What follows belongs to an exercise in optimizing a design on an open flow for small area, a short achievable clock period and few clock cycles; a production flow would make more cautious choices. RTL that was checked went through simulation tests only; none was proved equivalent to the original. Not every run is shown, and edits may drop behaviour that the tests do not exercise. For runs 1 and 7, only the layout was checked, not whether the RTL still works.

### flow/config.mk
export PLATFORM = sky130hd
export DESIGN_NAME = JAM
export DESIGN_NICKNAME = JAM
export VERILOG_FILES = /design/flow/design.v
export SDC_FILE = /design/flow/constraint.sdc
export NUM_CORES = 4
export LEC_CHECK = 0
export CAP_MARGIN = 20
export CORE_MARGIN = 2
export CORE_UTILIZATION = 40
export SETUP_SLACK_MARGIN = 2.5
export SLEW_MARGIN = 20
export TNS_END_PERCENT = 100
### flow/constraint.sdc
create_clock -name core_clock -period 5.0 [get_ports {CLK}]
set_input_delay 1.0000 -clock core_clock [delete_from_list [all_inputs] [get_ports {CLK}]]
set_output_delay 1.0000 -clock core_clock [all_outputs]
set_load 0.01 [all_outputs]
### flow/design.v
module JAM (
input CLK,
input RST,
output reg [2:0] W,
output reg [2:0] J,
input [6:0] Cost,
output reg [3:0] MatchCount,
output reg [9:0] MinCost,
output reg Valid );
function [1:0] cmp8;
  input [7:0] p;
  input [7:0] q;
  reg [7:0] x, g;
  reg l;
  integer k;
  begin
    x = p ^ q;
    g = ~p & q;
    l = 1'b0;
    for (k = 0; k < 8; k = k + 1) l = g[k] | (~x[k] & l);
    cmp8 = {l, ~|x};
  end
endfunction
function [1:0] cmp9;
  input [8:0] p;
  input [8:0] q;
  reg [8:0] x, g;
  reg l;
  integer k;
  begin
    x = p ^ q;
    g = ~p & q;
    l = 1'b0;
    for (k = 0; k < 9; k = k + 1) l = g[k] | (~x[k] & l);
    cmp9 = {l, ~|x};
  end
endfunction
function [1:0] cmp10;
  input [9:0] p;
  input [9:0] q;
  reg [9:0] x, g;
  reg l;
  integer k;
  begin
    x = p ^ q;
    g = ~p & q;
    l = 1'b0;
    for (k = 0; k < 10; k = k + 1) l = g[k] | (~x[k] & l);
    cmp10 = {l, ~|x};
  end
endfunction
reg [7:0] cnt;
wire reading = (cnt[7:6] == 2'd0);
always @(posedge CLK or posedge RST)
  if (RST) cnt <= 8'd0;
  else if (cnt != 8'd255) cnt <= cnt + 8'd1;
wire [7:0] cntn = cnt + 8'd1;
reg [2:0] wnext;
always @(*) begin
  case (cntn[5:3])
    3'd0: wnext = 3'd0;
    3'd1: wnext = 3'd4;
    3'd2: wnext = 3'd1;
    3'd3: wnext = 3'd5;
    3'd4: wnext = 3'd2;
    3'd5: wnext = 3'd6;
    3'd6: wnext = 3'd3;
    3'd7: wnext = 3'd7;
    default: wnext = 3'd0;
  endcase
end
always @(posedge CLK or posedge RST)
  if (RST) begin W <= 3'd0; J <= 3'd0; end
  else begin W <= wnext; J <= cntn[2:0]; end
reg [6:0] R0_0, R0_1, R0_2, R0_3, R0_4, R0_5, R0_6, R0_7;
reg [6:0] R1_0, R1_1, R1_2, R1_3, R1_4, R1_5, R1_6, R1_7;
reg [6:0] R2_0, R2_1, R2_2, R2_3, R2_4, R2_5, R2_6, R2_7;
reg [6:0] R3_0, R3_1, R3_2, R3_3, R3_4, R3_5, R3_6, R3_7;
reg [6:0] R4_0, R4_1, R4_2, R4_3, R4_4, R4_5, R4_6, R4_7;
reg [6:0] R5_0, R5_1, R5_2, R5_3, R5_4, R5_5, R5_6, R5_7;
reg [6:0] R6_0, R6_1, R6_2, R6_3, R6_4, R6_5, R6_6, R6_7;
reg [6:0] R7_0, R7_1, R7_2, R7_3, R7_4, R7_5, R7_6, R7_7;
always @(posedge CLK) begin
  R0_0 <= R0_1;
  R0_1 <= R0_2;
  R0_2 <= R0_3;
  R0_3 <= R0_4;
  R0_4 <= R0_5;
  R0_5 <= R0_6;
  R0_6 <= R0_7;
  R0_7 <= (reading && W == 3'd0) ? Cost : R0_0;
  R1_0 <= R1_1;
  R1_1 <= R1_2;
  R1_2 <= R1_3;
  R1_3 <= R1_4;
  R1_4 <= R1_5;
  R1_5 <= R1_6;
  R1_6 <= R1_7;
  R1_7 <= (reading && W == 3'd1) ? Cost : R1_0;
  R2_0 <= R2_1;
  R2_1 <= R2_2;
  R2_2 <= R2_3;
  R2_3 <= R2_4;
  R2_4 <= R2_5;
  R2_5 <= R2_6;
  R2_6 <= R2_7;
  R2_7 <= (reading && W == 3'd2) ? Cost : R2_0;
  R3_0 <= R3_1;
  R3_1 <= R3_2;
  R3_2 <= R3_3;
  R3_3 <= R3_4;
  R3_4 <= R3_5;
  R3_5 <= R3_6;
  R3_6 <= R3_7;
  R3_7 <= (reading && W == 3'd3) ? Cost : R3_0;
  R4_0 <= R4_1;
  R4_1 <= R4_2;
  R4_2 <= R4_3;
  R4_3 <= R4_4;
  R4_4 <= R4_5;
  R4_5 <= R4_6;
  R4_6 <= R4_7;
  R4_7 <= (reading && W == 3'd4) ? Cost : R4_0;
  R5_0 <= R5_1;
  R5_1 <= R5_2;
  R5_2 <= R5_3;
  R5_3 <= R5_4;
  R5_4 <= R5_5;
  R5_5 <= R5_6;
  R5_6 <= R5_7;
  R5_7 <= (reading && W == 3'd5) ? Cost : R5_0;
  R6_0 <= R6_1;
  R6_1 <= R6_2;
  R6_2 <= R6_3;
  R6_3 <= R6_4;
  R6_4 <= R6_5;
  R6_5 <= R6_6;
  R6_6 <= R6_7;
  R6_7 <= (reading && W == 3'd6) ? Cost : R6_0;
  R7_0 <= R7_1;
  R7_1 <= R7_2;
  R7_2 <= R7_3;
  R7_3 <= R7_4;
  R7_4 <= R7_5;
  R7_5 <= R7_6;
  R7_6 <= R7_7;
  R7_7 <= (reading && W == 3'd7) ? Cost : R7_0;
end
wire ev0 = (cnt >= 8'd61) && (cnt < 8'd131);
wire last0 = (cnt == 8'd130);
reg [7:1] ev, lst;
always @(posedge CLK or posedge RST)
  if (RST) begin ev <= 7'd0; lst <= 7'd0; end
  else begin ev <= {ev[6:1], ev0}; lst <= {lst[6:1], last0}; end
wire [7:0] kn = cntn - 8'd60;
reg [3:0] patn;
always @(*) begin
  case (kn)
    8'd0: patn = 4'd0;
    8'd1: patn = 4'd0;
    8'd2: patn = 4'd0;
    8'd3: patn = 4'd0;
    8'd4: patn = 4'd0;
    8'd5: patn = 4'd0;
    8'd6: patn = 4'd0;
    8'd7: patn = 4'd0;
    8'd8: patn = 4'd1;
    8'd9: patn = 4'd1;
    8'd10: patn = 4'd1;
    8'd11: patn = 4'd1;
    8'd12: patn = 4'd1;
    8'd13: patn = 4'd1;
    8'd14: patn = 4'd1;
    8'd15: patn = 4'd1;
    8'd16: patn = 4'd2;
    8'd17: patn = 4'd2;
    8'd18: patn = 4'd2;
    8'd19: patn = 4'd2;
    8'd20: patn = 4'd2;
    8'd21: patn = 4'd2;
    8'd22: patn = 4'd2;
    8'd23: patn = 4'd2;
    8'd24: patn = 4'd3;
    8'd25: patn = 4'd3;
    8'd26: patn = 4'd3;
    8'd27: patn = 4'd3;
    8'd28: patn = 4'd3;
    8'd29: patn = 4'd3;
    8'd30: patn = 4'd3;
    8'd31: patn = 4'd3;
    8'd32: patn = 4'd4;
    8'd33: patn = 4'd4;
    8'd34: patn = 4'd4;
    8'd35: patn = 4'd4;
    8'd36: patn = 4'd4;
    8'd37: patn = 4'd4;
    8'd38: patn = 4'd4;
    8'd39: patn = 4'd4;
    8'd40: patn = 4'd5;
    8'd41: patn = 4'd5;
    8'd42: patn = 4'd5;
    8'd43: patn = 4'd5;
    8'd44: patn = 4'd5;
    8'd45: patn = 4'd5;
    8'd46: patn = 4'd5;
    8'd47: patn = 4'd5;
    8'd48: patn = 4'd6;
    8'd49: patn = 4'd6;
    8'd50: patn = 4'd6;
    8'd51: patn = 4'd6;
    8'd52: patn = 4'd6;
    8'd53: patn = 4'd6;
    8'd54: patn = 4'd6;
    8'd55: patn = 4'd6;
    8'd56: patn = 4'd7;
    8'd57: patn = 4'd7;
    8'd58: patn = 4'd7;
    8'd59: patn = 4'd7;
    8'd60: patn = 4'd7;
    8'd61: patn = 4'd7;
    8'd62: patn = 4'd7;
    8'd63: patn = 4'd7;
    8'd64: patn = 4'd8;
    8'd65: patn = 4'd8;
    8'd66: patn = 4'd8;
    8'd67: patn = 4'd8;
    8'd68: patn = 4'd9;
    8'd69: patn = 4'd9;
    default: patn = 4'd0;
  endcase
end
reg [3:0] patD0, patD1, patD2, patD3, patD4;
always @(posedge CLK) begin
  patD0 <= patn;
  patD1 <= patD0;
  patD2 <= patD1;
  patD3 <= patD2;
  patD4 <= patD3;
end
wire [6:0] X0_0 = R0_0;
wire [6:0] X1_0 = R1_0;
reg [6:0] X0_1; reg [6:0] X0_1_d;
always @(*) begin
  case (patD0)
    4'd0: X0_1_d = R0_2;
    4'd1: X0_1_d = R0_6;
    4'd2: X0_1_d = R0_2;
    4'd3: X0_1_d = R0_2;
    4'd4: X0_1_d = R0_2;
    4'd5: X0_1_d = R0_6;
    4'd6: X0_1_d = R0_6;
    4'd7: X0_1_d = R0_2;
    4'd8: X0_1_d = R0_2;
    4'd9: X0_1_d = R0_3;
    default: X0_1_d = R0_2;
  endcase
end
always @(posedge CLK) X0_1 <= X0_1_d;
reg [6:0] X1_1; reg [6:0] X1_1_d;
always @(*) begin
  case (patD0)
    4'd0: X1_1_d = R1_2;
    4'd1: X1_1_d = R1_6;
    4'd2: X1_1_d = R1_2;
    4'd3: X1_1_d = R1_2;
    4'd4: X1_1_d = R1_2;
    4'd5: X1_1_d = R1_6;
    4'd6: X1_1_d = R1_6;
    4'd7: X1_1_d = R1_2;
    4'd8: X1_1_d = R1_2;
    4'd9: X1_1_d = R1_3;
    default: X1_1_d = R1_2;
  endcase
end
always @(posedge CLK) X1_1 <= X1_1_d;
reg [6:0] X0_2; reg [6:0] X0_2_d;
always @(*) begin
  case (patD0)
    4'd0: X0_2_d = R0_3;
    4'd1: X0_2_d = R0_5;
    4'd2: X0_2_d = R0_3;
    4'd3: X0_2_d = R0_3;
    4'd4: X0_2_d = R0_5;
    4'd5: X0_2_d = R0_3;
    4'd6: X0_2_d = R0_3;
    4'd7: X0_2_d = R0_5;
    4'd8: X0_2_d = R0_5;
    4'd9: X0_2_d = R0_5;
    default: X0_2_d = R0_3;
  endcase
end
always @(posedge CLK) X0_2 <= X0_2_d;
reg [6:0] X1_2; reg [6:0] X1_2_d;
always @(*) begin
  case (patD0)
    4'd0: X1_2_d = R1_3;
    4'd1: X1_2_d = R1_5;
    4'd2: X1_2_d = R1_3;
    4'd3: X1_2_d = R1_3;
    4'd4: X1_2_d = R1_5;
    4'd5: X1_2_d = R1_3;
    4'd6: X1_2_d = R1_3;
    4'd7: X1_2_d = R1_5;
    4'd8: X1_2_d = R1_5;
    4'd9: X1_2_d = R1_5;
    default: X1_2_d = R1_3;
  endcase
end
always @(posedge CLK) X1_2 <= X1_2_d;
reg [6:0] X0_3; reg [6:0] X0_3_d;
always @(*) begin
  case (patD0)
    4'd0: X0_3_d = R0_4;
    4'd1: X0_3_d = R0_7;
    4'd2: X0_3_d = R0_6;
    4'd3: X0_3_d = R0_7;
    4'd4: X0_3_d = R0_4;
    4'd5: X0_3_d = R0_7;
    4'd6: X0_3_d = R0_4;
    4'd7: X0_3_d = R0_7;
    4'd8: X0_3_d = R0_6;
    4'd9: X0_3_d = R0_7;
    default: X0_3_d = R0_4;
  endcase
end
always @(posedge CLK) X0_3 <= X0_3_d;
reg [6:0] X1_3; reg [6:0] X1_3_d;
always @(*) begin
  case (patD0)
    4'd0: X1_3_d = R1_4;
    4'd1: X1_3_d = R1_7;
    4'd2: X1_3_d = R1_6;
    4'd3: X1_3_d = R1_7;
    4'd4: X1_3_d = R1_4;
    4'd5: X1_3_d = R1_7;
    4'd6: X1_3_d = R1_4;
    4'd7: X1_3_d = R1_7;
    4'd8: X1_3_d = R1_6;
    4'd9: X1_3_d = R1_7;
    default: X1_3_d = R1_4;
  endcase
end
always @(posedge CLK) X1_3 <= X1_3_d;
wire [6:0] X2_0 = R2_6;
reg [6:0] X2_1; reg [6:0] X2_1_d;
always @(*) begin
  case (patD2)
    4'd0: X2_1_d = R2_0;
    4'd1: X2_1_d = R2_4;
    4'd2: X2_1_d = R2_0;
    4'd3: X2_1_d = R2_0;
    4'd4: X2_1_d = R2_0;
    4'd5: X2_1_d = R2_4;
    4'd6: X2_1_d = R2_4;
    4'd7: X2_1_d = R2_0;
    4'd8: X2_1_d = R2_0;
    4'd9: X2_1_d = R2_1;
    default: X2_1_d = R2_0;
  endcase
end
always @(posedge CLK) X2_1 <= X2_1_d;
reg [6:0] X2_2; reg [6:0] X2_2_d;
always @(*) begin
  case (patD2)
    4'd0: X2_2_d = R2_1;
    4'd1: X2_2_d = R2_3;
    4'd2: X2_2_d = R2_1;
    4'd3: X2_2_d = R2_1;
    4'd4: X2_2_d = R2_3;
    4'd5: X2_2_d = R2_1;
    4'd6: X2_2_d = R2_1;
    4'd7: X2_2_d = R2_3;
    4'd8: X2_2_d = R2_3;
    4'd9: X2_2_d = R2_3;
    default: X2_2_d = R2_1;
  endcase
end
always @(posedge CLK) X2_2 <= X2_2_d;
reg [6:0] X2_3; reg [6:0] X2_3_d;
always @(*) begin
  case (patD2)
    4'd0: X2_3_d = R2_2;
    4'd1: X2_3_d = R2_5;
    4'd2: X2_3_d = R2_4;
    4'd3: X2_3_d = R2_5;
    4'd4: X2_3_d = R2_2;
    4'd5: X2_3_d = R2_5;
    4'd6: X2_3_d = R2_2;
    4'd7: X2_3_d = R2_5;
    4'd8: X2_3_d = R2_4;
    4'd9: X2_3_d = R2_5;
    default: X2_3_d = R2_2;
  endcase
end
always @(posedge CLK) X2_3 <= X2_3_d;
wire [6:0] X3_0 = R3_4;
reg [6:0] X3_1; reg [6:0] X3_1_d;
always @(*) begin
  case (patD4)
    4'd0: X3_1_d = R3_6;
    4'd1: X3_1_d = R3_2;
    4'd2: X3_1_d = R3_6;
    4'd3: X3_1_d = R3_6;
    4'd4: X3_1_d = R3_6;
    4'd5: X3_1_d = R3_2;
    4'd6: X3_1_d = R3_2;
    4'd7: X3_1_d = R3_6;
    4'd8: X3_1_d = R3_6;
    4'd9: X3_1_d = R3_7;
    default: X3_1_d = R3_6;
  endcase
end
always @(posedge CLK) X3_1 <= X3_1_d;
reg [6:0] X3_2; reg [6:0] X3_2_d;
always @(*) begin
  case (patD4)
    4'd0: X3_2_d = R3_7;
    4'd1: X3_2_d = R3_1;
    4'd2: X3_2_d = R3_7;
    4'd3: X3_2_d = R3_7;
    4'd4: X3_2_d = R3_1;
    4'd5: X3_2_d = R3_7;
    4'd6: X3_2_d = R3_7;
    4'd7: X3_2_d = R3_1;
    4'd8: X3_2_d = R3_1;
    4'd9: X3_2_d = R3_1;
    default: X3_2_d = R3_7;
  endcase
end
always @(posedge CLK) X3_2 <= X3_2_d;
reg [6:0] X3_3; reg [6:0] X3_3_d;
always @(*) begin
  case (patD4)
    4'd0: X3_3_d = R3_0;
    4'd1: X3_3_d = R3_3;
    4'd2: X3_3_d = R3_2;
    4'd3: X3_3_d = R3_3;
    4'd4: X3_3_d = R3_0;
    4'd5: X3_3_d = R3_3;
    4'd6: X3_3_d = R3_0;
    4'd7: X3_3_d = R3_3;
    4'd8: X3_3_d = R3_2;
    4'd9: X3_3_d = R3_3;
    default: X3_3_d = R3_0;
  endcase
end
always @(posedge CLK) X3_3 <= X3_3_d;
reg [7:0] TS_01_1, TS_01_2;
reg [7:0] TS_02_1, TS_02_2;
reg [7:0] TS_03_1, TS_03_2;
reg [7:0] TS_12_1, TS_12_2;
reg [7:0] TS_13_1, TS_13_2;
reg [7:0] TS_23_1, TS_23_2;
always @(posedge CLK) begin
  TS_01_1 <= X0_0 + X1_1;
  TS_01_2 <= X0_1 + X1_0;
  TS_02_1 <= X0_0 + X1_2;
  TS_02_2 <= X0_2 + X1_0;
  TS_03_1 <= X0_0 + X1_3;
  TS_03_2 <= X0_3 + X1_0;
  TS_12_1 <= X0_1 + X1_2;
  TS_12_2 <= X0_2 + X1_1;
  TS_13_1 <= X0_1 + X1_3;
  TS_13_2 <= X0_3 + X1_1;
  TS_23_1 <= X0_2 + X1_3;
  TS_23_2 <= X0_3 + X1_2;
end
wire [1:0] TP_01_c = cmp8(TS_01_1, TS_01_2);
reg [7:0] TP_01; reg TP_01_e;
wire [1:0] TP_02_c = cmp8(TS_02_1, TS_02_2);
reg [7:0] TP_02; reg TP_02_e;
wire [1:0] TP_03_c = cmp8(TS_03_1, TS_03_2);
reg [7:0] TP_03; reg TP_03_e;
wire [1:0] TP_12_c = cmp8(TS_12_1, TS_12_2);
reg [7:0] TP_12; reg TP_12_e;
wire [1:0] TP_13_c = cmp8(TS_13_1, TS_13_2);
reg [7:0] TP_13; reg TP_13_e;
wire [1:0] TP_23_c = cmp8(TS_23_1, TS_23_2);
reg [7:0] TP_23; reg TP_23_e;
always @(posedge CLK) begin
  TP_01 <= TP_01_c[1] ? TS_01_1 : TS_01_2;
  TP_01_e <= TP_01_c[0];
  TP_02 <= TP_02_c[1] ? TS_02_1 : TS_02_2;
  TP_02_e <= TP_02_c[0];
  TP_03 <= TP_03_c[1] ? TS_03_1 : TS_03_2;
  TP_03_e <= TP_03_c[0];
  TP_12 <= TP_12_c[1] ? TS_12_1 : TS_12_2;
  TP_12_e <= TP_12_c[0];
  TP_13 <= TP_13_c[1] ? TS_13_1 : TS_13_2;
  TP_13_e <= TP_13_c[0];
  TP_23 <= TP_23_c[1] ? TS_23_1 : TS_23_2;
  TP_23_e <= TP_23_c[0];
end
reg [5:0] TE2, TE3;
always @(posedge CLK) begin
  TE2 <= {TP_23_e, TP_13_e, TP_12_e, TP_03_e, TP_02_e, TP_01_e};
  TE3 <= TE2;
end
reg [8:0] TU3_012_0, TU3_012_1, TU3_012_2;
reg [8:0] TU3_013_0, TU3_013_1, TU3_013_3;
reg [8:0] TU3_023_0, TU3_023_2, TU3_023_3;
reg [8:0] TU3_123_1, TU3_123_2, TU3_123_3;
always @(posedge CLK) begin
  TU3_012_0 <= {1'b0, TP_12} + {2'b0, X2_0};
  TU3_012_1 <= {1'b0, TP_02} + {2'b0, X2_1};
  TU3_012_2 <= {1'b0, TP_01} + {2'b0, X2_2};
  TU3_013_0 <= {1'b0, TP_13} + {2'b0, X2_0};
  TU3_013_1 <= {1'b0, TP_03} + {2'b0, X2_1};
  TU3_013_3 <= {1'b0, TP_01} + {2'b0, X2_3};
  TU3_023_0 <= {1'b0, TP_23} + {2'b0, X2_0};
  TU3_023_2 <= {1'b0, TP_03} + {2'b0, X2_2};
  TU3_023_3 <= {1'b0, TP_02} + {2'b0, X2_3};
  TU3_123_1 <= {1'b0, TP_23} + {2'b0, X2_1};
  TU3_123_2 <= {1'b0, TP_13} + {2'b0, X2_2};
  TU3_123_3 <= {1'b0, TP_12} + {2'b0, X2_3};
end
wire [1:0] TF3_012_c01 = cmp9(TU3_012_0, TU3_012_1);
wire [1:0] TF3_012_c02 = cmp9(TU3_012_0, TU3_012_2);
wire [1:0] TF3_012_c12 = cmp9(TU3_012_1, TU3_012_2);
wire TF3_012_m0 = ~(~TF3_012_c01[1] & ~TF3_012_c01[0]) & ~(~TF3_012_c02[1] & ~TF3_012_c02[0]);
wire TF3_012_m1 = ~TF3_012_c01[1] & ~(~TF3_012_c12[1] & ~TF3_012_c12[0]);
wire TF3_012_m2 = ~TF3_012_c02[1] & ~TF3_012_c12[1];
reg [8:0] TV3_012; reg [2:0] TM3_012;
always @(posedge CLK) begin
  TV3_012 <= ({9{TF3_012_m0}} & TU3_012_0) | ({9{TF3_012_m1}} & TU3_012_1) | ({9{TF3_012_m2}} & TU3_012_2);
  TM3_012 <= {TF3_012_m2, TF3_012_m1, TF3_012_m0};
end
wire [1:0] TF3_013_c01 = cmp9(TU3_013_0, TU3_013_1);
wire [1:0] TF3_013_c02 = cmp9(TU3_013_0, TU3_013_3);
wire [1:0] TF3_013_c12 = cmp9(TU3_013_1, TU3_013_3);
wire TF3_013_m0 = ~(~TF3_013_c01[1] & ~TF3_013_c01[0]) & ~(~TF3_013_c02[1] & ~TF3_013_c02[0]);
wire TF3_013_m1 = ~TF3_013_c01[1] & ~(~TF3_013_c12[1] & ~TF3_013_c12[0]);
wire TF3_013_m2 = ~TF3_013_c02[1] & ~TF3_013_c12[1];
reg [8:0] TV3_013; reg [2:0] TM3_013;
always @(posedge CLK) begin
  TV3_013 <= ({9{TF3_013_m0}} & TU3_013_0) | ({9{TF3_013_m1}} & TU3_013_1) | ({9{TF3_013_m2}} & TU3_013_3);
  TM3_013 <= {TF3_013_m2, TF3_013_m1, TF3_013_m0};
end
wire [1:0] TF3_023_c01 = cmp9(TU3_023_0, TU3_023_2);
wire [1:0] TF3_023_c02 = cmp9(TU3_023_0, TU3_023_3);
wire [1:0] TF3_023_c12 = cmp9(TU3_023_2, TU3_023_3);
wire TF3_023_m0 = ~(~TF3_023_c01[1] & ~TF3_023_c01[0]) & ~(~TF3_023_c02[1] & ~TF3_023_c02[0]);
wire TF3_023_m1 = ~TF3_023_c01[1] & ~(~TF3_023_c12[1] & ~TF3_023_c12[0]);
wire TF3_023_m2 = ~TF3_023_c02[1] & ~TF3_023_c12[1];
reg [8:0] TV3_023; reg [2:0] TM3_023;
always @(posedge CLK) begin
  TV3_023 <= ({9{TF3_023_m0}} & TU3_023_0) | ({9{TF3_023_m1}} & TU3_023_2) | ({9{TF3_023_m2}} & TU3_023_3);
  TM3_023 <= {TF3_023_m2, TF3_023_m1, TF3_023_m0};
end
wire [1:0] TF3_123_c01 = cmp9(TU3_123_1, TU3_123_2);
wire [1:0] TF3_123_c02 = cmp9(TU3_123_1, TU3_123_3);
wire [1:0] TF3_123_c12 = cmp9(TU3_123_2, TU3_123_3);
wire TF3_123_m0 = ~(~TF3_123_c01[1] & ~TF3_123_c01[0]) & ~(~TF3_123_c02[1] & ~TF3_123_c02[0]);
wire TF3_123_m1 = ~TF3_123_c01[1] & ~(~TF3_123_c12[1] & ~TF3_123_c12[0]);
wire TF3_123_m2 = ~TF3_123_c02[1] & ~TF3_123_c12[1];
reg [8:0] TV3_123; reg [2:0] TM3_123;
always @(posedge CLK) begin
  TV3_123 <= ({9{TF3_123_m0}} & TU3_123_1) | ({9{TF3_123_m1}} & TU3_123_2) | ({9{TF3_123_m2}} & TU3_123_3);
  TM3_123 <= {TF3_123_m2, TF3_123_m1, TF3_123_m0};
end
reg [9:0] TU4_0, TU4_1, TU4_2, TU4_3;
reg [2:0] TN3_0, TN3_1, TN3_2, TN3_3;
always @(posedge CLK) begin
  TU4_0 <= {1'b0, TV3_123} + {3'b0, X3_0};
  TN3_0 <= ({3{TM3_123[0]}} & {1'b0, TE3[5], ~TE3[5]}) + ({3{TM3_123[1]}} & {1'b0, TE3[4], ~TE3[4]}) + ({3{TM3_123[2]}} & {1'b0, TE3[3], ~TE3[3]});
  TU4_1 <= {1'b0, TV3_023} + {3'b0, X3_1};
  TN3_1 <= ({3{TM3_023[0]}} & {1'b0, TE3[5], ~TE3[5]}) + ({3{TM3_023[1]}} & {1'b0, TE3[2], ~TE3[2]}) + ({3{TM3_023[2]}} & {1'b0, TE3[1], ~TE3[1]});
  TU4_2 <= {1'b0, TV3_013} + {3'b0, X3_2};
  TN3_2 <= ({3{TM3_013[0]}} & {1'b0, TE3[4], ~TE3[4]}) + ({3{TM3_013[1]}} & {1'b0, TE3[2], ~TE3[2]}) + ({3{TM3_013[2]}} & {1'b0, TE3[0], ~TE3[0]});
  TU4_3 <= {1'b0, TV3_012} + {3'b0, X3_3};
  TN3_3 <= ({3{TM3_012[0]}} & {1'b0, TE3[3], ~TE3[3]}) + ({3{TM3_012[1]}} & {1'b0, TE3[1], ~TE3[1]}) + ({3{TM3_012[2]}} & {1'b0, TE3[0], ~TE3[0]});
end
wire [1:0] TF4_c01 = cmp10(TU4_0, TU4_1);
wire [1:0] TF4_c02 = cmp10(TU4_0, TU4_2);
wire [1:0] TF4_c03 = cmp10(TU4_0, TU4_3);
wire [1:0] TF4_c12 = cmp10(TU4_1, TU4_2);
wire [1:0] TF4_c13 = cmp10(TU4_1, TU4_3);
wire [1:0] TF4_c23 = cmp10(TU4_2, TU4_3);
wire TF4_m0 = ~(~TF4_c01[1] & ~TF4_c01[0]) & ~(~TF4_c02[1] & ~TF4_c02[0]) & ~(~TF4_c03[1] & ~TF4_c03[0]);
wire TF4_m1 = ~TF4_c01[1] & ~(~TF4_c12[1] & ~TF4_c12[0]) & ~(~TF4_c13[1] & ~TF4_c13[0]);
wire TF4_m2 = ~TF4_c02[1] & ~TF4_c12[1] & ~(~TF4_c23[1] & ~TF4_c23[0]);
wire TF4_m3 = ~TF4_c03[1] & ~TF4_c13[1] & ~TF4_c23[1];
reg [9:0] TV4; reg [3:0] TM4; reg [2:0] TN4_0, TN4_1, TN4_2, TN4_3;
always @(posedge CLK) begin
  TV4 <= ({10{TF4_m0}} & TU4_0) | ({10{TF4_m1}} & TU4_1) | ({10{TF4_m2}} & TU4_2) | ({10{TF4_m3}} & TU4_3);
  TM4 <= {TF4_m3, TF4_m2, TF4_m1, TF4_m0};
  TN4_0 <= TN3_0;
  TN4_1 <= TN3_1;
  TN4_2 <= TN3_2;
  TN4_3 <= TN3_3;
end
wire [3:0] Tn = ({4{TM4[0]}} & {1'b0, TN4_0}) + ({4{TM4[1]}} & {1'b0, TN4_1}) + ({4{TM4[2]}} & {1'b0, TN4_2}) + ({4{TM4[3]}} & {1'b0, TN4_3});
reg [6:0] X4_0; reg [6:0] X4_0_d;
always @(*) begin
  case (patD0)
    4'd0: X4_0_d = R4_5;
    4'd1: X4_0_d = R4_3;
    4'd2: X4_0_d = R4_5;
    4'd3: X4_0_d = R4_5;
    4'd4: X4_0_d = R4_3;
    4'd5: X4_0_d = R4_5;
    4'd6: X4_0_d = R4_5;
    4'd7: X4_0_d = R4_3;
    4'd8: X4_0_d = R4_3;
    4'd9: X4_0_d = R4_6;
    default: X4_0_d = R4_5;
  endcase
end
always @(posedge CLK) X4_0 <= X4_0_d;
reg [6:0] X5_0; reg [6:0] X5_0_d;
always @(*) begin
  case (patD0)
    4'd0: X5_0_d = R5_5;
    4'd1: X5_0_d = R5_3;
    4'd2: X5_0_d = R5_5;
    4'd3: X5_0_d = R5_5;
    4'd4: X5_0_d = R5_3;
    4'd5: X5_0_d = R5_5;
    4'd6: X5_0_d = R5_5;
    4'd7: X5_0_d = R5_3;
    4'd8: X5_0_d = R5_3;
    4'd9: X5_0_d = R5_6;
    default: X5_0_d = R5_5;
  endcase
end
always @(posedge CLK) X5_0 <= X5_0_d;
reg [6:0] X4_1; reg [6:0] X4_1_d;
always @(*) begin
  case (patD0)
    4'd0: X4_1_d = R4_6;
    4'd1: X4_1_d = R4_2;
    4'd2: X4_1_d = R4_4;
    4'd3: X4_1_d = R4_6;
    4'd4: X4_1_d = R4_6;
    4'd5: X4_1_d = R4_2;
    4'd6: X4_1_d = R4_2;
    4'd7: X4_1_d = R4_6;
    4'd8: X4_1_d = R4_4;
    4'd9: X4_1_d = R4_2;
    default: X4_1_d = R4_6;
  endcase
end
always @(posedge CLK) X4_1 <= X4_1_d;
reg [6:0] X5_1; reg [6:0] X5_1_d;
always @(*) begin
  case (patD0)
    4'd0: X5_1_d = R5_6;
    4'd1: X5_1_d = R5_2;
    4'd2: X5_1_d = R5_4;
    4'd3: X5_1_d = R5_6;
    4'd4: X5_1_d = R5_6;
    4'd5: X5_1_d = R5_2;
    4'd6: X5_1_d = R5_2;
    4'd7: X5_1_d = R5_6;
    4'd8: X5_1_d = R5_4;
    4'd9: X5_1_d = R5_2;
    default: X5_1_d = R5_6;
  endcase
end
always @(posedge CLK) X5_1 <= X5_1_d;
wire [6:0] X4_2 = R4_7;
wire [6:0] X5_2 = R5_7;
reg [6:0] X4_3; reg [6:0] X4_3_d;
always @(*) begin
  case (patD0)
    4'd0: X4_3_d = R4_7;
    4'd1: X4_3_d = R4_4;
    4'd2: X4_3_d = R4_7;
    4'd3: X4_3_d = R4_4;
    4'd4: X4_3_d = R4_7;
    4'd5: X4_3_d = R4_4;
    4'd6: X4_3_d = R4_7;
    4'd7: X4_3_d = R4_4;
    4'd8: X4_3_d = R4_7;
    4'd9: X4_3_d = R4_4;
    default: X4_3_d = R4_7;
  endcase
end
always @(posedge CLK) X4_3 <= X4_3_d;
reg [6:0] X5_3; reg [6:0] X5_3_d;
always @(*) begin
  case (patD0)
    4'd0: X5_3_d = R5_7;
    4'd1: X5_3_d = R5_4;
    4'd2: X5_3_d = R5_7;
    4'd3: X5_3_d = R5_4;
    4'd4: X5_3_d = R5_7;
    4'd5: X5_3_d = R5_4;
    4'd6: X5_3_d = R5_7;
    4'd7: X5_3_d = R5_4;
    4'd8: X5_3_d = R5_7;
    4'd9: X5_3_d = R5_4;
    default: X5_3_d = R5_7;
  endcase
end
always @(posedge CLK) X5_3 <= X5_3_d;
reg [6:0] X6_0; reg [6:0] X6_0_d;
always @(*) begin
  case (patD2)
    4'd0: X6_0_d = R6_3;
    4'd1: X6_0_d = R6_1;
    4'd2: X6_0_d = R6_3;
    4'd3: X6_0_d = R6_3;
    4'd4: X6_0_d = R6_1;
    4'd5: X6_0_d = R6_3;
    4'd6: X6_0_d = R6_3;
    4'd7: X6_0_d = R6_1;
    4'd8: X6_0_d = R6_1;
    4'd9: X6_0_d = R6_4;
    default: X6_0_d = R6_3;
  endcase
end
always @(posedge CLK) X6_0 <= X6_0_d;
reg [6:0] X6_1; reg [6:0] X6_1_d;
always @(*) begin
  case (patD2)
    4'd0: X6_1_d = R6_4;
    4'd1: X6_1_d = R6_0;
    4'd2: X6_1_d = R6_2;
    4'd3: X6_1_d = R6_4;
    4'd4: X6_1_d = R6_4;
    4'd5: X6_1_d = R6_0;
    4'd6: X6_1_d = R6_0;
    4'd7: X6_1_d = R6_4;
    4'd8: X6_1_d = R6_2;
    4'd9: X6_1_d = R6_0;
    default: X6_1_d = R6_4;
  endcase
end
always @(posedge CLK) X6_1 <= X6_1_d;
wire [6:0] X6_2 = R6_5;
reg [6:0] X6_3; reg [6:0] X6_3_d;
always @(*) begin
  case (patD2)
    4'd0: X6_3_d = R6_5;
    4'd1: X6_3_d = R6_2;
    4'd2: X6_3_d = R6_5;
    4'd3: X6_3_d = R6_2;
    4'd4: X6_3_d = R6_5;
    4'd5: X6_3_d = R6_2;
    4'd6: X6_3_d = R6_5;
    4'd7: X6_3_d = R6_2;
    4'd8: X6_3_d = R6_5;
    4'd9: X6_3_d = R6_2;
    default: X6_3_d = R6_5;
  endcase
end
always @(posedge CLK) X6_3 <= X6_3_d;
reg [6:0] X7_0; reg [6:0] X7_0_d;
always @(*) begin
  case (patD4)
    4'd0: X7_0_d = R7_1;
    4'd1: X7_0_d = R7_7;
    4'd2: X7_0_d = R7_1;
    4'd3: X7_0_d = R7_1;
    4'd4: X7_0_d = R7_7;
    4'd5: X7_0_d = R7_1;
    4'd6: X7_0_d = R7_1;
    4'd7: X7_0_d = R7_7;
    4'd8: X7_0_d = R7_7;
    4'd9: X7_0_d = R7_2;
    default: X7_0_d = R7_1;
  endcase
end
always @(posedge CLK) X7_0 <= X7_0_d;
reg [6:0] X7_1; reg [6:0] X7_1_d;
always @(*) begin
  case (patD4)
    4'd0: X7_1_d = R7_2;
    4'd1: X7_1_d = R7_6;
    4'd2: X7_1_d = R7_0;
    4'd3: X7_1_d = R7_2;
    4'd4: X7_1_d = R7_2;
    4'd5: X7_1_d = R7_6;
    4'd6: X7_1_d = R7_6;
    4'd7: X7_1_d = R7_2;
    4'd8: X7_1_d = R7_0;
    4'd9: X7_1_d = R7_6;
    default: X7_1_d = R7_2;
  endcase
end
always @(posedge CLK) X7_1 <= X7_1_d;
wire [6:0] X7_2 = R7_3;
reg [6:0] X7_3; reg [6:0] X7_3_d;
always @(*) begin
  case (patD4)
    4'd0: X7_3_d = R7_3;
    4'd1: X7_3_d = R7_0;
    4'd2: X7_3_d = R7_3;
    4'd3: X7_3_d = R7_0;
    4'd4: X7_3_d = R7_3;
    4'd5: X7_3_d = R7_0;
    4'd6: X7_3_d = R7_3;
    4'd7: X7_3_d = R7_0;
    4'd8: X7_3_d = R7_3;
    4'd9: X7_3_d = R7_0;
    default: X7_3_d = R7_3;
  endcase
end
always @(posedge CLK) X7_3 <= X7_3_d;
reg [7:0] BS_01_1, BS_01_2;
reg [7:0] BS_02_1, BS_02_2;
reg [7:0] BS_03_1, BS_03_2;
reg [7:0] BS_12_1, BS_12_2;
reg [7:0] BS_13_1, BS_13_2;
reg [7:0] BS_23_1, BS_23_2;
always @(posedge CLK) begin
  BS_01_1 <= X4_0 + X5_1;
  BS_01_2 <= X4_1 + X5_0;
  BS_02_1 <= X4_0 + X5_2;
  BS_02_2 <= X4_2 + X5_0;
  BS_03_1 <= X4_0 + X5_3;
  BS_03_2 <= X4_3 + X5_0;
  BS_12_1 <= X4_1 + X5_2;
  BS_12_2 <= X4_2 + X5_1;
  BS_13_1 <= X4_1 + X5_3;
  BS_13_2 <= X4_3 + X5_1;
  BS_23_1 <= X4_2 + X5_3;
  BS_23_2 <= X4_3 + X5_2;
end
wire [1:0] BP_01_c = cmp8(BS_01_1, BS_01_2);
reg [7:0] BP_01; reg BP_01_e;
wire [1:0] BP_02_c = cmp8(BS_02_1, BS_02_2);
reg [7:0] BP_02; reg BP_02_e;
wire [1:0] BP_03_c = cmp8(BS_03_1, BS_03_2);
reg [7:0] BP_03; reg BP_03_e;
wire [1:0] BP_12_c = cmp8(BS_12_1, BS_12_2);
reg [7:0] BP_12; reg BP_12_e;
wire [1:0] BP_13_c = cmp8(BS_13_1, BS_13_2);
reg [7:0] BP_13; reg BP_13_e;
wire [1:0] BP_23_c = cmp8(BS_23_1, BS_23_2);
reg [7:0] BP_23; reg BP_23_e;
always @(posedge CLK) begin
  BP_01 <= BP_01_c[1] ? BS_01_1 : BS_01_2;
  BP_01_e <= BP_01_c[0];
  BP_02 <= BP_02_c[1] ? BS_02_1 : BS_02_2;
  BP_02_e <= BP_02_c[0];
  BP_03 <= BP_03_c[1] ? BS_03_1 : BS_03_2;
  BP_03_e <= BP_03_c[0];
  BP_12 <= BP_12_c[1] ? BS_12_1 : BS_12_2;
  BP_12_e <= BP_12_c[0];
  BP_13 <= BP_13_c[1] ? BS_13_1 : BS_13_2;
  BP_13_e <= BP_13_c[0];
  BP_23 <= BP_23_c[1] ? BS_23_1 : BS_23_2;
  BP_23_e <= BP_23_c[0];
end
reg [5:0] BE2, BE3;
always @(posedge CLK) begin
  BE2 <= {BP_23_e, BP_13_e, BP_12_e, BP_03_e, BP_02_e, BP_01_e};
  BE3 <= BE2;
end
reg [8:0] BU3_012_0, BU3_012_1, BU3_012_2;
reg [8:0] BU3_013_0, BU3_013_1, BU3_013_3;
reg [8:0] BU3_023_0, BU3_023_2, BU3_023_3;
reg [8:0] BU3_123_1, BU3_123_2, BU3_123_3;
always @(posedge CLK) begin
  BU3_012_0 <= {1'b0, BP_12} + {2'b0, X6_0};
  BU3_012_1 <= {1'b0, BP_02} + {2'b0, X6_1};
  BU3_012_2 <= {1'b0, BP_01} + {2'b0, X6_2};
  BU3_013_0 <= {1'b0, BP_13} + {2'b0, X6_0};
  BU3_013_1 <= {1'b0, BP_03} + {2'b0, X6_1};
  BU3_013_3 <= {1'b0, BP_01} + {2'b0, X6_3};
  BU3_023_0 <= {1'b0, BP_23} + {2'b0, X6_0};
  BU3_023_2 <= {1'b0, BP_03} + {2'b0, X6_2};
  BU3_023_3 <= {1'b0, BP_02} + {2'b0, X6_3};
  BU3_123_1 <= {1'b0, BP_23} + {2'b0, X6_1};
  BU3_123_2 <= {1'b0, BP_13} + {2'b0, X6_2};
  BU3_123_3 <= {1'b0, BP_12} + {2'b0, X6_3};
end
wire [1:0] BF3_012_c01 = cmp9(BU3_012_0, BU3_012_1);
wire [1:0] BF3_012_c02 = cmp9(BU3_012_0, BU3_012_2);
wire [1:0] BF3_012_c12 = cmp9(BU3_012_1, BU3_012_2);
wire BF3_012_m0 = ~(~BF3_012_c01[1] & ~BF3_012_c01[0]) & ~(~BF3_012_c02[1] & ~BF3_012_c02[0]);
wire BF3_012_m1 = ~BF3_012_c01[1] & ~(~BF3_012_c12[1] & ~BF3_012_c12[0]);
wire BF3_012_m2 = ~BF3_012_c02[1] & ~BF3_012_c12[1];
reg [8:0] BV3_012; reg [2:0] BM3_012;
always @(posedge CLK) begin
  BV3_012 <= ({9{BF3_012_m0}} & BU3_012_0) | ({9{BF3_012_m1}} & BU3_012_1) | ({9{BF3_012_m2}} & BU3_012_2);
  BM3_012 <= {BF3_012_m2, BF3_012_m1, BF3_012_m0};
end
wire [1:0] BF3_013_c01 = cmp9(BU3_013_0, BU3_013_1);
wire [1:0] BF3_013_c02 = cmp9(BU3_013_0, BU3_013_3);
wire [1:0] BF3_013_c12 = cmp9(BU3_013_1, BU3_013_3);
wire BF3_013_m0 = ~(~BF3_013_c01[1] & ~BF3_013_c01[0]) & ~(~BF3_013_c02[1] & ~BF3_013_c02[0]);
wire BF3_013_m1 = ~BF3_013_c01[1] & ~(~BF3_013_c12[1] & ~BF3_013_c12[0]);
wire BF3_013_m2 = ~BF3_013_c02[1] & ~BF3_013_c12[1];
reg [8:0] BV3_013; reg [2:0] BM3_013;
always @(posedge CLK) begin
  BV3_013 <= ({9{BF3_013_m0}} & BU3_013_0) | ({9{BF3_013_m1}} & BU3_013_1) | ({9{BF3_013_m2}} & BU3_013_3);
  BM3_013 <= {BF3_013_m2, BF3_013_m1, BF3_013_m0};
end
wire [1:0] BF3_023_c01 = cmp9(BU3_023_0, BU3_023_2);
wire [1:0] BF3_023_c02 = cmp9(BU3_023_0, BU3_023_3);
wire [1:0] BF3_023_c12 = cmp9(BU3_023_2, BU3_023_3);
wire BF3_023_m0 = ~(~BF3_023_c01[1] & ~BF3_023_c01[0]) & ~(~BF3_023_c02[1] & ~BF3_023_c02[0]);
wire BF3_023_m1 = ~BF3_023_c01[1] & ~(~BF3_023_c12[1] & ~BF3_023_c12[0]);
wire BF3_023_m2 = ~BF3_023_c02[1] & ~BF3_023_c12[1];
reg [8:0] BV3_023; reg [2:0] BM3_023;
always @(posedge CLK) begin
  BV3_023 <= ({9{BF3_023_m0}} & BU3_023_0) | ({9{BF3_023_m1}} & BU3_023_2) | ({9{BF3_023_m2}} & BU3_023_3);
  BM3_023 <= {BF3_023_m2, BF3_023_m1, BF3_023_m0};
end
wire [1:0] BF3_123_c01 = cmp9(BU3_123_1, BU3_123_2);
wire [1:0] BF3_123_c02 = cmp9(BU3_123_1, BU3_123_3);
wire [1:0] BF3_123_c12 = cmp9(BU3_123_2, BU3_123_3);
wire BF3_123_m0 = ~(~BF3_123_c01[1] & ~BF3_123_c01[0]) & ~(~BF3_123_c02[1] & ~BF3_123_c02[0]);
wire BF3_123_m1 = ~BF3_123_c01[1] & ~(~BF3_123_c12[1] & ~BF3_123_c12[0]);
wire BF3_123_m2 = ~BF3_123_c02[1] & ~BF3_123_c12[1];
reg [8:0] BV3_123; reg [2:0] BM3_123;
always @(posedge CLK) begin
  BV3_123 <= ({9{BF3_123_m0}} & BU3_123_1) | ({9{BF3_123_m1}} & BU3_123_2) | ({9{BF3_123_m2}} & BU3_123_3);
  BM3_123 <= {BF3_123_m2, BF3_123_m1, BF3_123_m0};
end
reg [9:0] BU4_0, BU4_1, BU4_2, BU4_3;
reg [2:0] BN3_0, BN3_1, BN3_2, BN3_3;
always @(posedge CLK) begin
  BU4_0 <= {1'b0, BV3_123} + {3'b0, X7_0};
  BN3_0 <= ({3{BM3_123[0]}} & {1'b0, BE3[5], ~BE3[5]}) + ({3{BM3_123[1]}} & {1'b0, BE3[4], ~BE3[4]}) + ({3{BM3_123[2]}} & {1'b0, BE3[3], ~BE3[3]});
  BU4_1 <= {1'b0, BV3_023} + {3'b0, X7_1};
  BN3_1 <= ({3{BM3_023[0]}} & {1'b0, BE3[5], ~BE3[5]}) + ({3{BM3_023[1]}} & {1'b0, BE3[2], ~BE3[2]}) + ({3{BM3_023[2]}} & {1'b0, BE3[1], ~BE3[1]});
  BU4_2 <= {1'b0, BV3_013} + {3'b0, X7_2};
  BN3_2 <= ({3{BM3_013[0]}} & {1'b0, BE3[4], ~BE3[4]}) + ({3{BM3_013[1]}} & {1'b0, BE3[2], ~BE3[2]}) + ({3{BM3_013[2]}} & {1'b0, BE3[0], ~BE3[0]});
  BU4_3 <= {1'b0, BV3_012} + {3'b0, X7_3};
  BN3_3 <= ({3{BM3_012[0]}} & {1'b0, BE3[3], ~BE3[3]}) + ({3{BM3_012[1]}} & {1'b0, BE3[1], ~BE3[1]}) + ({3{BM3_012[2]}} & {1'b0, BE3[0], ~BE3[0]});
end
wire [1:0] BF4_c01 = cmp10(BU4_0, BU4_1);
wire [1:0] BF4_c02 = cmp10(BU4_0, BU4_2);
wire [1:0] BF4_c03 = cmp10(BU4_0, BU4_3);
wire [1:0] BF4_c12 = cmp10(BU4_1, BU4_2);
wire [1:0] BF4_c13 = cmp10(BU4_1, BU4_3);
wire [1:0] BF4_c23 = cmp10(BU4_2, BU4_3);
wire BF4_m0 = ~(~BF4_c01[1] & ~BF4_c01[0]) & ~(~BF4_c02[1] & ~BF4_c02[0]) & ~(~BF4_c03[1] & ~BF4_c03[0]);
wire BF4_m1 = ~BF4_c01[1] & ~(~BF4_c12[1] & ~BF4_c12[0]) & ~(~BF4_c13[1] & ~BF4_c13[0]);
wire BF4_m2 = ~BF4_c02[1] & ~BF4_c12[1] & ~(~BF4_c23[1] & ~BF4_c23[0]);
wire BF4_m3 = ~BF4_c03[1] & ~BF4_c13[1] & ~BF4_c23[1];
reg [9:0] BV4; reg [3:0] BM4; reg [2:0] BN4_0, BN4_1, BN4_2, BN4_3;
always @(posedge CLK) begin
  BV4 <= ({10{BF4_m0}} & BU4_0) | ({10{BF4_m1}} & BU4_1) | ({10{BF4_m2}} & BU4_2) | ({10{BF4_m3}} & BU4_3);
  BM4 <= {BF4_m3, BF4_m2, BF4_m1, BF4_m0};
  BN4_0 <= BN3_0;
  BN4_1 <= BN3_1;
  BN4_2 <= BN3_2;
  BN4_3 <= BN3_3;
end
wire [3:0] Bn = ({4{BM4[0]}} & {1'b0, BN4_0}) + ({4{BM4[1]}} & {1'b0, BN4_1}) + ({4{BM4[2]}} & {1'b0, BN4_2}) + ({4{BM4[3]}} & {1'b0, BN4_3});
reg [9:0] tot; reg [3:0] Fn, Gn;
always @(posedge CLK) begin
  tot <= TV4 + BV4;
  Fn <= Tn; Gn <= Bn;
end
wire [3:0] totn = Fn * Gn;
wire [1:0] tc = cmp10(tot, MinCost);
always @(posedge CLK or posedge RST) begin
  if (RST) begin
    MinCost <= 10'd1023;
    MatchCount <= 4'd0;
    Valid <= 1'b0;
  end else begin
    if (ev[7]) begin
      if (tc[1]) begin
        MinCost <= tot;
        MatchCount <= totn;
      end else if (tc[0]) begin
        MatchCount <= MatchCount + totn;
      end
    end
    if (lst[7]) Valid <= 1'b1;
  end
end
endmodule
### flow/run.sh
#!/bin/bash
# synth_recipe.tcl (not shown) runs the flow's synth.tcl, then flattens the netlist and writes it again
# the make line also repeats each setting of config.mk as NAME=value (left out here)
make -C /OpenROAD-flow-scripts/flow DESIGN_CONFIG=/design/flow/config.mk WORK_HOME=/design/flow/orfs CLKGATE_MAP_FILE= SYNTH_SCRIPT=/design/flow/synth_recipe.tcl finish
Run 1, wires after detailed routing:
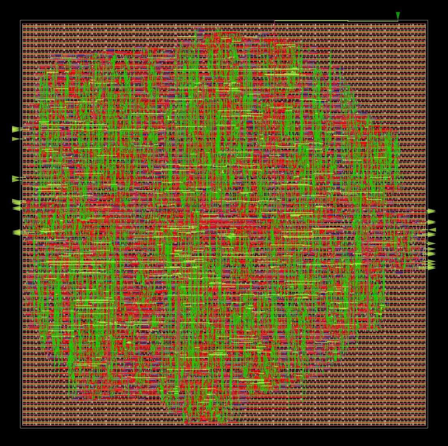
DRT Wirelength: 167 mm
met1 wire length: 79.5 mm

Run 1, worst path highlighted:
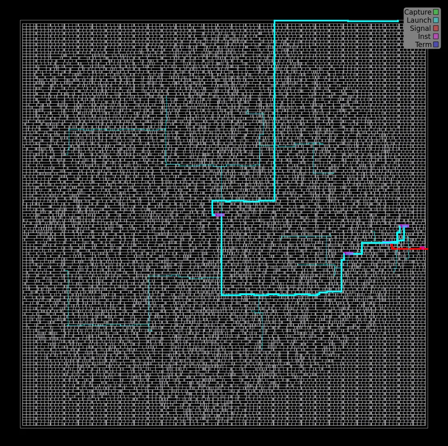
Finished Layout Cells: 8447
Final Core Density: 45.8%

==> summary.txt, run 1 <==
TritonCTS clock tree yes; met2 Use GR 33.0%; routability cong. 0.919; die width 403 um; top cells by area, synth dfxtp_1, ha_1, inv_1, xnor2_1, nand2_1; crit path cell chain buf_6; RR Endpoint TV3_013[0]; Register Area 30100 um^2; fin crit share 49.4%; Worst Hold End R7_3[6]; via count 42513; Clock Sinks 1489; delay-heaviest family, CP flip-flops; Slew HR 27.2%; # nets final 7220; R2R setup slack 2.55 ns; Core Rows 146; setup violators final 0; # IOs 30; EDFF count, synth 0; total die area 163000 um^2; Slowest-stage cell, CP dfstp_2; Crit Path Class reg2out; max_cap viols 0; Starting Density 40.3%; P&R area growth vs syn 13.8%; top cells by count, synth dfxtp_1, ha_1, inv_1, nand2_1, a21oi_1; post-synthesis cell type count 71; Setup TNS 0 ns; Met2 Routed Length 76.1 mm; clk slew on worst S/H paths 0.06 ns; arrival time at the worst endpoint 1.47 ns; M1 GR Usage 27.8%; via/cell ratio 5.03; Top class by area multi-input gates; CTS Hold Bufs 0; routed wl met3 6.52 mm; capture point of the worst path MinCost[8]; GRT met3 Usage 2.81%; num tapcells 2072; commonest non-fill, non-tap cell in the layout dfxtp_1; Final Hold Viols 0; status no timing/DRC/antenna violations; slowest cell delay on critical path 0.56 ns; PostCTS Resize Cnt 104; number of non-clock buffers 88; Max H-tree Level 4; layer with the highest usage met2; post-CTS setup buffers 19; Top Layer Used met4; clk_buf instances 213; DRC 0
Run 1, clock distribution:
(1 px per um)
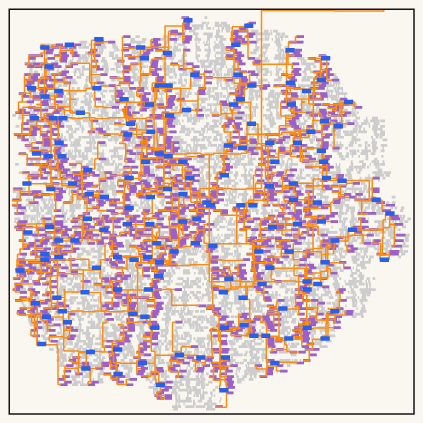
legend:
  clock drivers:
    color: blue
    count: 156
  clock wires:
    color: orange
    length: 17100 um
  flip-flops:
    color: purple
    count: 1489
flops lie: widely spread
Worst-Skew Late Latency: 0.80 ns
skew final: 0.0497 ns

## run 1: logic make-up after synthesis
| group | synth area share [%] |
|---|---|
| xor gates and xnor gates | 4.50 |
| AOI/OAI and AO/OA | 12.7 |
| buffers and inverters | 4.71 |
| and+or+nand+nor | 8.28 |
| DFF | 47.1 |
| muxes | 2.80 |
| adders and majority gates | 19.9 |
## run 1: state kept, by name, summed over array words and instances (netlist names), 10 cells and up
| name | count |
|---|---|
| TU4_0 | 10 |
| BU4_0 | 10 |
| TU4_2 | 10 |
| BU4_1 | 10 |
| BU4_2 | 10 |
| BV4 | 10 |
| MinCost | 10 |
| BU4_3 | 10 |
| TU4_1 | 10 |
| tot | 10 |
| TV4 | 10 |
| TU4_3 | 10 |
## run 1: stage by stage
step	setup slack (ns)	hold slack [ns]	std cells	area, um^2
3_3_place_gp	2.22	0.310	8116	66500
5_1_grt	2.38	0.302	8444	72600
4_1_cts	2.32	0.297	8420	72000
3_5_place_dp	2.16	0.312	8117	66500
2_1_floorplan	2.60	0.310	6085	63800
6_report	2.53	0.294	8447	72600
## Run 2: what changed since run 1
--- a/flow/design.v
+++ b/flow/design.v
@@ -85,74 +85,75 @@
   R0_1 <= R0_2;
   R0_2 <= R0_3;
   R0_3 <= R0_4;
-  R0_4 <= R0_5;
   R0_5 <= R0_6;
   R0_6 <= R0_7;
-  R0_7 <= (reading && W == 3'd0) ? Cost : R0_0;
+  R0_7 <= R0_0;
+  R0_4 <= (reading && W == 3'd0) ? Cost : R0_5;
   R1_0 <= R1_1;
   R1_1 <= R1_2;
   R1_2 <= R1_3;
   R1_3 <= R1_4;
-  R1_4 <= R1_5;
   R1_5 <= R1_6;
   R1_6 <= R1_7;
-  R1_7 <= (reading && W == 3'd1) ? Cost : R1_0;
+  R1_7 <= R1_0;
+  R1_4 <= (reading && W == 3'd1) ? Cost : R1_5;
   R2_0 <= R2_1;
   R2_1 <= R2_2;
   R2_2 <= R2_3;
   R2_3 <= R2_4;
-  R2_4 <= R2_5;
   R2_5 <= R2_6;
   R2_6 <= R2_7;
-  R2_7 <= (reading && W == 3'd2) ? Cost : R2_0;
+  R2_7 <= R2_0;
+  R2_4 <= (reading && W == 3'd2) ? Cost : R2_5;
   R3_0 <= R3_1;
   R3_1 <= R3_2;
   R3_2 <= R3_3;
   R3_3 <= R3_4;
-  R3_4 <= R3_5;
   R3_5 <= R3_6;
   R3_6 <= R3_7;
-  R3_7 <= (reading && W == 3'd3) ? Cost : R3_0;
+  R3_7 <= R3_0;
+  R3_4 <= (reading && W == 3'd3) ? Cost : R3_5;
   R4_0 <= R4_1;
   R4_1 <= R4_2;
   R4_2 <= R4_3;
   R4_3 <= R4_4;
-  R4_4 <= R4_5;
   R4_5 <= R4_6;
   R4_6 <= R4_7;
-  R4_7 <= (reading && W == 3'd4) ? Cost : R4_0;
+  R4_7 <= R4_0;
+  R4_4 <= (reading && W == 3'd4) ? Cost : R4_5;
   R5_0 <= R5_1;
   R5_1 <= R5_2;
   R5_2 <= R5_3;
   R5_3 <= R5_4;
-  R5_4 <= R5_5;
   R5_5 <= R5_6;
   R5_6 <= R5_7;
-  R5_7 <= (reading && W == 3'd5) ? Cost : R5_0;
+  R5_7 <= R5_0;
+  R5_4 <= (reading && W == 3'd5) ? Cost : R5_5;
   R6_0 <= R6_1;
   R6_1 <= R6_2;
   R6_2 <= R6_3;
   R6_3 <= R6_4;
-  R6_4 <= R6_5;
   R6_5 <= R6_6;
   R6_6 <= R6_7;
-  R6_7 <= (reading && W == 3'd6) ? Cost : R6_0;
+  R6_7 <= R6_0;
+  R6_4 <= (reading && W == 3'd6) ? Cost : R6_5;
   R7_0 <= R7_1;
   R7_1 <= R7_2;
   R7_2 <= R7_3;
   R7_3 <= R7_4;
-  R7_4 <= R7_5;
   R7_5 <= R7_6;
   R7_6 <= R7_7;
-  R7_7 <= (reading && W == 3'd7) ? Cost : R7_0;
+  R7_7 <= R7_0;
+  R7_4 <= (reading && W == 3'd7) ? Cost : R7_5;
 end
-wire ev0 = (cnt >= 8'd61) && (cnt < 8'd131);
-wire last0 = (cnt == 8'd130);
-reg [7:1] ev, lst;
+wire ev0 = (cnt >= 8'd57) && (cnt < 8'd127);
+wire last0 = (cnt == 8'd126);
+wire first0 = (cnt == 8'd57);
+reg [7:1] ev, lst, fst;
 always @(posedge CLK or posedge RST)
-  if (RST) begin ev <= 7'd0; lst <= 7'd0; end
-  else begin ev <= {ev[6:1], ev0}; lst <= {lst[6:1], last0}; end
-wire [7:0] kn = cntn - 8'd60;
+  if (RST) begin ev <= 7'd0; lst <= 7'd0; fst <= 7'd0; end
+  else begin ev <= {ev[6:1], ev0}; lst <= {lst[6:1], last0}; fst <= {fst[6:1], first0}; end
+wire [7:0] kn = cntn - 8'd56;
 reg [3:0] patn;
 always @(*) begin
   case (kn)
@@ -950,21 +951,15 @@
 end
 wire [3:0] totn = Fn * Gn;
 wire [1:0] tc = cmp10(tot, MinCost);
-always @(posedge CLK or posedge RST) begin
-  if (RST) begin
-    MinCost <= 10'd1023;
-    MatchCount <= 4'd0;
-    Valid <= 1'b0;
-  end else begin
-    if (ev[7]) begin
-      if (tc[1]) begin
-        MinCost <= tot;
-        MatchCount <= totn;
-      end else if (tc[0]) begin
-        MatchCount <= MatchCount + totn;
-      end
-    end
-    if (lst[7]) Valid <= 1'b1;
+always @(posedge CLK) begin
+  if (fst[7] || (ev[7] && tc[1])) begin
+    MinCost <= tot;
+    MatchCount <= totn;
+  end else if (ev[7] && tc[0]) begin
+    MatchCount <= MatchCount + totn;
   end
 end
+always @(posedge CLK or posedge RST)
+  if (RST) Valid <= 1'b0;
+  else if (lst[7]) Valid <= 1'b1;
 endmodule
--- a/flow/config.mk
+++ b/flow/config.mk
@@ -8,6 +8,8 @@
 export CAP_MARGIN = 20
 export CORE_MARGIN = 2
 export CORE_UTILIZATION = 40
-export SETUP_SLACK_MARGIN = 2.5
+export CTS_CLUSTER_DIAMETER = 100
+export CTS_CLUSTER_SIZE = 30
+export SETUP_SLACK_MARGIN = 3.0
 export SLEW_MARGIN = 20
 export TNS_END_PERCENT = 100
==> run 2 against run 1 <==
- sequential cell count increased by 7
- non-clock buffer count is 323 higher
- clock-buffer cell count shrank 139
- cell count increased by 5.2%
- routed wire length is 11% higher
- register-to-register slack improved by 0.04 ns
- sequential share of layout area down 2.3 points
- die area rose by 2.0%
- critical path type is now reg2reg
==> summary.txt, run 2 <==
status no timing/DRC/antenna violations; Final Hold Viols 0 (unchanged); arrival time at the worst endpoint 3.01 ns (+1.54 ns); commonest non-fill, non-tap cell in the layout dfxtp_1; routability cong. 0.936 (+1.9%); Worst-Skew Late Latency 0.73 ns (-0.07 ns); routed wl met3 7.36 mm (+13%); Core Rows 148 (+1.4%); met1 wire length 86.9 mm (+9.4%); TritonCTS clock tree yes; CTS Hold Bufs 0 (unchanged); Starting Density 40.1% (-0.14 points); # nets final 7661 (+6.1%); # IOs 30 (unchanged); Register Area 30900 um^2 (+2.7%); post-synthesis cell type count 80 (+13%); EDFF count, synth 14 (+14); Final WS setup 2.59 ns (+0.0624 ns); DP Cell Count 8415 (+3.7%); DRC 0 (unchanged); top cells by area, synth dfxtp_1, ha_1, inv_1, xnor2_1, nand2_1; Slew HR 41.7% (+14 points); Slowest-stage cell, CP fa_1; crit path cell chain nand2_2, fa_1, inv_1, fa_1, ha_2, inv_2, fa_2, xnor2_2, xnor2_1; Clock Sinks 1496 (+0.47%); Top Layer Used met5; skew final 0.0360 ns (-0.0137 ns); Crit Path Class reg2reg; total die area 166000 um^2 (+2.0%)
Testbench counts for the RTL of run 2, summed over its fixed seeds: cycles 5,392.
## run 2: final timing paths
check | end | slack [ns] | cells past startpoint
max in group asynchronous | fst[6] | 3.90 | 3
max reg2reg | Gn[3] | 2.59 | 9
max | Gn[3] | 2.59 | 9
min | R4_7[1] | 0.32 | 0
min reg2reg | R4_7[1] | 0.32 | 0
min in group asynchronous | J[2] | 0.69 | 3
## run 2: cell type report
type	instances	share of cell area, %
inverter	679	3.32
multi-input combinational	4039	47.2
clock inverter	15	0.329
timing repair buffer	411	4.65
tap	2175	3.44
sequential	1496	39.1
clock buffer	74	1.99
antenna	1	0.00317
## run 2: timing repair
action / in CTS / in global routing
setup endpoints to repair: 522 / 477
cloned: 16 / 4
gates resized for setup: 1195 / 644
hold endpoints to repair: 0 / 0
pin swaps: 438 / 389
buffers inserted: 259 / 106
## run 2: logic make-up after synthesis
group	after synthesis	share of synthesized area, %
buffers and inverters	756	4.45
AND/OR/NAND/NOR	1396	10.0
AO/OA/AOI/OAI	1212	12.8
adder cells (fa/ha/maj)	965	19.5
XOR/XNOR	278	3.74
multiplexers	171	2.96
flip-flops	1496	46.5
Run 2, the metal 2 layer:
(1.5 px per um)
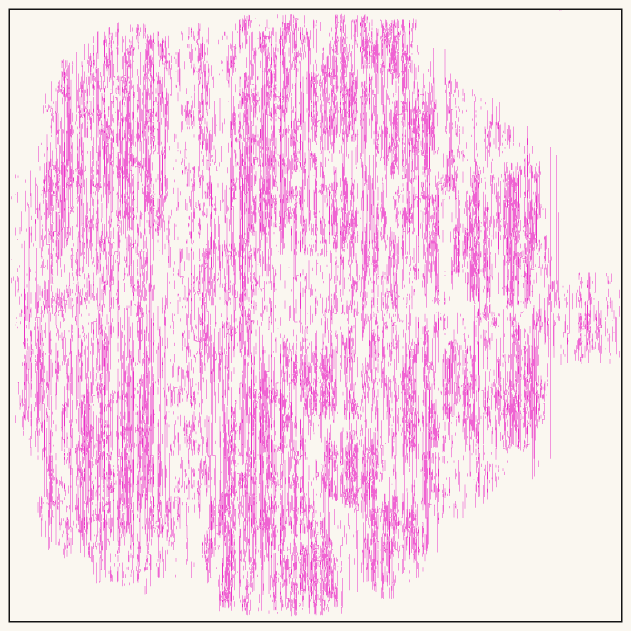
nets with wire on the layer: 6577
longest straight run: 134 um
wire length on this layer: 84.3 mm
main direction: vertical
DRT Wirelength: 185 mm
via count: 45891
met2 Use GR: 35.0%

Run 2, worst path highlighted:
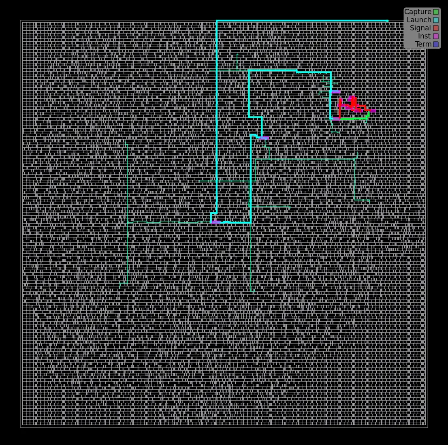
Final min period: 2.41 ns
Setup TNS: 0 ns
Final Core Density: 48.7%
Finished Layout Cells: 8890

## Run 3: what changed since run 2
--- a/flow/config.mk
+++ b/flow/config.mk
@@ -8,8 +8,6 @@
 export CAP_MARGIN = 20
 export CORE_MARGIN = 2
 export CORE_UTILIZATION = 40
-export CTS_CLUSTER_DIAMETER = 100
-export CTS_CLUSTER_SIZE = 30
-export SETUP_SLACK_MARGIN = 3.0
+export SETUP_SLACK_MARGIN = 2.5
 export SLEW_MARGIN = 20
 export TNS_END_PERCENT = 100
==> run 3 against run 2 <==
- still clean on timing, DRC and antenna
- design area fell by 6.9%
- worst setup slack got worse by 0.037 ns
- core utilization fell by 3.4 points
==> summary.txt, run 3 <==
leading cell types in the layout, fill and taps excluded dfxtp_1, ha_1, inv_1, nand2_1, nor2_1; setup violators final 0; seq_cells 1496 (unchanged); commonest non-fill, non-tap cell in the layout dfxtp_1; Ant. Diodes 7 (+6); XOR/XNOR Fraction of Synth Area 3.74% (unchanged); Finished Layout Cells 8721 (-1.9%); Slowest-stage cell, CP edfxtp_1; CTS Hold Bufs 0 (unchanged); Starting Density 40.1% (unchanged); R2R setup slack 2.58 ns (about the same); Synth Area in Simple Gates 10.0% (unchanged); num tapcells 2175 (unchanged); Post-Synth Adder-Cell Area 19.5% (unchanged); PostCTS Resize Cnt 61 (-95%); DRT Wirelength 173 mm (-6.3%); multi-input logic cell count 4024 (-0.37%); number of non-clock buffers 58 (-86%); hold path depth 0 (unchanged); Crit. path cell count 1 (-8); TritonCTS clock tree yes; Crit Path Class reg2out; Worst Hold End R1_0[2]; Register Area 30300 um^2 (-2.0%); # nets final 7389 (-3.6%); detailed placement HPWL 137 mm; status no timing/DRC/antenna violations; clock buffer depth 3; Synth Cell Area 65100 um^2; NonClk Buf Share 0.678% (-4.0 points); crit path cell chain clkdlybuf4s15_1; multi-input combinational area share 43.7% (-3.4 points); top cells by area, synth dfxtp_1, ha_1, inv_1, xnor2_1, nand2_1; Final Hold Viols 0 (unchanged); routability cong. 0.929 (-0.77%); Inverters excl. clock 679 (unchanged); CTS Buf Count 156; # IOs 30 (unchanged); Slew HR 22.7% (-19 points); Top class by area multi-input gates; Core Rows 148 (unchanged); DP Cell Count 8415 (unchanged); complex-gate fraction of the synthesized area 12.8% (unchanged); Clock Sinks 1496 (unchanged); via count 44117 (-3.9%); clk_buf instances 203 (+170%); post-CTS setup buffers 12 (-95%); fraction of area in registers 41.2% (+2.1 points); Layout clock area frac 7.24% (+4.9 points); Setup TNS 0 ns (unchanged); Final WS setup 2.56 ns (-0.0370 ns); Final min period 2.44 ns (+0.0370 ns)
run 3: cell counts after synthesis:
No cell type changed its count.
run 3: cell families (layout without fill, tap and decap cells):
group / Yosys count / after routing
compound gates: 1212 / 1213
xor+xnor: 278 / 278
mux: 171 / 171
buf+inv: 756 / 1019
flops: 1496 / 1496
fa+ha+maj: 965 / 965
simple gates: 1396 / 1397
other cells: 0 / 7
run 3: worst max-delay path by stage:
stage,end
floorplan,MatchCount[3]
global placement,BV3_123[0]
detailed placement,R7_4[6]
CTS,W[1]
global route,patD0[3]
finish,MinCost[5]
run 3: per-layer routing:
| layer | share of wire, % | GRT usage (%) | wire [um] | vias to the layer above |
|---|---|---|---|---|
| li1 | - | - | - | 21991 |
| met1 | 47 | 27.8 | 81500 | 20787 |
| met3 | 4.5 | 2.78 | 7730 | 312 |
| met5 | 0.016 | 0 | 27 | - |
| met4 | 3.2 | 6.92 | 5560 | 4 |
| met2 | 45 | 33.4 | 78300 | 1023 |
Run 3, clock distribution:
(1 px per um)
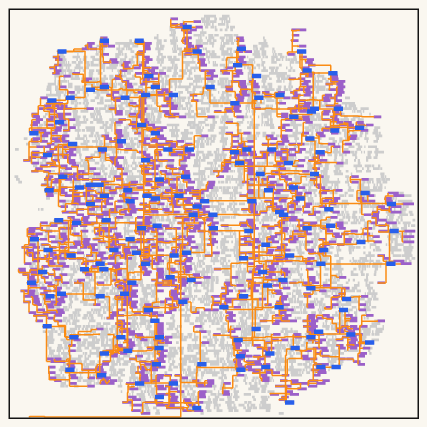
legend:
  clock drivers:
    color: blue
    count: 156
  flip-flops:
    color: purple
    count: 1496
  clock wires:
    color: orange
    length: 17000 um
flops lie: widely spread
skew final: 0.0296 ns
Worst-Skew Late Latency: 0.79 ns

Run 3, the metal 2 layer:
(1.5 px per um)
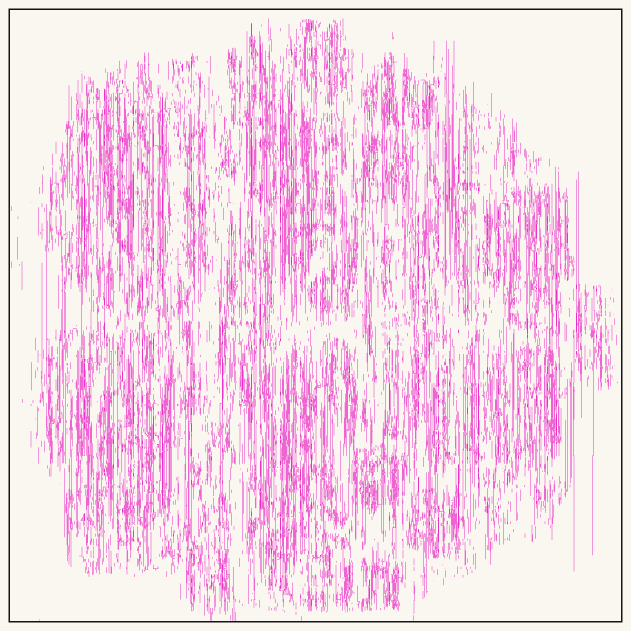
nets with wire on the layer: 6133
longest straight run: 143 um
main direction: vertical
share of all routed wire: 45%
wire length on this layer: 78.3 mm

## Run 4: what changed since run 3
--- a/flow/config.mk
+++ b/flow/config.mk
@@ -7,7 +7,8 @@
 export LEC_CHECK = 0
 export CAP_MARGIN = 20
 export CORE_MARGIN = 2
-export CORE_UTILIZATION = 40
+export CORE_UTILIZATION = 60
+export PLACE_DENSITY = 0.75
 export SETUP_SLACK_MARGIN = 2.5
 export SLEW_MARGIN = 20
 export TNS_END_PERCENT = 100
==> run 4 against run 3 <==
- still clean
- routed wire length decreased by 4.3%
- synthesized cell count stayed put
- core utilization grew 22 points
- global-route usage is 9.1 points higher
- register-to-register slack got worse by 0.04 ns
- sequential cell count did not move
- hold slack hardly changed
- critical endpoint is now BS_23_1[6]
==> summary.txt, run 4 <==
commonest non-fill, non-tap cell in the layout dfxtp_1; top cells by area, synth dfxtp_1, ha_1, inv_1, xnor2_1, nand2_1; Top Layer Used met5; DP Cell Count 7637 (-9.2%); Final Hold Viols 0 (unchanged); status no timing/DRC/antenna violations; num tapcells 1403 (-35%); routability cong. 0.979 (+5.3%); GRT met3 Usage 3.99% (+1.2 points); Met2 Routed Length 74.9 mm (-4.3%); Layout clock area frac 6.88% (-0.36 points); leading cell types in the layout, fill and taps excluded dfxtp_1, ha_1, inv_1, nand2_1, nor2_1; # nets final 7372 (-0.23%); CTS Hold Bufs 0 (unchanged); post-CTS setup buffers 6 (-6); met1 wire length 74.8 mm (-8.3%); routed wl met3 9.91 mm (+28%); TritonCTS clock tree yes; M1 GR Usage 40.4% (+13 points); Setup TNS 0 ns (unchanged); Starting Density 60.6% (+21 points); Register Area 30300 um^2 (about the same); PostCTS Resize Cnt 36 (-41%); multi-input logic cell count 4023 (-0.025%)
==> run 4: cell types whose count changed in the layout (fill, tap and decap cells not counted), moves of 6 or more <==
cell,delta
clkbuf_1,+7
clkdlybuf4s15_1,-8
clkbuf_16,-6
a21boi_0,-6
a21boi_1,+6
dlygate4sd2_1,+12
buf_4,-6
==> run 4: critical path: stages, from the launching register on <==
cell and delay, ns:
dfxtp_1 0.50, inv_1 0.25, fa_1 0.51, nor2b_1 0.14, o21ai_0 0.14, a21boi_0 0.35
o21a_1 0.16, nor2_1 0.05, xnor2_1 0.25
==> run 4: path summary, 6_finish.rpt <==
check	startpoint	cells past startpoint	endpoint
setup / recovery	R4_7[1]	8	BS_23_1[6]
min in group asynchronous	RST	3	W[2]
hold reg to reg	R6_7[0]	0	R6_6[0]
max in group asynchronous	RST	3	fst[5]
hold / removal	R6_7[0]	0	R6_6[0]
setup reg to reg	R4_7[1]	8	BS_23_1[6]
==> run 4: per-stage QoR <==
stage / worst slack [ns] / area [um^2]
5_1_grt: 2.50 / 72100
6_report: 2.54 / 72100
3_5_place_dp: 2.25 / 66900
4_1_cts: 2.31 / 71900
2_1_floorplan: 2.53 / 65100
3_3_place_gp: 2.20 / 66900
Run 4, the metal 2 layer:
(2 px per um)
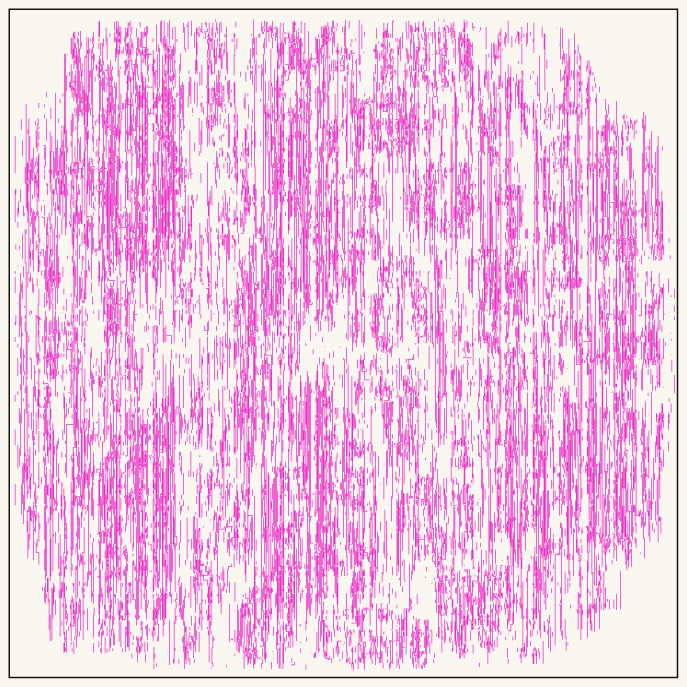
main direction: vertical
nets with wire on the layer: 6217
met2 Use GR: 47.6%
DRT Wirelength: 166 mm
via count: 44897

Run 4, cell classes on the final placement:
(1.5 px per um) Fill, decap, tap and diode cells in gray.
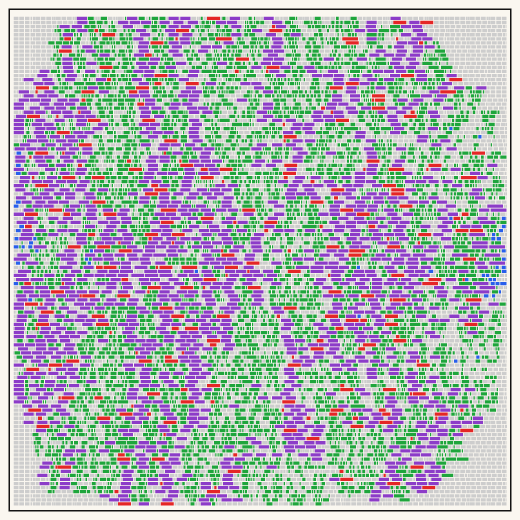
legend:
  combinational and other logic:
    color: green
    cells: 4702
    share_of_their_area: 49%
  remaining buffers and delay cells:
    color: blue
    cells: 51
    share_of_their_area: 0.62%
  sequential cells:
    color: purple
    cells: 1496
    share_of_their_area: 43%
  clock drivers and dummy loads:
    color: red
    cells: 272
    share_of_their_area: 7.1%
fraction of area in registers: 42.0%
Design Area, Final: 72100 um^2

--- run 5: outline of the changes from run 4 ---
flow/design.v: 965 -> 1232 lines; modules unchanged: 0
  JAM: edited, 965 -> 1232 lines
--- a/flow/config.mk
+++ b/flow/config.mk
@@ -6,9 +6,12 @@
 export NUM_CORES = 4
 export LEC_CHECK = 0
+export ABC_AREA = 1
 export CAP_MARGIN = 20
 export CORE_MARGIN = 2
-export CORE_UTILIZATION = 60
-export PLACE_DENSITY = 0.75
-export SETUP_SLACK_MARGIN = 2.5
+export CORE_UTILIZATION = 50
+export CTS_CLUSTER_DIAMETER = 150
+export CTS_CLUSTER_SIZE = 25
+export PLACE_DENSITY = 0.7
+export SETUP_SLACK_MARGIN = 2.8
 export SLEW_MARGIN = 20
 export TNS_END_PERCENT = 100
==> run 5 against run 4 <==
- still clean on timing, DRC and antenna
- synthesized cell count up 13%
- cell count up 12%
- core utilization fell by 13 points
- die area up 19%
- worst setup slack gained 0.28 ns
- routed wire length decreased by 2.1%
- sequential cell count is 13 lower
- via count up 2.3%
- synthesized area down 1.0%
==> summary.txt, run 5 <==
status no timing/DRC/antenna violations; slowest cell delay on critical path 0.54 ns (+0.03 ns); Slowest-stage cell, CP fa_2; Critical Path Most Common Cell nand3_1; Clock Sinks 1483; CTS Hold Bufs 0 (unchanged); pre-CTS WS 2.17 ns (-0.0828 ns); Synth Cell Area 64400 um^2; Design Area, Final 69600 um^2 (-3.5%); Crit Path Class reg2reg; Placement Cell Area 66600 um^2 (-0.41%); met1 wire length 74.3 mm (-0.58%); I/O Buffers 29; delay-heaviest family, CP adder cells; commonest non-fill, non-tap cell in the layout nand2_1; crit start category register; DRC 0; met2 Use GR 40.6% (-7.0 points); leading cell types in the layout, fill and taps excluded nand2_1, dfxtp_1, inv_1, ha_1, a21oi_1; layout cells sized above 1 5.29%; Starting Density 50.5% (-10 points); fraction of area in registers 43.0% (+1.0 points); Final Hold Viols 0 (unchanged); Layout clock area frac 2.66% (-4.2 points); CP bufs+invs 2 (+1); Register Area 29900 um^2 (-1.2%); M1 GR Usage 33.3% (-7.1 points); routability cong. 0.963 (-1.6%); Worst-Skew Late Latency 0.68 ns; Setup TNS 0 ns (unchanged); crit path cell chain ha_4, fa_2, buf_12, buf_6, ha_4, nand2_2, nand2_1, nand2_1, nand3_1, nand3_1, nand3_1, nand3_1, nand2_1; top cells by area, synth dfxtp_1, ha_1, nand2_1, inv_1, a21oi_1; Synth top area share 45.1%; GRT met3 Usage 2.55% (-1.4 points); multi-input logic cell count 4602 (+14%); Synth Flop Type dfxtp_1; EDFF count, synth 0; num tapcells 1662 (+18%); TritonCTS clock tree yes; DP Cell Count 8734 (+14%); #FFs+latches synth 1483; Final WS setup 2.82 ns (+0.283 ns); routed wl met3 8.12 mm (-18%); # nets final 8150 (+11%); DRT iter0 DRCs 3296; clk slew on worst S/H paths 0.10 ns; sequential cell area fraction in the yosys report 46.3%
Testbench counts for the RTL of run 5, summed over its fixed seeds: cycles 5,392.
run 5: cell types whose count changed in the layout (fill, tap and decap cells not counted), sizes merged, moves of 92 or more:
cell	delta
a21o	-132
nand2	+978
a21oi	+331
clkbuf	-129
xor2	+239
mux2	-165
xnor2	-163
a21boi	-92
inv	+253
nand3	+280
run 5: worst paths after layout:
kind                             to  slack, ns  depth (start not counted)     start
setup / recovery            totn[3]       2.82                         13    BCA[0]
hold / removal             patD4[1]       0.33                          0  patD3[1]
setup reg to reg            totn[3]       2.82                         13    BCA[0]
hold reg to reg            patD4[1]       0.33                          0  patD3[1]
max in group asynchronous    cnt[1]       3.61                          4       RST
min in group asynchronous    fst[7]       1.05                          4       RST
run 5: timing repair:
item,in CTS,in global routing
buffers inserted,16,15
gates resized for setup,183,221
pin swaps,17,32
cloned,0,3
endpoints found under the setup margin,241,288
Run 5, wires after detailed routing:
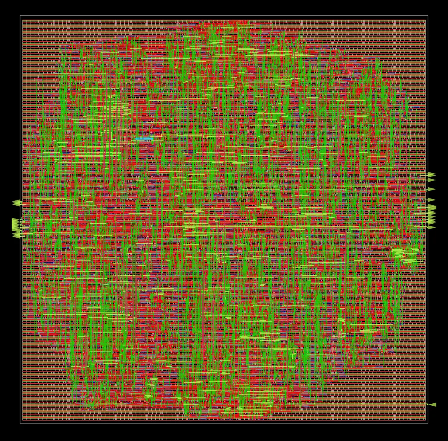
Met2 Routed Length: 74.9 mm
Top Layer Used: met5
gr usage total: 24.3%
DRT Wirelength: 162 mm
via count: 45935

Run 5, clock distribution:
(1 px per um)
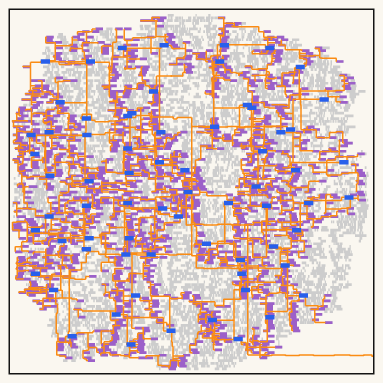
legend:
  clock drivers:
    color: blue
    count: 69
  clock wires:
    color: orange
    length: 14000 um
  flip-flops:
    color: purple
    count: 1483
flops lie: widely spread
routed clock nets: 70

## Run 6: what changed since run 5
--- a/flow/config.mk
+++ b/flow/config.mk
@@ -8,10 +8,10 @@
 export ABC_AREA = 1
 export CAP_MARGIN = 20
 export CORE_MARGIN = 2
-export CORE_UTILIZATION = 50
+export CORE_UTILIZATION = 40
 export CTS_CLUSTER_DIAMETER = 150
 export CTS_CLUSTER_SIZE = 25
 export PLACE_DENSITY = 0.7
-export SETUP_SLACK_MARGIN = 2.8
+export SETUP_SLACK_MARGIN = 2.75
 export SLEW_MARGIN = 20
 export TNS_END_PERCENT = 100
==> run 6 against run 5 <==
- critical endpoint is now X3_2[4]
- first-iteration DRC count is 14% higher
- hold slack better by 0.0029 ns
- clock skew up 0.0016 ns
- critical path type unchanged
- largest cell class unchanged
==> summary.txt, run 6 <==
status no timing/DRC/antenna violations; post-CTS setup buffers 15 (-1); leading cell types in the layout, fill and taps excluded nand2_1, dfxtp_1, inv_1, ha_1, a21oi_1; Slowest-stage cell, CP o31ai_2; multi-input logic cell count 4600 (-0.043%); GRT met3 Usage 2.38% (-0.17 points); DRC 0 (unchanged); DRT iter0 DRCs 3754 (+14%); Met2 Routed Length 74.7 mm (-0.22%); Top Layer Used met5; crit path cell chain nor2_1, inv_2, nand2_1, o31ai_2, nor2_1, buf_4, inv_2, nand2_1, nand2_1; DRT Wirelength 165 mm (+2.0%); Inverters excl. clock 953; routed wl met3 7.84 mm (-3.6%); Register Area 29900 um^2 (about the same); Setup TNS 0 ns (unchanged); clk slew on worst S/H paths 0.10 ns (about the same); TritonCTS clock tree yes; Clock Sinks 1483 (unchanged); Worst-Skew Late Latency 0.70 ns (+0.02 ns); setup violators final 0; slowest cell delay on critical path 0.66 ns (+0.12 ns); PostCTS Resize Cnt 159 (-13%); Final Hold Viols 0 (unchanged); I/O Buffers 29 (unchanged); met2 Use GR 32.5% (-8.1 points); fraction of area in registers 42.7% (-0.30 points); NonClk Buf Share 0.822%; routability cong. 0.941 (-2.3%); Crit Path Class reg2reg; CP bufs+invs 3 (+1); crit start category register; via count 45886 (-0.11%); Crit. path cell count 9 (-4); hold path depth 0 (unchanged); commonest non-fill, non-tap cell in the layout nand2_1; #FFs+latches synth 1483 (unchanged); top cells by area, synth dfxtp_1, ha_1, nand2_1, inv_1, a21oi_1; EDFF count, synth 0 (unchanged); sequential cell area fraction in the yosys report 46.3% (unchanged); most numerous cell in the Yosys netlist nand2_1; Starting Density 40.2% (-10 points); M1 GR Usage 27.3% (-6.0 points); Synth Cell Area 64400 um^2 (unchanged)
[run 6: cell counts after synthesis]
No cell type changed its count.
[run 6: logic make-up after synthesis]
logic type,count (synthesis),share of synthesized area (%)
flip-flops,1483,46.3
buffers and inverters,1017,5.98
adder cells (fa/ha/maj),964,19.7
XOR/XNOR,354,4.82
AO/OA/AOI/OAI,981,8.51
AND/OR/NAND/NOR,2295,14.6
multiplexers,6,0.105
[run 6: final timing paths]
check	slack [ns]	from	endpoint
worst max-delay path	2.76	patD4[1]	X3_2[4]
worst min-delay path	0.33	R4_0[5]	R4_7[5]
worst max register to register	2.76	patD4[1]	X3_2[4]
worst min register to register	0.33	R4_0[5]	R4_7[5]
max in group asynchronous	3.53	RST	lst[7]
min in group asynchronous	1.04	RST	cnt[2]
[run 6: metrics by stage]
step / instance area [um^2] / setup slack, ns
CTS: 69400 / 2.75
global route: 70000 / 2.67
detailed placement: 67200 / 2.24
global placement: 67200 / 2.26
floorplan: 64400 / 2.86
finish: 70000 / 2.76
Run 6, worst path highlighted:
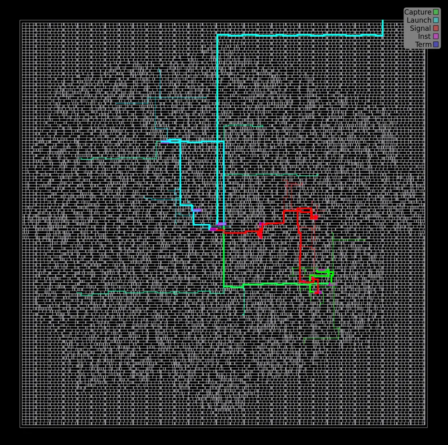
Final WS setup: 2.76 ns
Finished Layout Cells: 9362
Final Core Density: 43.7%
Final min period: 2.24 ns

Run 6, clock distribution:
(1 px per um)
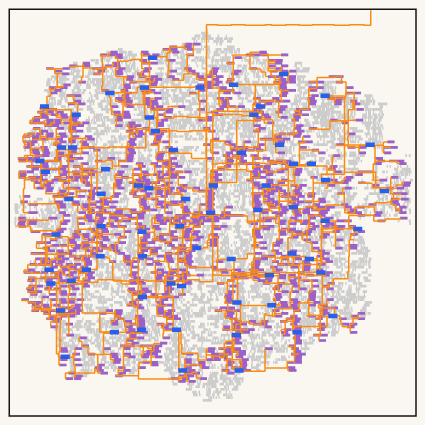
legend:
  flip-flops:
    color: purple
    count: 1483
  clock wires:
    color: orange
    length: 14800 um
  clock drivers:
    color: blue
    count: 69
routed clock nets: 70

## Run 7: what changed since run 6
--- a/flow/design.v
+++ b/flow/design.v
@@ -510,108 +510,28 @@
 end
 wire [6:0] X0_0 = R0_0;
 wire [6:0] X1_0 = R1_0;
-reg [6:0] X0_1; reg [6:0] X0_1_d;
-always @(*) begin
-  case (patD0)
-    4'd0: X0_1_d = R0_2;
-    4'd1: X0_1_d = R0_6;
-    4'd2: X0_1_d = R0_2;
-    4'd3: X0_1_d = R0_2;
-    4'd4: X0_1_d = R0_2;
-    4'd5: X0_1_d = R0_6;
-    4'd6: X0_1_d = R0_6;
-    4'd7: X0_1_d = R0_2;
-    4'd8: X0_1_d = R0_2;
-    4'd9: X0_1_d = R0_3;
-    default: X0_1_d = R0_2;
-  endcase
-end
-always @(posedge CLK) X0_1 <= X0_1_d;
-reg [6:0] X1_1; reg [6:0] X1_1_d;
-always @(*) begin
-  case (patD0)
-    4'd0: X1_1_d = R1_2;
-    4'd1: X1_1_d = R1_6;
-    4'd2: X1_1_d = R1_2;
-    4'd3: X1_1_d = R1_2;
-    4'd4: X1_1_d = R1_2;
-    4'd5: X1_1_d = R1_6;
-    4'd6: X1_1_d = R1_6;
-    4'd7: X1_1_d = R1_2;
-    4'd8: X1_1_d = R1_2;
-    4'd9: X1_1_d = R1_3;
-    default: X1_1_d = R1_2;
-  endcase
-end
-always @(posedge CLK) X1_1 <= X1_1_d;
-reg [6:0] X0_2; reg [6:0] X0_2_d;
-always @(*) begin
-  case (patD0)
-    4'd0: X0_2_d = R0_3;
-    4'd1: X0_2_d = R0_5;
-    4'd2: X0_2_d = R0_3;
-    4'd3: X0_2_d = R0_3;
-    4'd4: X0_2_d = R0_5;
-    4'd5: X0_2_d = R0_3;
-    4'd6: X0_2_d = R0_3;
-    4'd7: X0_2_d = R0_5;
-    4'd8: X0_2_d = R0_5;
-    4'd9: X0_2_d = R0_5;
-    default: X0_2_d = R0_3;
-  endcase
-end
-always @(posedge CLK) X0_2 <= X0_2_d;
-reg [6:0] X1_2; reg [6:0] X1_2_d;
-always @(*) begin
-  case (patD0)
-    4'd0: X1_2_d = R1_3;
-    4'd1: X1_2_d = R1_5;
-    4'd2: X1_2_d = R1_3;
-    4'd3: X1_2_d = R1_3;
-    4'd4: X1_2_d = R1_5;
-    4'd5: X1_2_d = R1_3;
-    4'd6: X1_2_d = R1_3;
-    4'd7: X1_2_d = R1_5;
-    4'd8: X1_2_d = R1_5;
-    4'd9: X1_2_d = R1_5;
-    default: X1_2_d = R1_3;
-  endcase
-end
-always @(posedge CLK) X1_2 <= X1_2_d;
-reg [6:0] X0_3; reg [6:0] X0_3_d;
-always @(*) begin
-  case (patD0)
-    4'd0: X0_3_d = R0_4;
-    4'd1: X0_3_d = R0_7;
-    4'd2: X0_3_d = R0_6;
-    4'd3: X0_3_d = R0_7;
-    4'd4: X0_3_d = R0_4;
-    4'd5: X0_3_d = R0_7;
-    4'd6: X0_3_d = R0_4;
-    4'd7: X0_3_d = R0_7;
-    4'd8: X0_3_d = R0_6;
-    4'd9: X0_3_d = R0_7;
-    default: X0_3_d = R0_4;
-  endcase
-end
-always @(posedge CLK) X0_3 <= X0_3_d;
-reg [6:0] X1_3; reg [6:0] X1_3_d;
-always @(*) begin
-  case (patD0)
-    4'd0: X1_3_d = R1_4;
-    4'd1: X1_3_d = R1_7;
-    4'd2: X1_3_d = R1_6;
-    4'd3: X1_3_d = R1_7;
-    4'd4: X1_3_d = R1_4;
-    4'd5: X1_3_d = R1_7;
-    4'd6: X1_3_d = R1_4;
-    4'd7: X1_3_d = R1_7;
-    4'd8: X1_3_d = R1_6;
-    4'd9: X1_3_d = R1_7;
-    default: X1_3_d = R1_4;
-  endcase
-end
-always @(posedge CLK) X1_3 <= X1_3_d;
+reg selT1_1_0;
+always @(posedge CLK) selT1_1_0 <= patD0 == 4'd0 || patD0 == 4'd2 || patD0 == 4'd3 || patD0 == 4'd4 || patD0 == 4'd7 || patD0 == 4'd8;
+reg selT1_2_0;
+always @(posedge CLK) selT1_2_0 <= patD0 == 4'd9;
+reg selT1_5_0;
+always @(posedge CLK) selT1_5_0 <= patD0 == 4'd1 || patD0 == 4'd5 || patD0 == 4'd6;
+wire [6:0] X0_1 = ({7{selT1_1_0}} & R0_1) | ({7{selT1_2_0}} & R0_2) | ({7{selT1_5_0}} & R0_5);
+wire [6:0] X1_1 = ({7{selT1_1_0}} & R1_1) | ({7{selT1_2_0}} & R1_2) | ({7{selT1_5_0}} & R1_5);
+reg selT2_2_0;
+always @(posedge CLK) selT2_2_0 <= patD0 == 4'd0 || patD0 == 4'd2 || patD0 == 4'd3 || patD0 == 4'd5 || patD0 == 4'd6;
+reg selT2_4_0;
+always @(posedge CLK) selT2_4_0 <= patD0 == 4'd1 || patD0 == 4'd4 || patD0 == 4'd7 || patD0 == 4'd8 || patD0 == 4'd9;
+wire [6:0] X0_2 = ({7{selT2_2_0}} & R0_2) | ({7{selT2_4_0}} & R0_4);
+wire [6:0] X1_2 = ({7{selT2_2_0}} & R1_2) | ({7{selT2_4_0}} & R1_4);
+reg selT3_3_0;
+always @(posedge CLK) selT3_3_0 <= patD0 == 4'd0 || patD0 == 4'd4 || patD0 == 4'd6;
+reg selT3_5_0;
+always @(posedge CLK) selT3_5_0 <= patD0 == 4'd2 || patD0 == 4'd8;
+reg selT3_6_0;
+always @(posedge CLK) selT3_6_0 <= patD0 == 4'd1 || patD0 == 4'd3 || patD0 == 4'd5 || patD0 == 4'd7 || patD0 == 4'd9;
+wire [6:0] X0_3 = ({7{selT3_3_0}} & R0_3) | ({7{selT3_5_0}} & R0_5) | ({7{selT3_6_0}} & R0_6);
+wire [6:0] X1_3 = ({7{selT3_3_0}} & R1_3) | ({7{selT3_5_0}} & R1_5) | ({7{selT3_6_0}} & R1_6);
 wire [6:0] X2_0 = R2_6;
 reg [6:0] X2_1; reg [6:0] X2_1_d;
 always @(*) begin
@@ -859,110 +779,30 @@
   TCA <= (TF4_m0 & TF4_m1) ? TN01 : TF4_m0 ? {1'b0, TN3_0} : TF4_m1 ? {1'b0, TN3_1} : 4'd0;
   TCB <= (TF4_m2 & TF4_m3) ? TN23 : TF4_m2 ? {1'b0, TN3_2} : TF4_m3 ? {1'b0, TN3_3} : 4'd0;
 end
-reg [6:0] X4_0; reg [6:0] X4_0_d;
-always @(*) begin
-  case (patD0)
-    4'd0: X4_0_d = R4_5;
-    4'd1: X4_0_d = R4_3;
-    4'd2: X4_0_d = R4_5;
-    4'd3: X4_0_d = R4_5;
-    4'd4: X4_0_d = R4_3;
-    4'd5: X4_0_d = R4_5;
-    4'd6: X4_0_d = R4_5;
-    4'd7: X4_0_d = R4_3;
-    4'd8: X4_0_d = R4_3;
-    4'd9: X4_0_d = R4_6;
-    default: X4_0_d = R4_5;
-  endcase
-end
-always @(posedge CLK) X4_0 <= X4_0_d;
-reg [6:0] X5_0; reg [6:0] X5_0_d;
-always @(*) begin
-  case (patD0)
-    4'd0: X5_0_d = R5_5;
-    4'd1: X5_0_d = R5_3;
-    4'd2: X5_0_d = R5_5;
-    4'd3: X5_0_d = R5_5;
-    4'd4: X5_0_d = R5_3;
-    4'd5: X5_0_d = R5_5;
-    4'd6: X5_0_d = R5_5;
-    4'd7: X5_0_d = R5_3;
-    4'd8: X5_0_d = R5_3;
-    4'd9: X5_0_d = R5_6;
-    default: X5_0_d = R5_5;
-  endcase
-end
-always @(posedge CLK) X5_0 <= X5_0_d;
-reg [6:0] X4_1; reg [6:0] X4_1_d;
-always @(*) begin
-  case (patD0)
-    4'd0: X4_1_d = R4_6;
-    4'd1: X4_1_d = R4_2;
-    4'd2: X4_1_d = R4_4;
-    4'd3: X4_1_d = R4_6;
-    4'd4: X4_1_d = R4_6;
-    4'd5: X4_1_d = R4_2;
-    4'd6: X4_1_d = R4_2;
-    4'd7: X4_1_d = R4_6;
-    4'd8: X4_1_d = R4_4;
-    4'd9: X4_1_d = R4_2;
-    default: X4_1_d = R4_6;
-  endcase
-end
-always @(posedge CLK) X4_1 <= X4_1_d;
-reg [6:0] X5_1; reg [6:0] X5_1_d;
-always @(*) begin
-  case (patD0)
-    4'd0: X5_1_d = R5_6;
-    4'd1: X5_1_d = R5_2;
-    4'd2: X5_1_d = R5_4;
-    4'd3: X5_1_d = R5_6;
-    4'd4: X5_1_d = R5_6;
-    4'd5: X5_1_d = R5_2;
-    4'd6: X5_1_d = R5_2;
-    4'd7: X5_1_d = R5_6;
-    4'd8: X5_1_d = R5_4;
-    4'd9: X5_1_d = R5_2;
-    default: X5_1_d = R5_6;
-  endcase
-end
-always @(posedge CLK) X5_1 <= X5_1_d;
+reg selB0_2_0;
+always @(posedge CLK) selB0_2_0 <= patD0 == 4'd1 || patD0 == 4'd4 || patD0 == 4'd7 || patD0 == 4'd8;
+reg selB0_4_0;
+always @(posedge CLK) selB0_4_0 <= patD0 == 4'd0 || patD0 == 4'd2 || patD0 == 4'd3 || patD0 == 4'd5 || patD0 == 4'd6;
+reg selB0_5_0;
+always @(posedge CLK) selB0_5_0 <= patD0 == 4'd9;
+wire [6:0] X4_0 = ({7{selB0_2_0}} & R4_2) | ({7{selB0_4_0}} & R4_4) | ({7{selB0_5_0}} & R4_5);
+wire [6:0] X5_0 = ({7{selB0_2_0}} & R5_2) | ({7{selB0_4_0}} & R5_4) | ({7{selB0_5_0}} & R5_5);
+reg selB1_1_0;
+always @(posedge CLK) selB1_1_0 <= patD0 == 4'd1 || patD0 == 4'd5 || patD0 == 4'd6 || patD0 == 4'd9;
+reg selB1_3_0;
+always @(posedge CLK) selB1_3_0 <= patD0 == 4'd2 || patD0 == 4'd8;
+reg selB1_5_0;
+always @(posedge CLK) selB1_5_0 <= patD0 == 4'd0 || patD0 == 4'd3 || patD0 == 4'd4 || patD0 == 4'd7;
+wire [6:0] X4_1 = ({7{selB1_1_0}} & R4_1) | ({7{selB1_3_0}} & R4_3) | ({7{selB1_5_0}} & R4_5);
+wire [6:0] X5_1 = ({7{selB1_1_0}} & R5_1) | ({7{selB1_3_0}} & R5_3) | ({7{selB1_5_0}} & R5_5);
 wire [6:0] X4_2 = R4_7;
 wire [6:0] X5_2 = R5_7;
-reg [6:0] X4_3; reg [6:0] X4_3_d;
-always @(*) begin
-  case (patD0)
-    4'd0: X4_3_d = R4_7;
-    4'd1: X4_3_d = R4_4;
-    4'd2: X4_3_d = R4_7;
-    4'd3: X4_3_d = R4_4;
-    4'd4: X4_3_d = R4_7;
-    4'd5: X4_3_d = R4_4;
-    4'd6: X4_3_d = R4_7;
-    4'd7: X4_3_d = R4_4;
-    4'd8: X4_3_d = R4_7;
-    4'd9: X4_3_d = R4_4;
-    default: X4_3_d = R4_7;
-  endcase
-end
-always @(posedge CLK) X4_3 <= X4_3_d;
-reg [6:0] X5_3; reg [6:0] X5_3_d;
-always @(*) begin
-  case (patD0)
-    4'd0: X5_3_d = R5_7;
-    4'd1: X5_3_d = R5_4;
-    4'd2: X5_3_d = R5_7;
-    4'd3: X5_3_d = R5_4;
-    4'd4: X5_3_d = R5_7;
-    4'd5: X5_3_d = R5_4;
-    4'd6: X5_3_d = R5_7;
-    4'd7: X5_3_d = R5_4;
-    4'd8: X5_3_d = R5_7;
-    4'd9: X5_3_d = R5_4;
-    default: X5_3_d = R5_7;
-  endcase
-end
-always @(posedge CLK) X5_3 <= X5_3_d;
+reg selB3_3_0;
+always @(posedge CLK) selB3_3_0 <= patD0 == 4'd1 || patD0 == 4'd3 || patD0 == 4'd5 || patD0 == 4'd7 || patD0 == 4'd9;
+reg selB3_6_0;
+always @(posedge CLK) selB3_6_0 <= patD0 == 4'd0 || patD0 == 4'd2 || patD0 == 4'd4 || patD0 == 4'd6 || patD0 == 4'd8;
+wire [6:0] X4_3 = ({7{selB3_3_0}} & R4_3) | ({7{selB3_6_0}} & R4_6);
+wire [6:0] X5_3 = ({7{selB3_3_0}} & R5_3) | ({7{selB3_6_0}} & R5_6);
 reg [6:0] X6_0; reg [6:0] X6_0_d;
 always @(*) begin
   case (patD2)
@@ -1210,13 +1050,13 @@
   BCA <= (BF4_m0 & BF4_m1) ? BN01 : BF4_m0 ? {1'b0, BN3_0} : BF4_m1 ? {1'b0, BN3_1} : 4'd0;
   BCB <= (BF4_m2 & BF4_m3) ? BN23 : BF4_m2 ? {1'b0, BN3_2} : BF4_m3 ? {1'b0, BN3_3} : 4'd0;
 end
-reg [9:0] tot; reg [3:0] Fn, Gn;
+wire [3:0] Fn = TCA + TCB;
+wire [3:0] Gn = BCA + BCB;
+reg [9:0] tot; reg [3:0] totn;
 always @(posedge CLK) begin
   tot <= {1'b0, TV4} + {1'b0, BV4};
-  Fn <= TCA + TCB;
-  Gn <= BCA + BCB;
+  totn <= mul16(Fn, Gn);
 end
-wire [3:0] totn = mul16(Fn, Gn);
 reg [9:0] mc; reg [3:0] mn;
 wire [1:0] tc = cmp10(tot, mc);
 wire ld = fst[7] || (ev[7] && tc[1]);
@@ -1225,8 +1065,8 @@
 wire [3:0] mn_n = ld ? totn : acc ? mn + totn : mn;
 always @(posedge CLK) begin
   mc <= mc_n; mn <= mn_n;
-  MinCost <= RST ? 10'd0 : mc_n;
-  MatchCount <= RST ? 4'd0 : mn_n;
+  if (ld) MinCost <= tot;
+  if (ld) MatchCount <= totn; else if (acc) MatchCount <= MatchCount + totn;
   Valid <= RST ? 1'b0 : (Valid | lst[7]);
 end
 endmodule
==> flow/config.mk (replaced) <==
export PLATFORM = sky130hd
export DESIGN_NAME = JAM
export DESIGN_NICKNAME = JAM
export VERILOG_FILES = /design/flow/design.v
export SDC_FILE = /design/flow/constraint.sdc
export NUM_CORES = 4
export LEC_CHECK = 0
export CAP_MARGIN = 20
export CORE_MARGIN = 2
export CORE_UTILIZATION = 40
export SETUP_SLACK_MARGIN = 2.5
export SLEW_MARGIN = 20
export TNS_END_PERCENT = 100
==> run 7 against run 6 <==
- critical path depth increased by 3
- die area is 3.9% lower
- synthesized cell count down 18%
- register-to-register slack got worse by 0.34 ns
- via count down 7.4%
==> summary.txt, run 7 <==
Setup TNS 0 ns (unchanged); Slowest-stage cell, CP a222oi_1; top cells by area, synth dfxtp_1, ha_1, inv_1, xnor2_1, mux2_2; Design Area, Final 72500 um^2 (+3.6%); CP bufs+invs 3 (unchanged); post-synthesis mux area share 3.23% (+3.1 points); slowest cell delay on critical path 0.45 ns (-0.21 ns); sequential cell area fraction in the yosys report 45.7% (-0.66 points); largest family of logic cells by synthesized area adder cells; leading cell types in the layout, fill and taps excluded dfxtp_1, ha_1, inv_1, nand2_1, a21oi_1; DRT Wirelength 169 mm (+2.1%); Worst-Skew Late Latency 0.79 ns (+0.09 ns); status no timing/DRC/antenna violations; XOR/XNOR Fraction of Synth Area 4.72% (-0.10 points); Crit Path Class reg2reg; most numerous cell in the Yosys netlist dfxtp_1; EDFF count, synth 14 (+14); Clock Sinks 1397 (-5.8%); TritonCTS clock tree yes; crit path cell chain buf_6, a222oi_1, inv_1, buf_4, ha_1, a21o_1, a21oi_2, o21bai_1, a21oi_2, nor2b_1, o21ai_0, nand2b_1; pre-CTS WS 1.62 ns (-0.619 ns); DRC 0 (unchanged); DRT iter0 DRCs 3137 (-16%); #FFs+latches synth 1397 (-5.8%); Post-Synth Adder-Cell Area 20.5% (+0.80 points); Starting Density 40.2% (about the same); I/O Buffers 29 (unchanged); commonest non-fill, non-tap cell in the layout dfxtp_1
-- run 7: cell types whose count changed after synthesis, sizes merged, moves of 156 or more --
cell and change:
nor2 -156, a21o +166, a21oi -239, nand3 -317
inv -251, nand2 -1137, xor2 -166
-- run 7: layout make-up --
class | count | area, um^2
tap | 2044 | 2560
clock inverter | 70 | 1080
timing repair buffer | 171 | 1490
sequential | 1397 | 28400
multi-input combinational | 3704 | 32400
clock buffer | 193 | 4050
antenna | 3 | 7.51
inverter | 681 | 2560
fill | 14132 | 81400
-- run 7: path summary, 6_finish.rpt --
path	startpoint	endpoint	depth (start not counted)
max	selT2_2_0	BS_02_2[7]	12
max in group asynchronous	RST	cnt[2]	3
max reg2reg	selT2_2_0	BS_02_2[7]	12
min	R7_4[3]	R7_3[3]	0
min in group asynchronous	RST	lst[6]	2
min reg2reg	R7_4[3]	R7_3[3]	0
-- run 7: per-layer routing --
layer / GRT usage (%) / up-vias / wire [um]
met5: 0 / - / 0
met4: 6.85 / 0 / 5210
met3: 3.08 / 262 / 9250
met2: 33.3 / 1135 / 76100
met1: 29.1 / 20230 / 78400
li1: - / 20878 / -
Run 7, worst path highlighted:
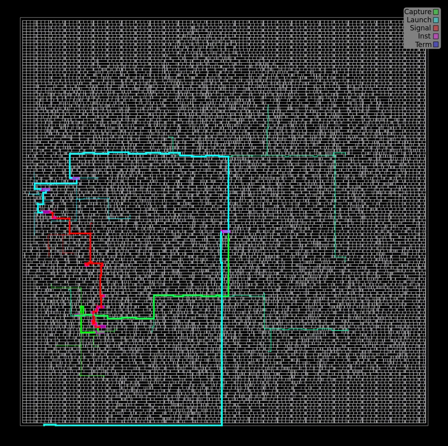
Final WS setup: 2.42 ns
Finished Layout Cells: 8263
Final Core Density: 47.1%
Final min period: 2.58 ns

Run 7, wires after detailed routing:
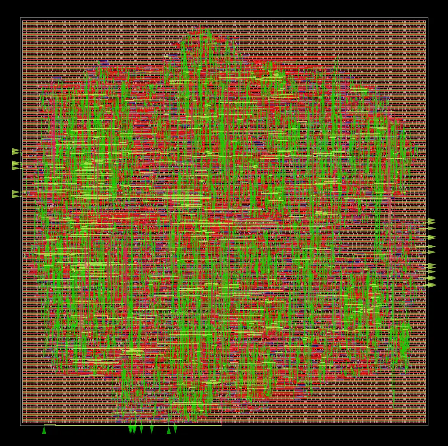
WL/cell: 20.4 um
Met2 Routed Length: 76.1 mm
gr usage total: 20.9%

[what the ideal ports hide]
No port has a modelled driver above. Below, the same layouts with a new extraction and two added sets of constraints.
Step 1: set_driving_cell puts a clkbuf_16 on CLK and a buf_2 on each other input, an assumption about the parent block.
Step 2 also shifts input and output timing later by t, the mid clock arrival at the registers, as if the neighbouring blocks saw the same clock.
a / b / c = no drivers / after step 1 / after step 2; a / b = the first two.
| run | t (ns) | setup WS [ns] | hold WS [ns] | worst setup path after step 2 | worst register clock-pin slew, ns |
|---|---|---|---|---|---|
| run 1 | 0.856 | 2.530 / 2.454 / 2.275 | 0.294 / 0.294 / 0.294 | input to register | 0.07 / 0.07 |
| run 2 | 0.786 | 2.593 / 2.593 / 2.497 | 0.317 / 0.317 / 0.317 | input to register | 0.12 / 0.12 |
| run 3 | 0.857 | 2.556 / 2.477 / 2.229 | 0.315 / 0.315 / 0.315 | input to register | 0.07 / 0.07 |
| run 4 | 0.820 | 2.537 / 2.475 / 2.318 | 0.315 / 0.315 / 0.315 | input to register | 0.07 / 0.07 |
| run 5 | 0.747 | 2.820 / 2.767 / 2.650 | 0.327 / 0.327 / 0.327 | input to register | 0.11 / 0.11 |
| run 6 | 0.769 | 2.764 / 2.739 / 2.619 | 0.330 / 0.330 / 0.330 | input to register | 0.11 / 0.11 |
| run 7 | 0.845 | 2.420 / 2.420 / 2.319 | 0.319 / 0.319 / 0.319 | input to register | 0.07 / 0.07 |
After both steps every run listed still meets setup and hold. For run 3, which loses most, drivers alone change the setup slack by -0.079 ns; drivers and shift together by -0.327 ns.
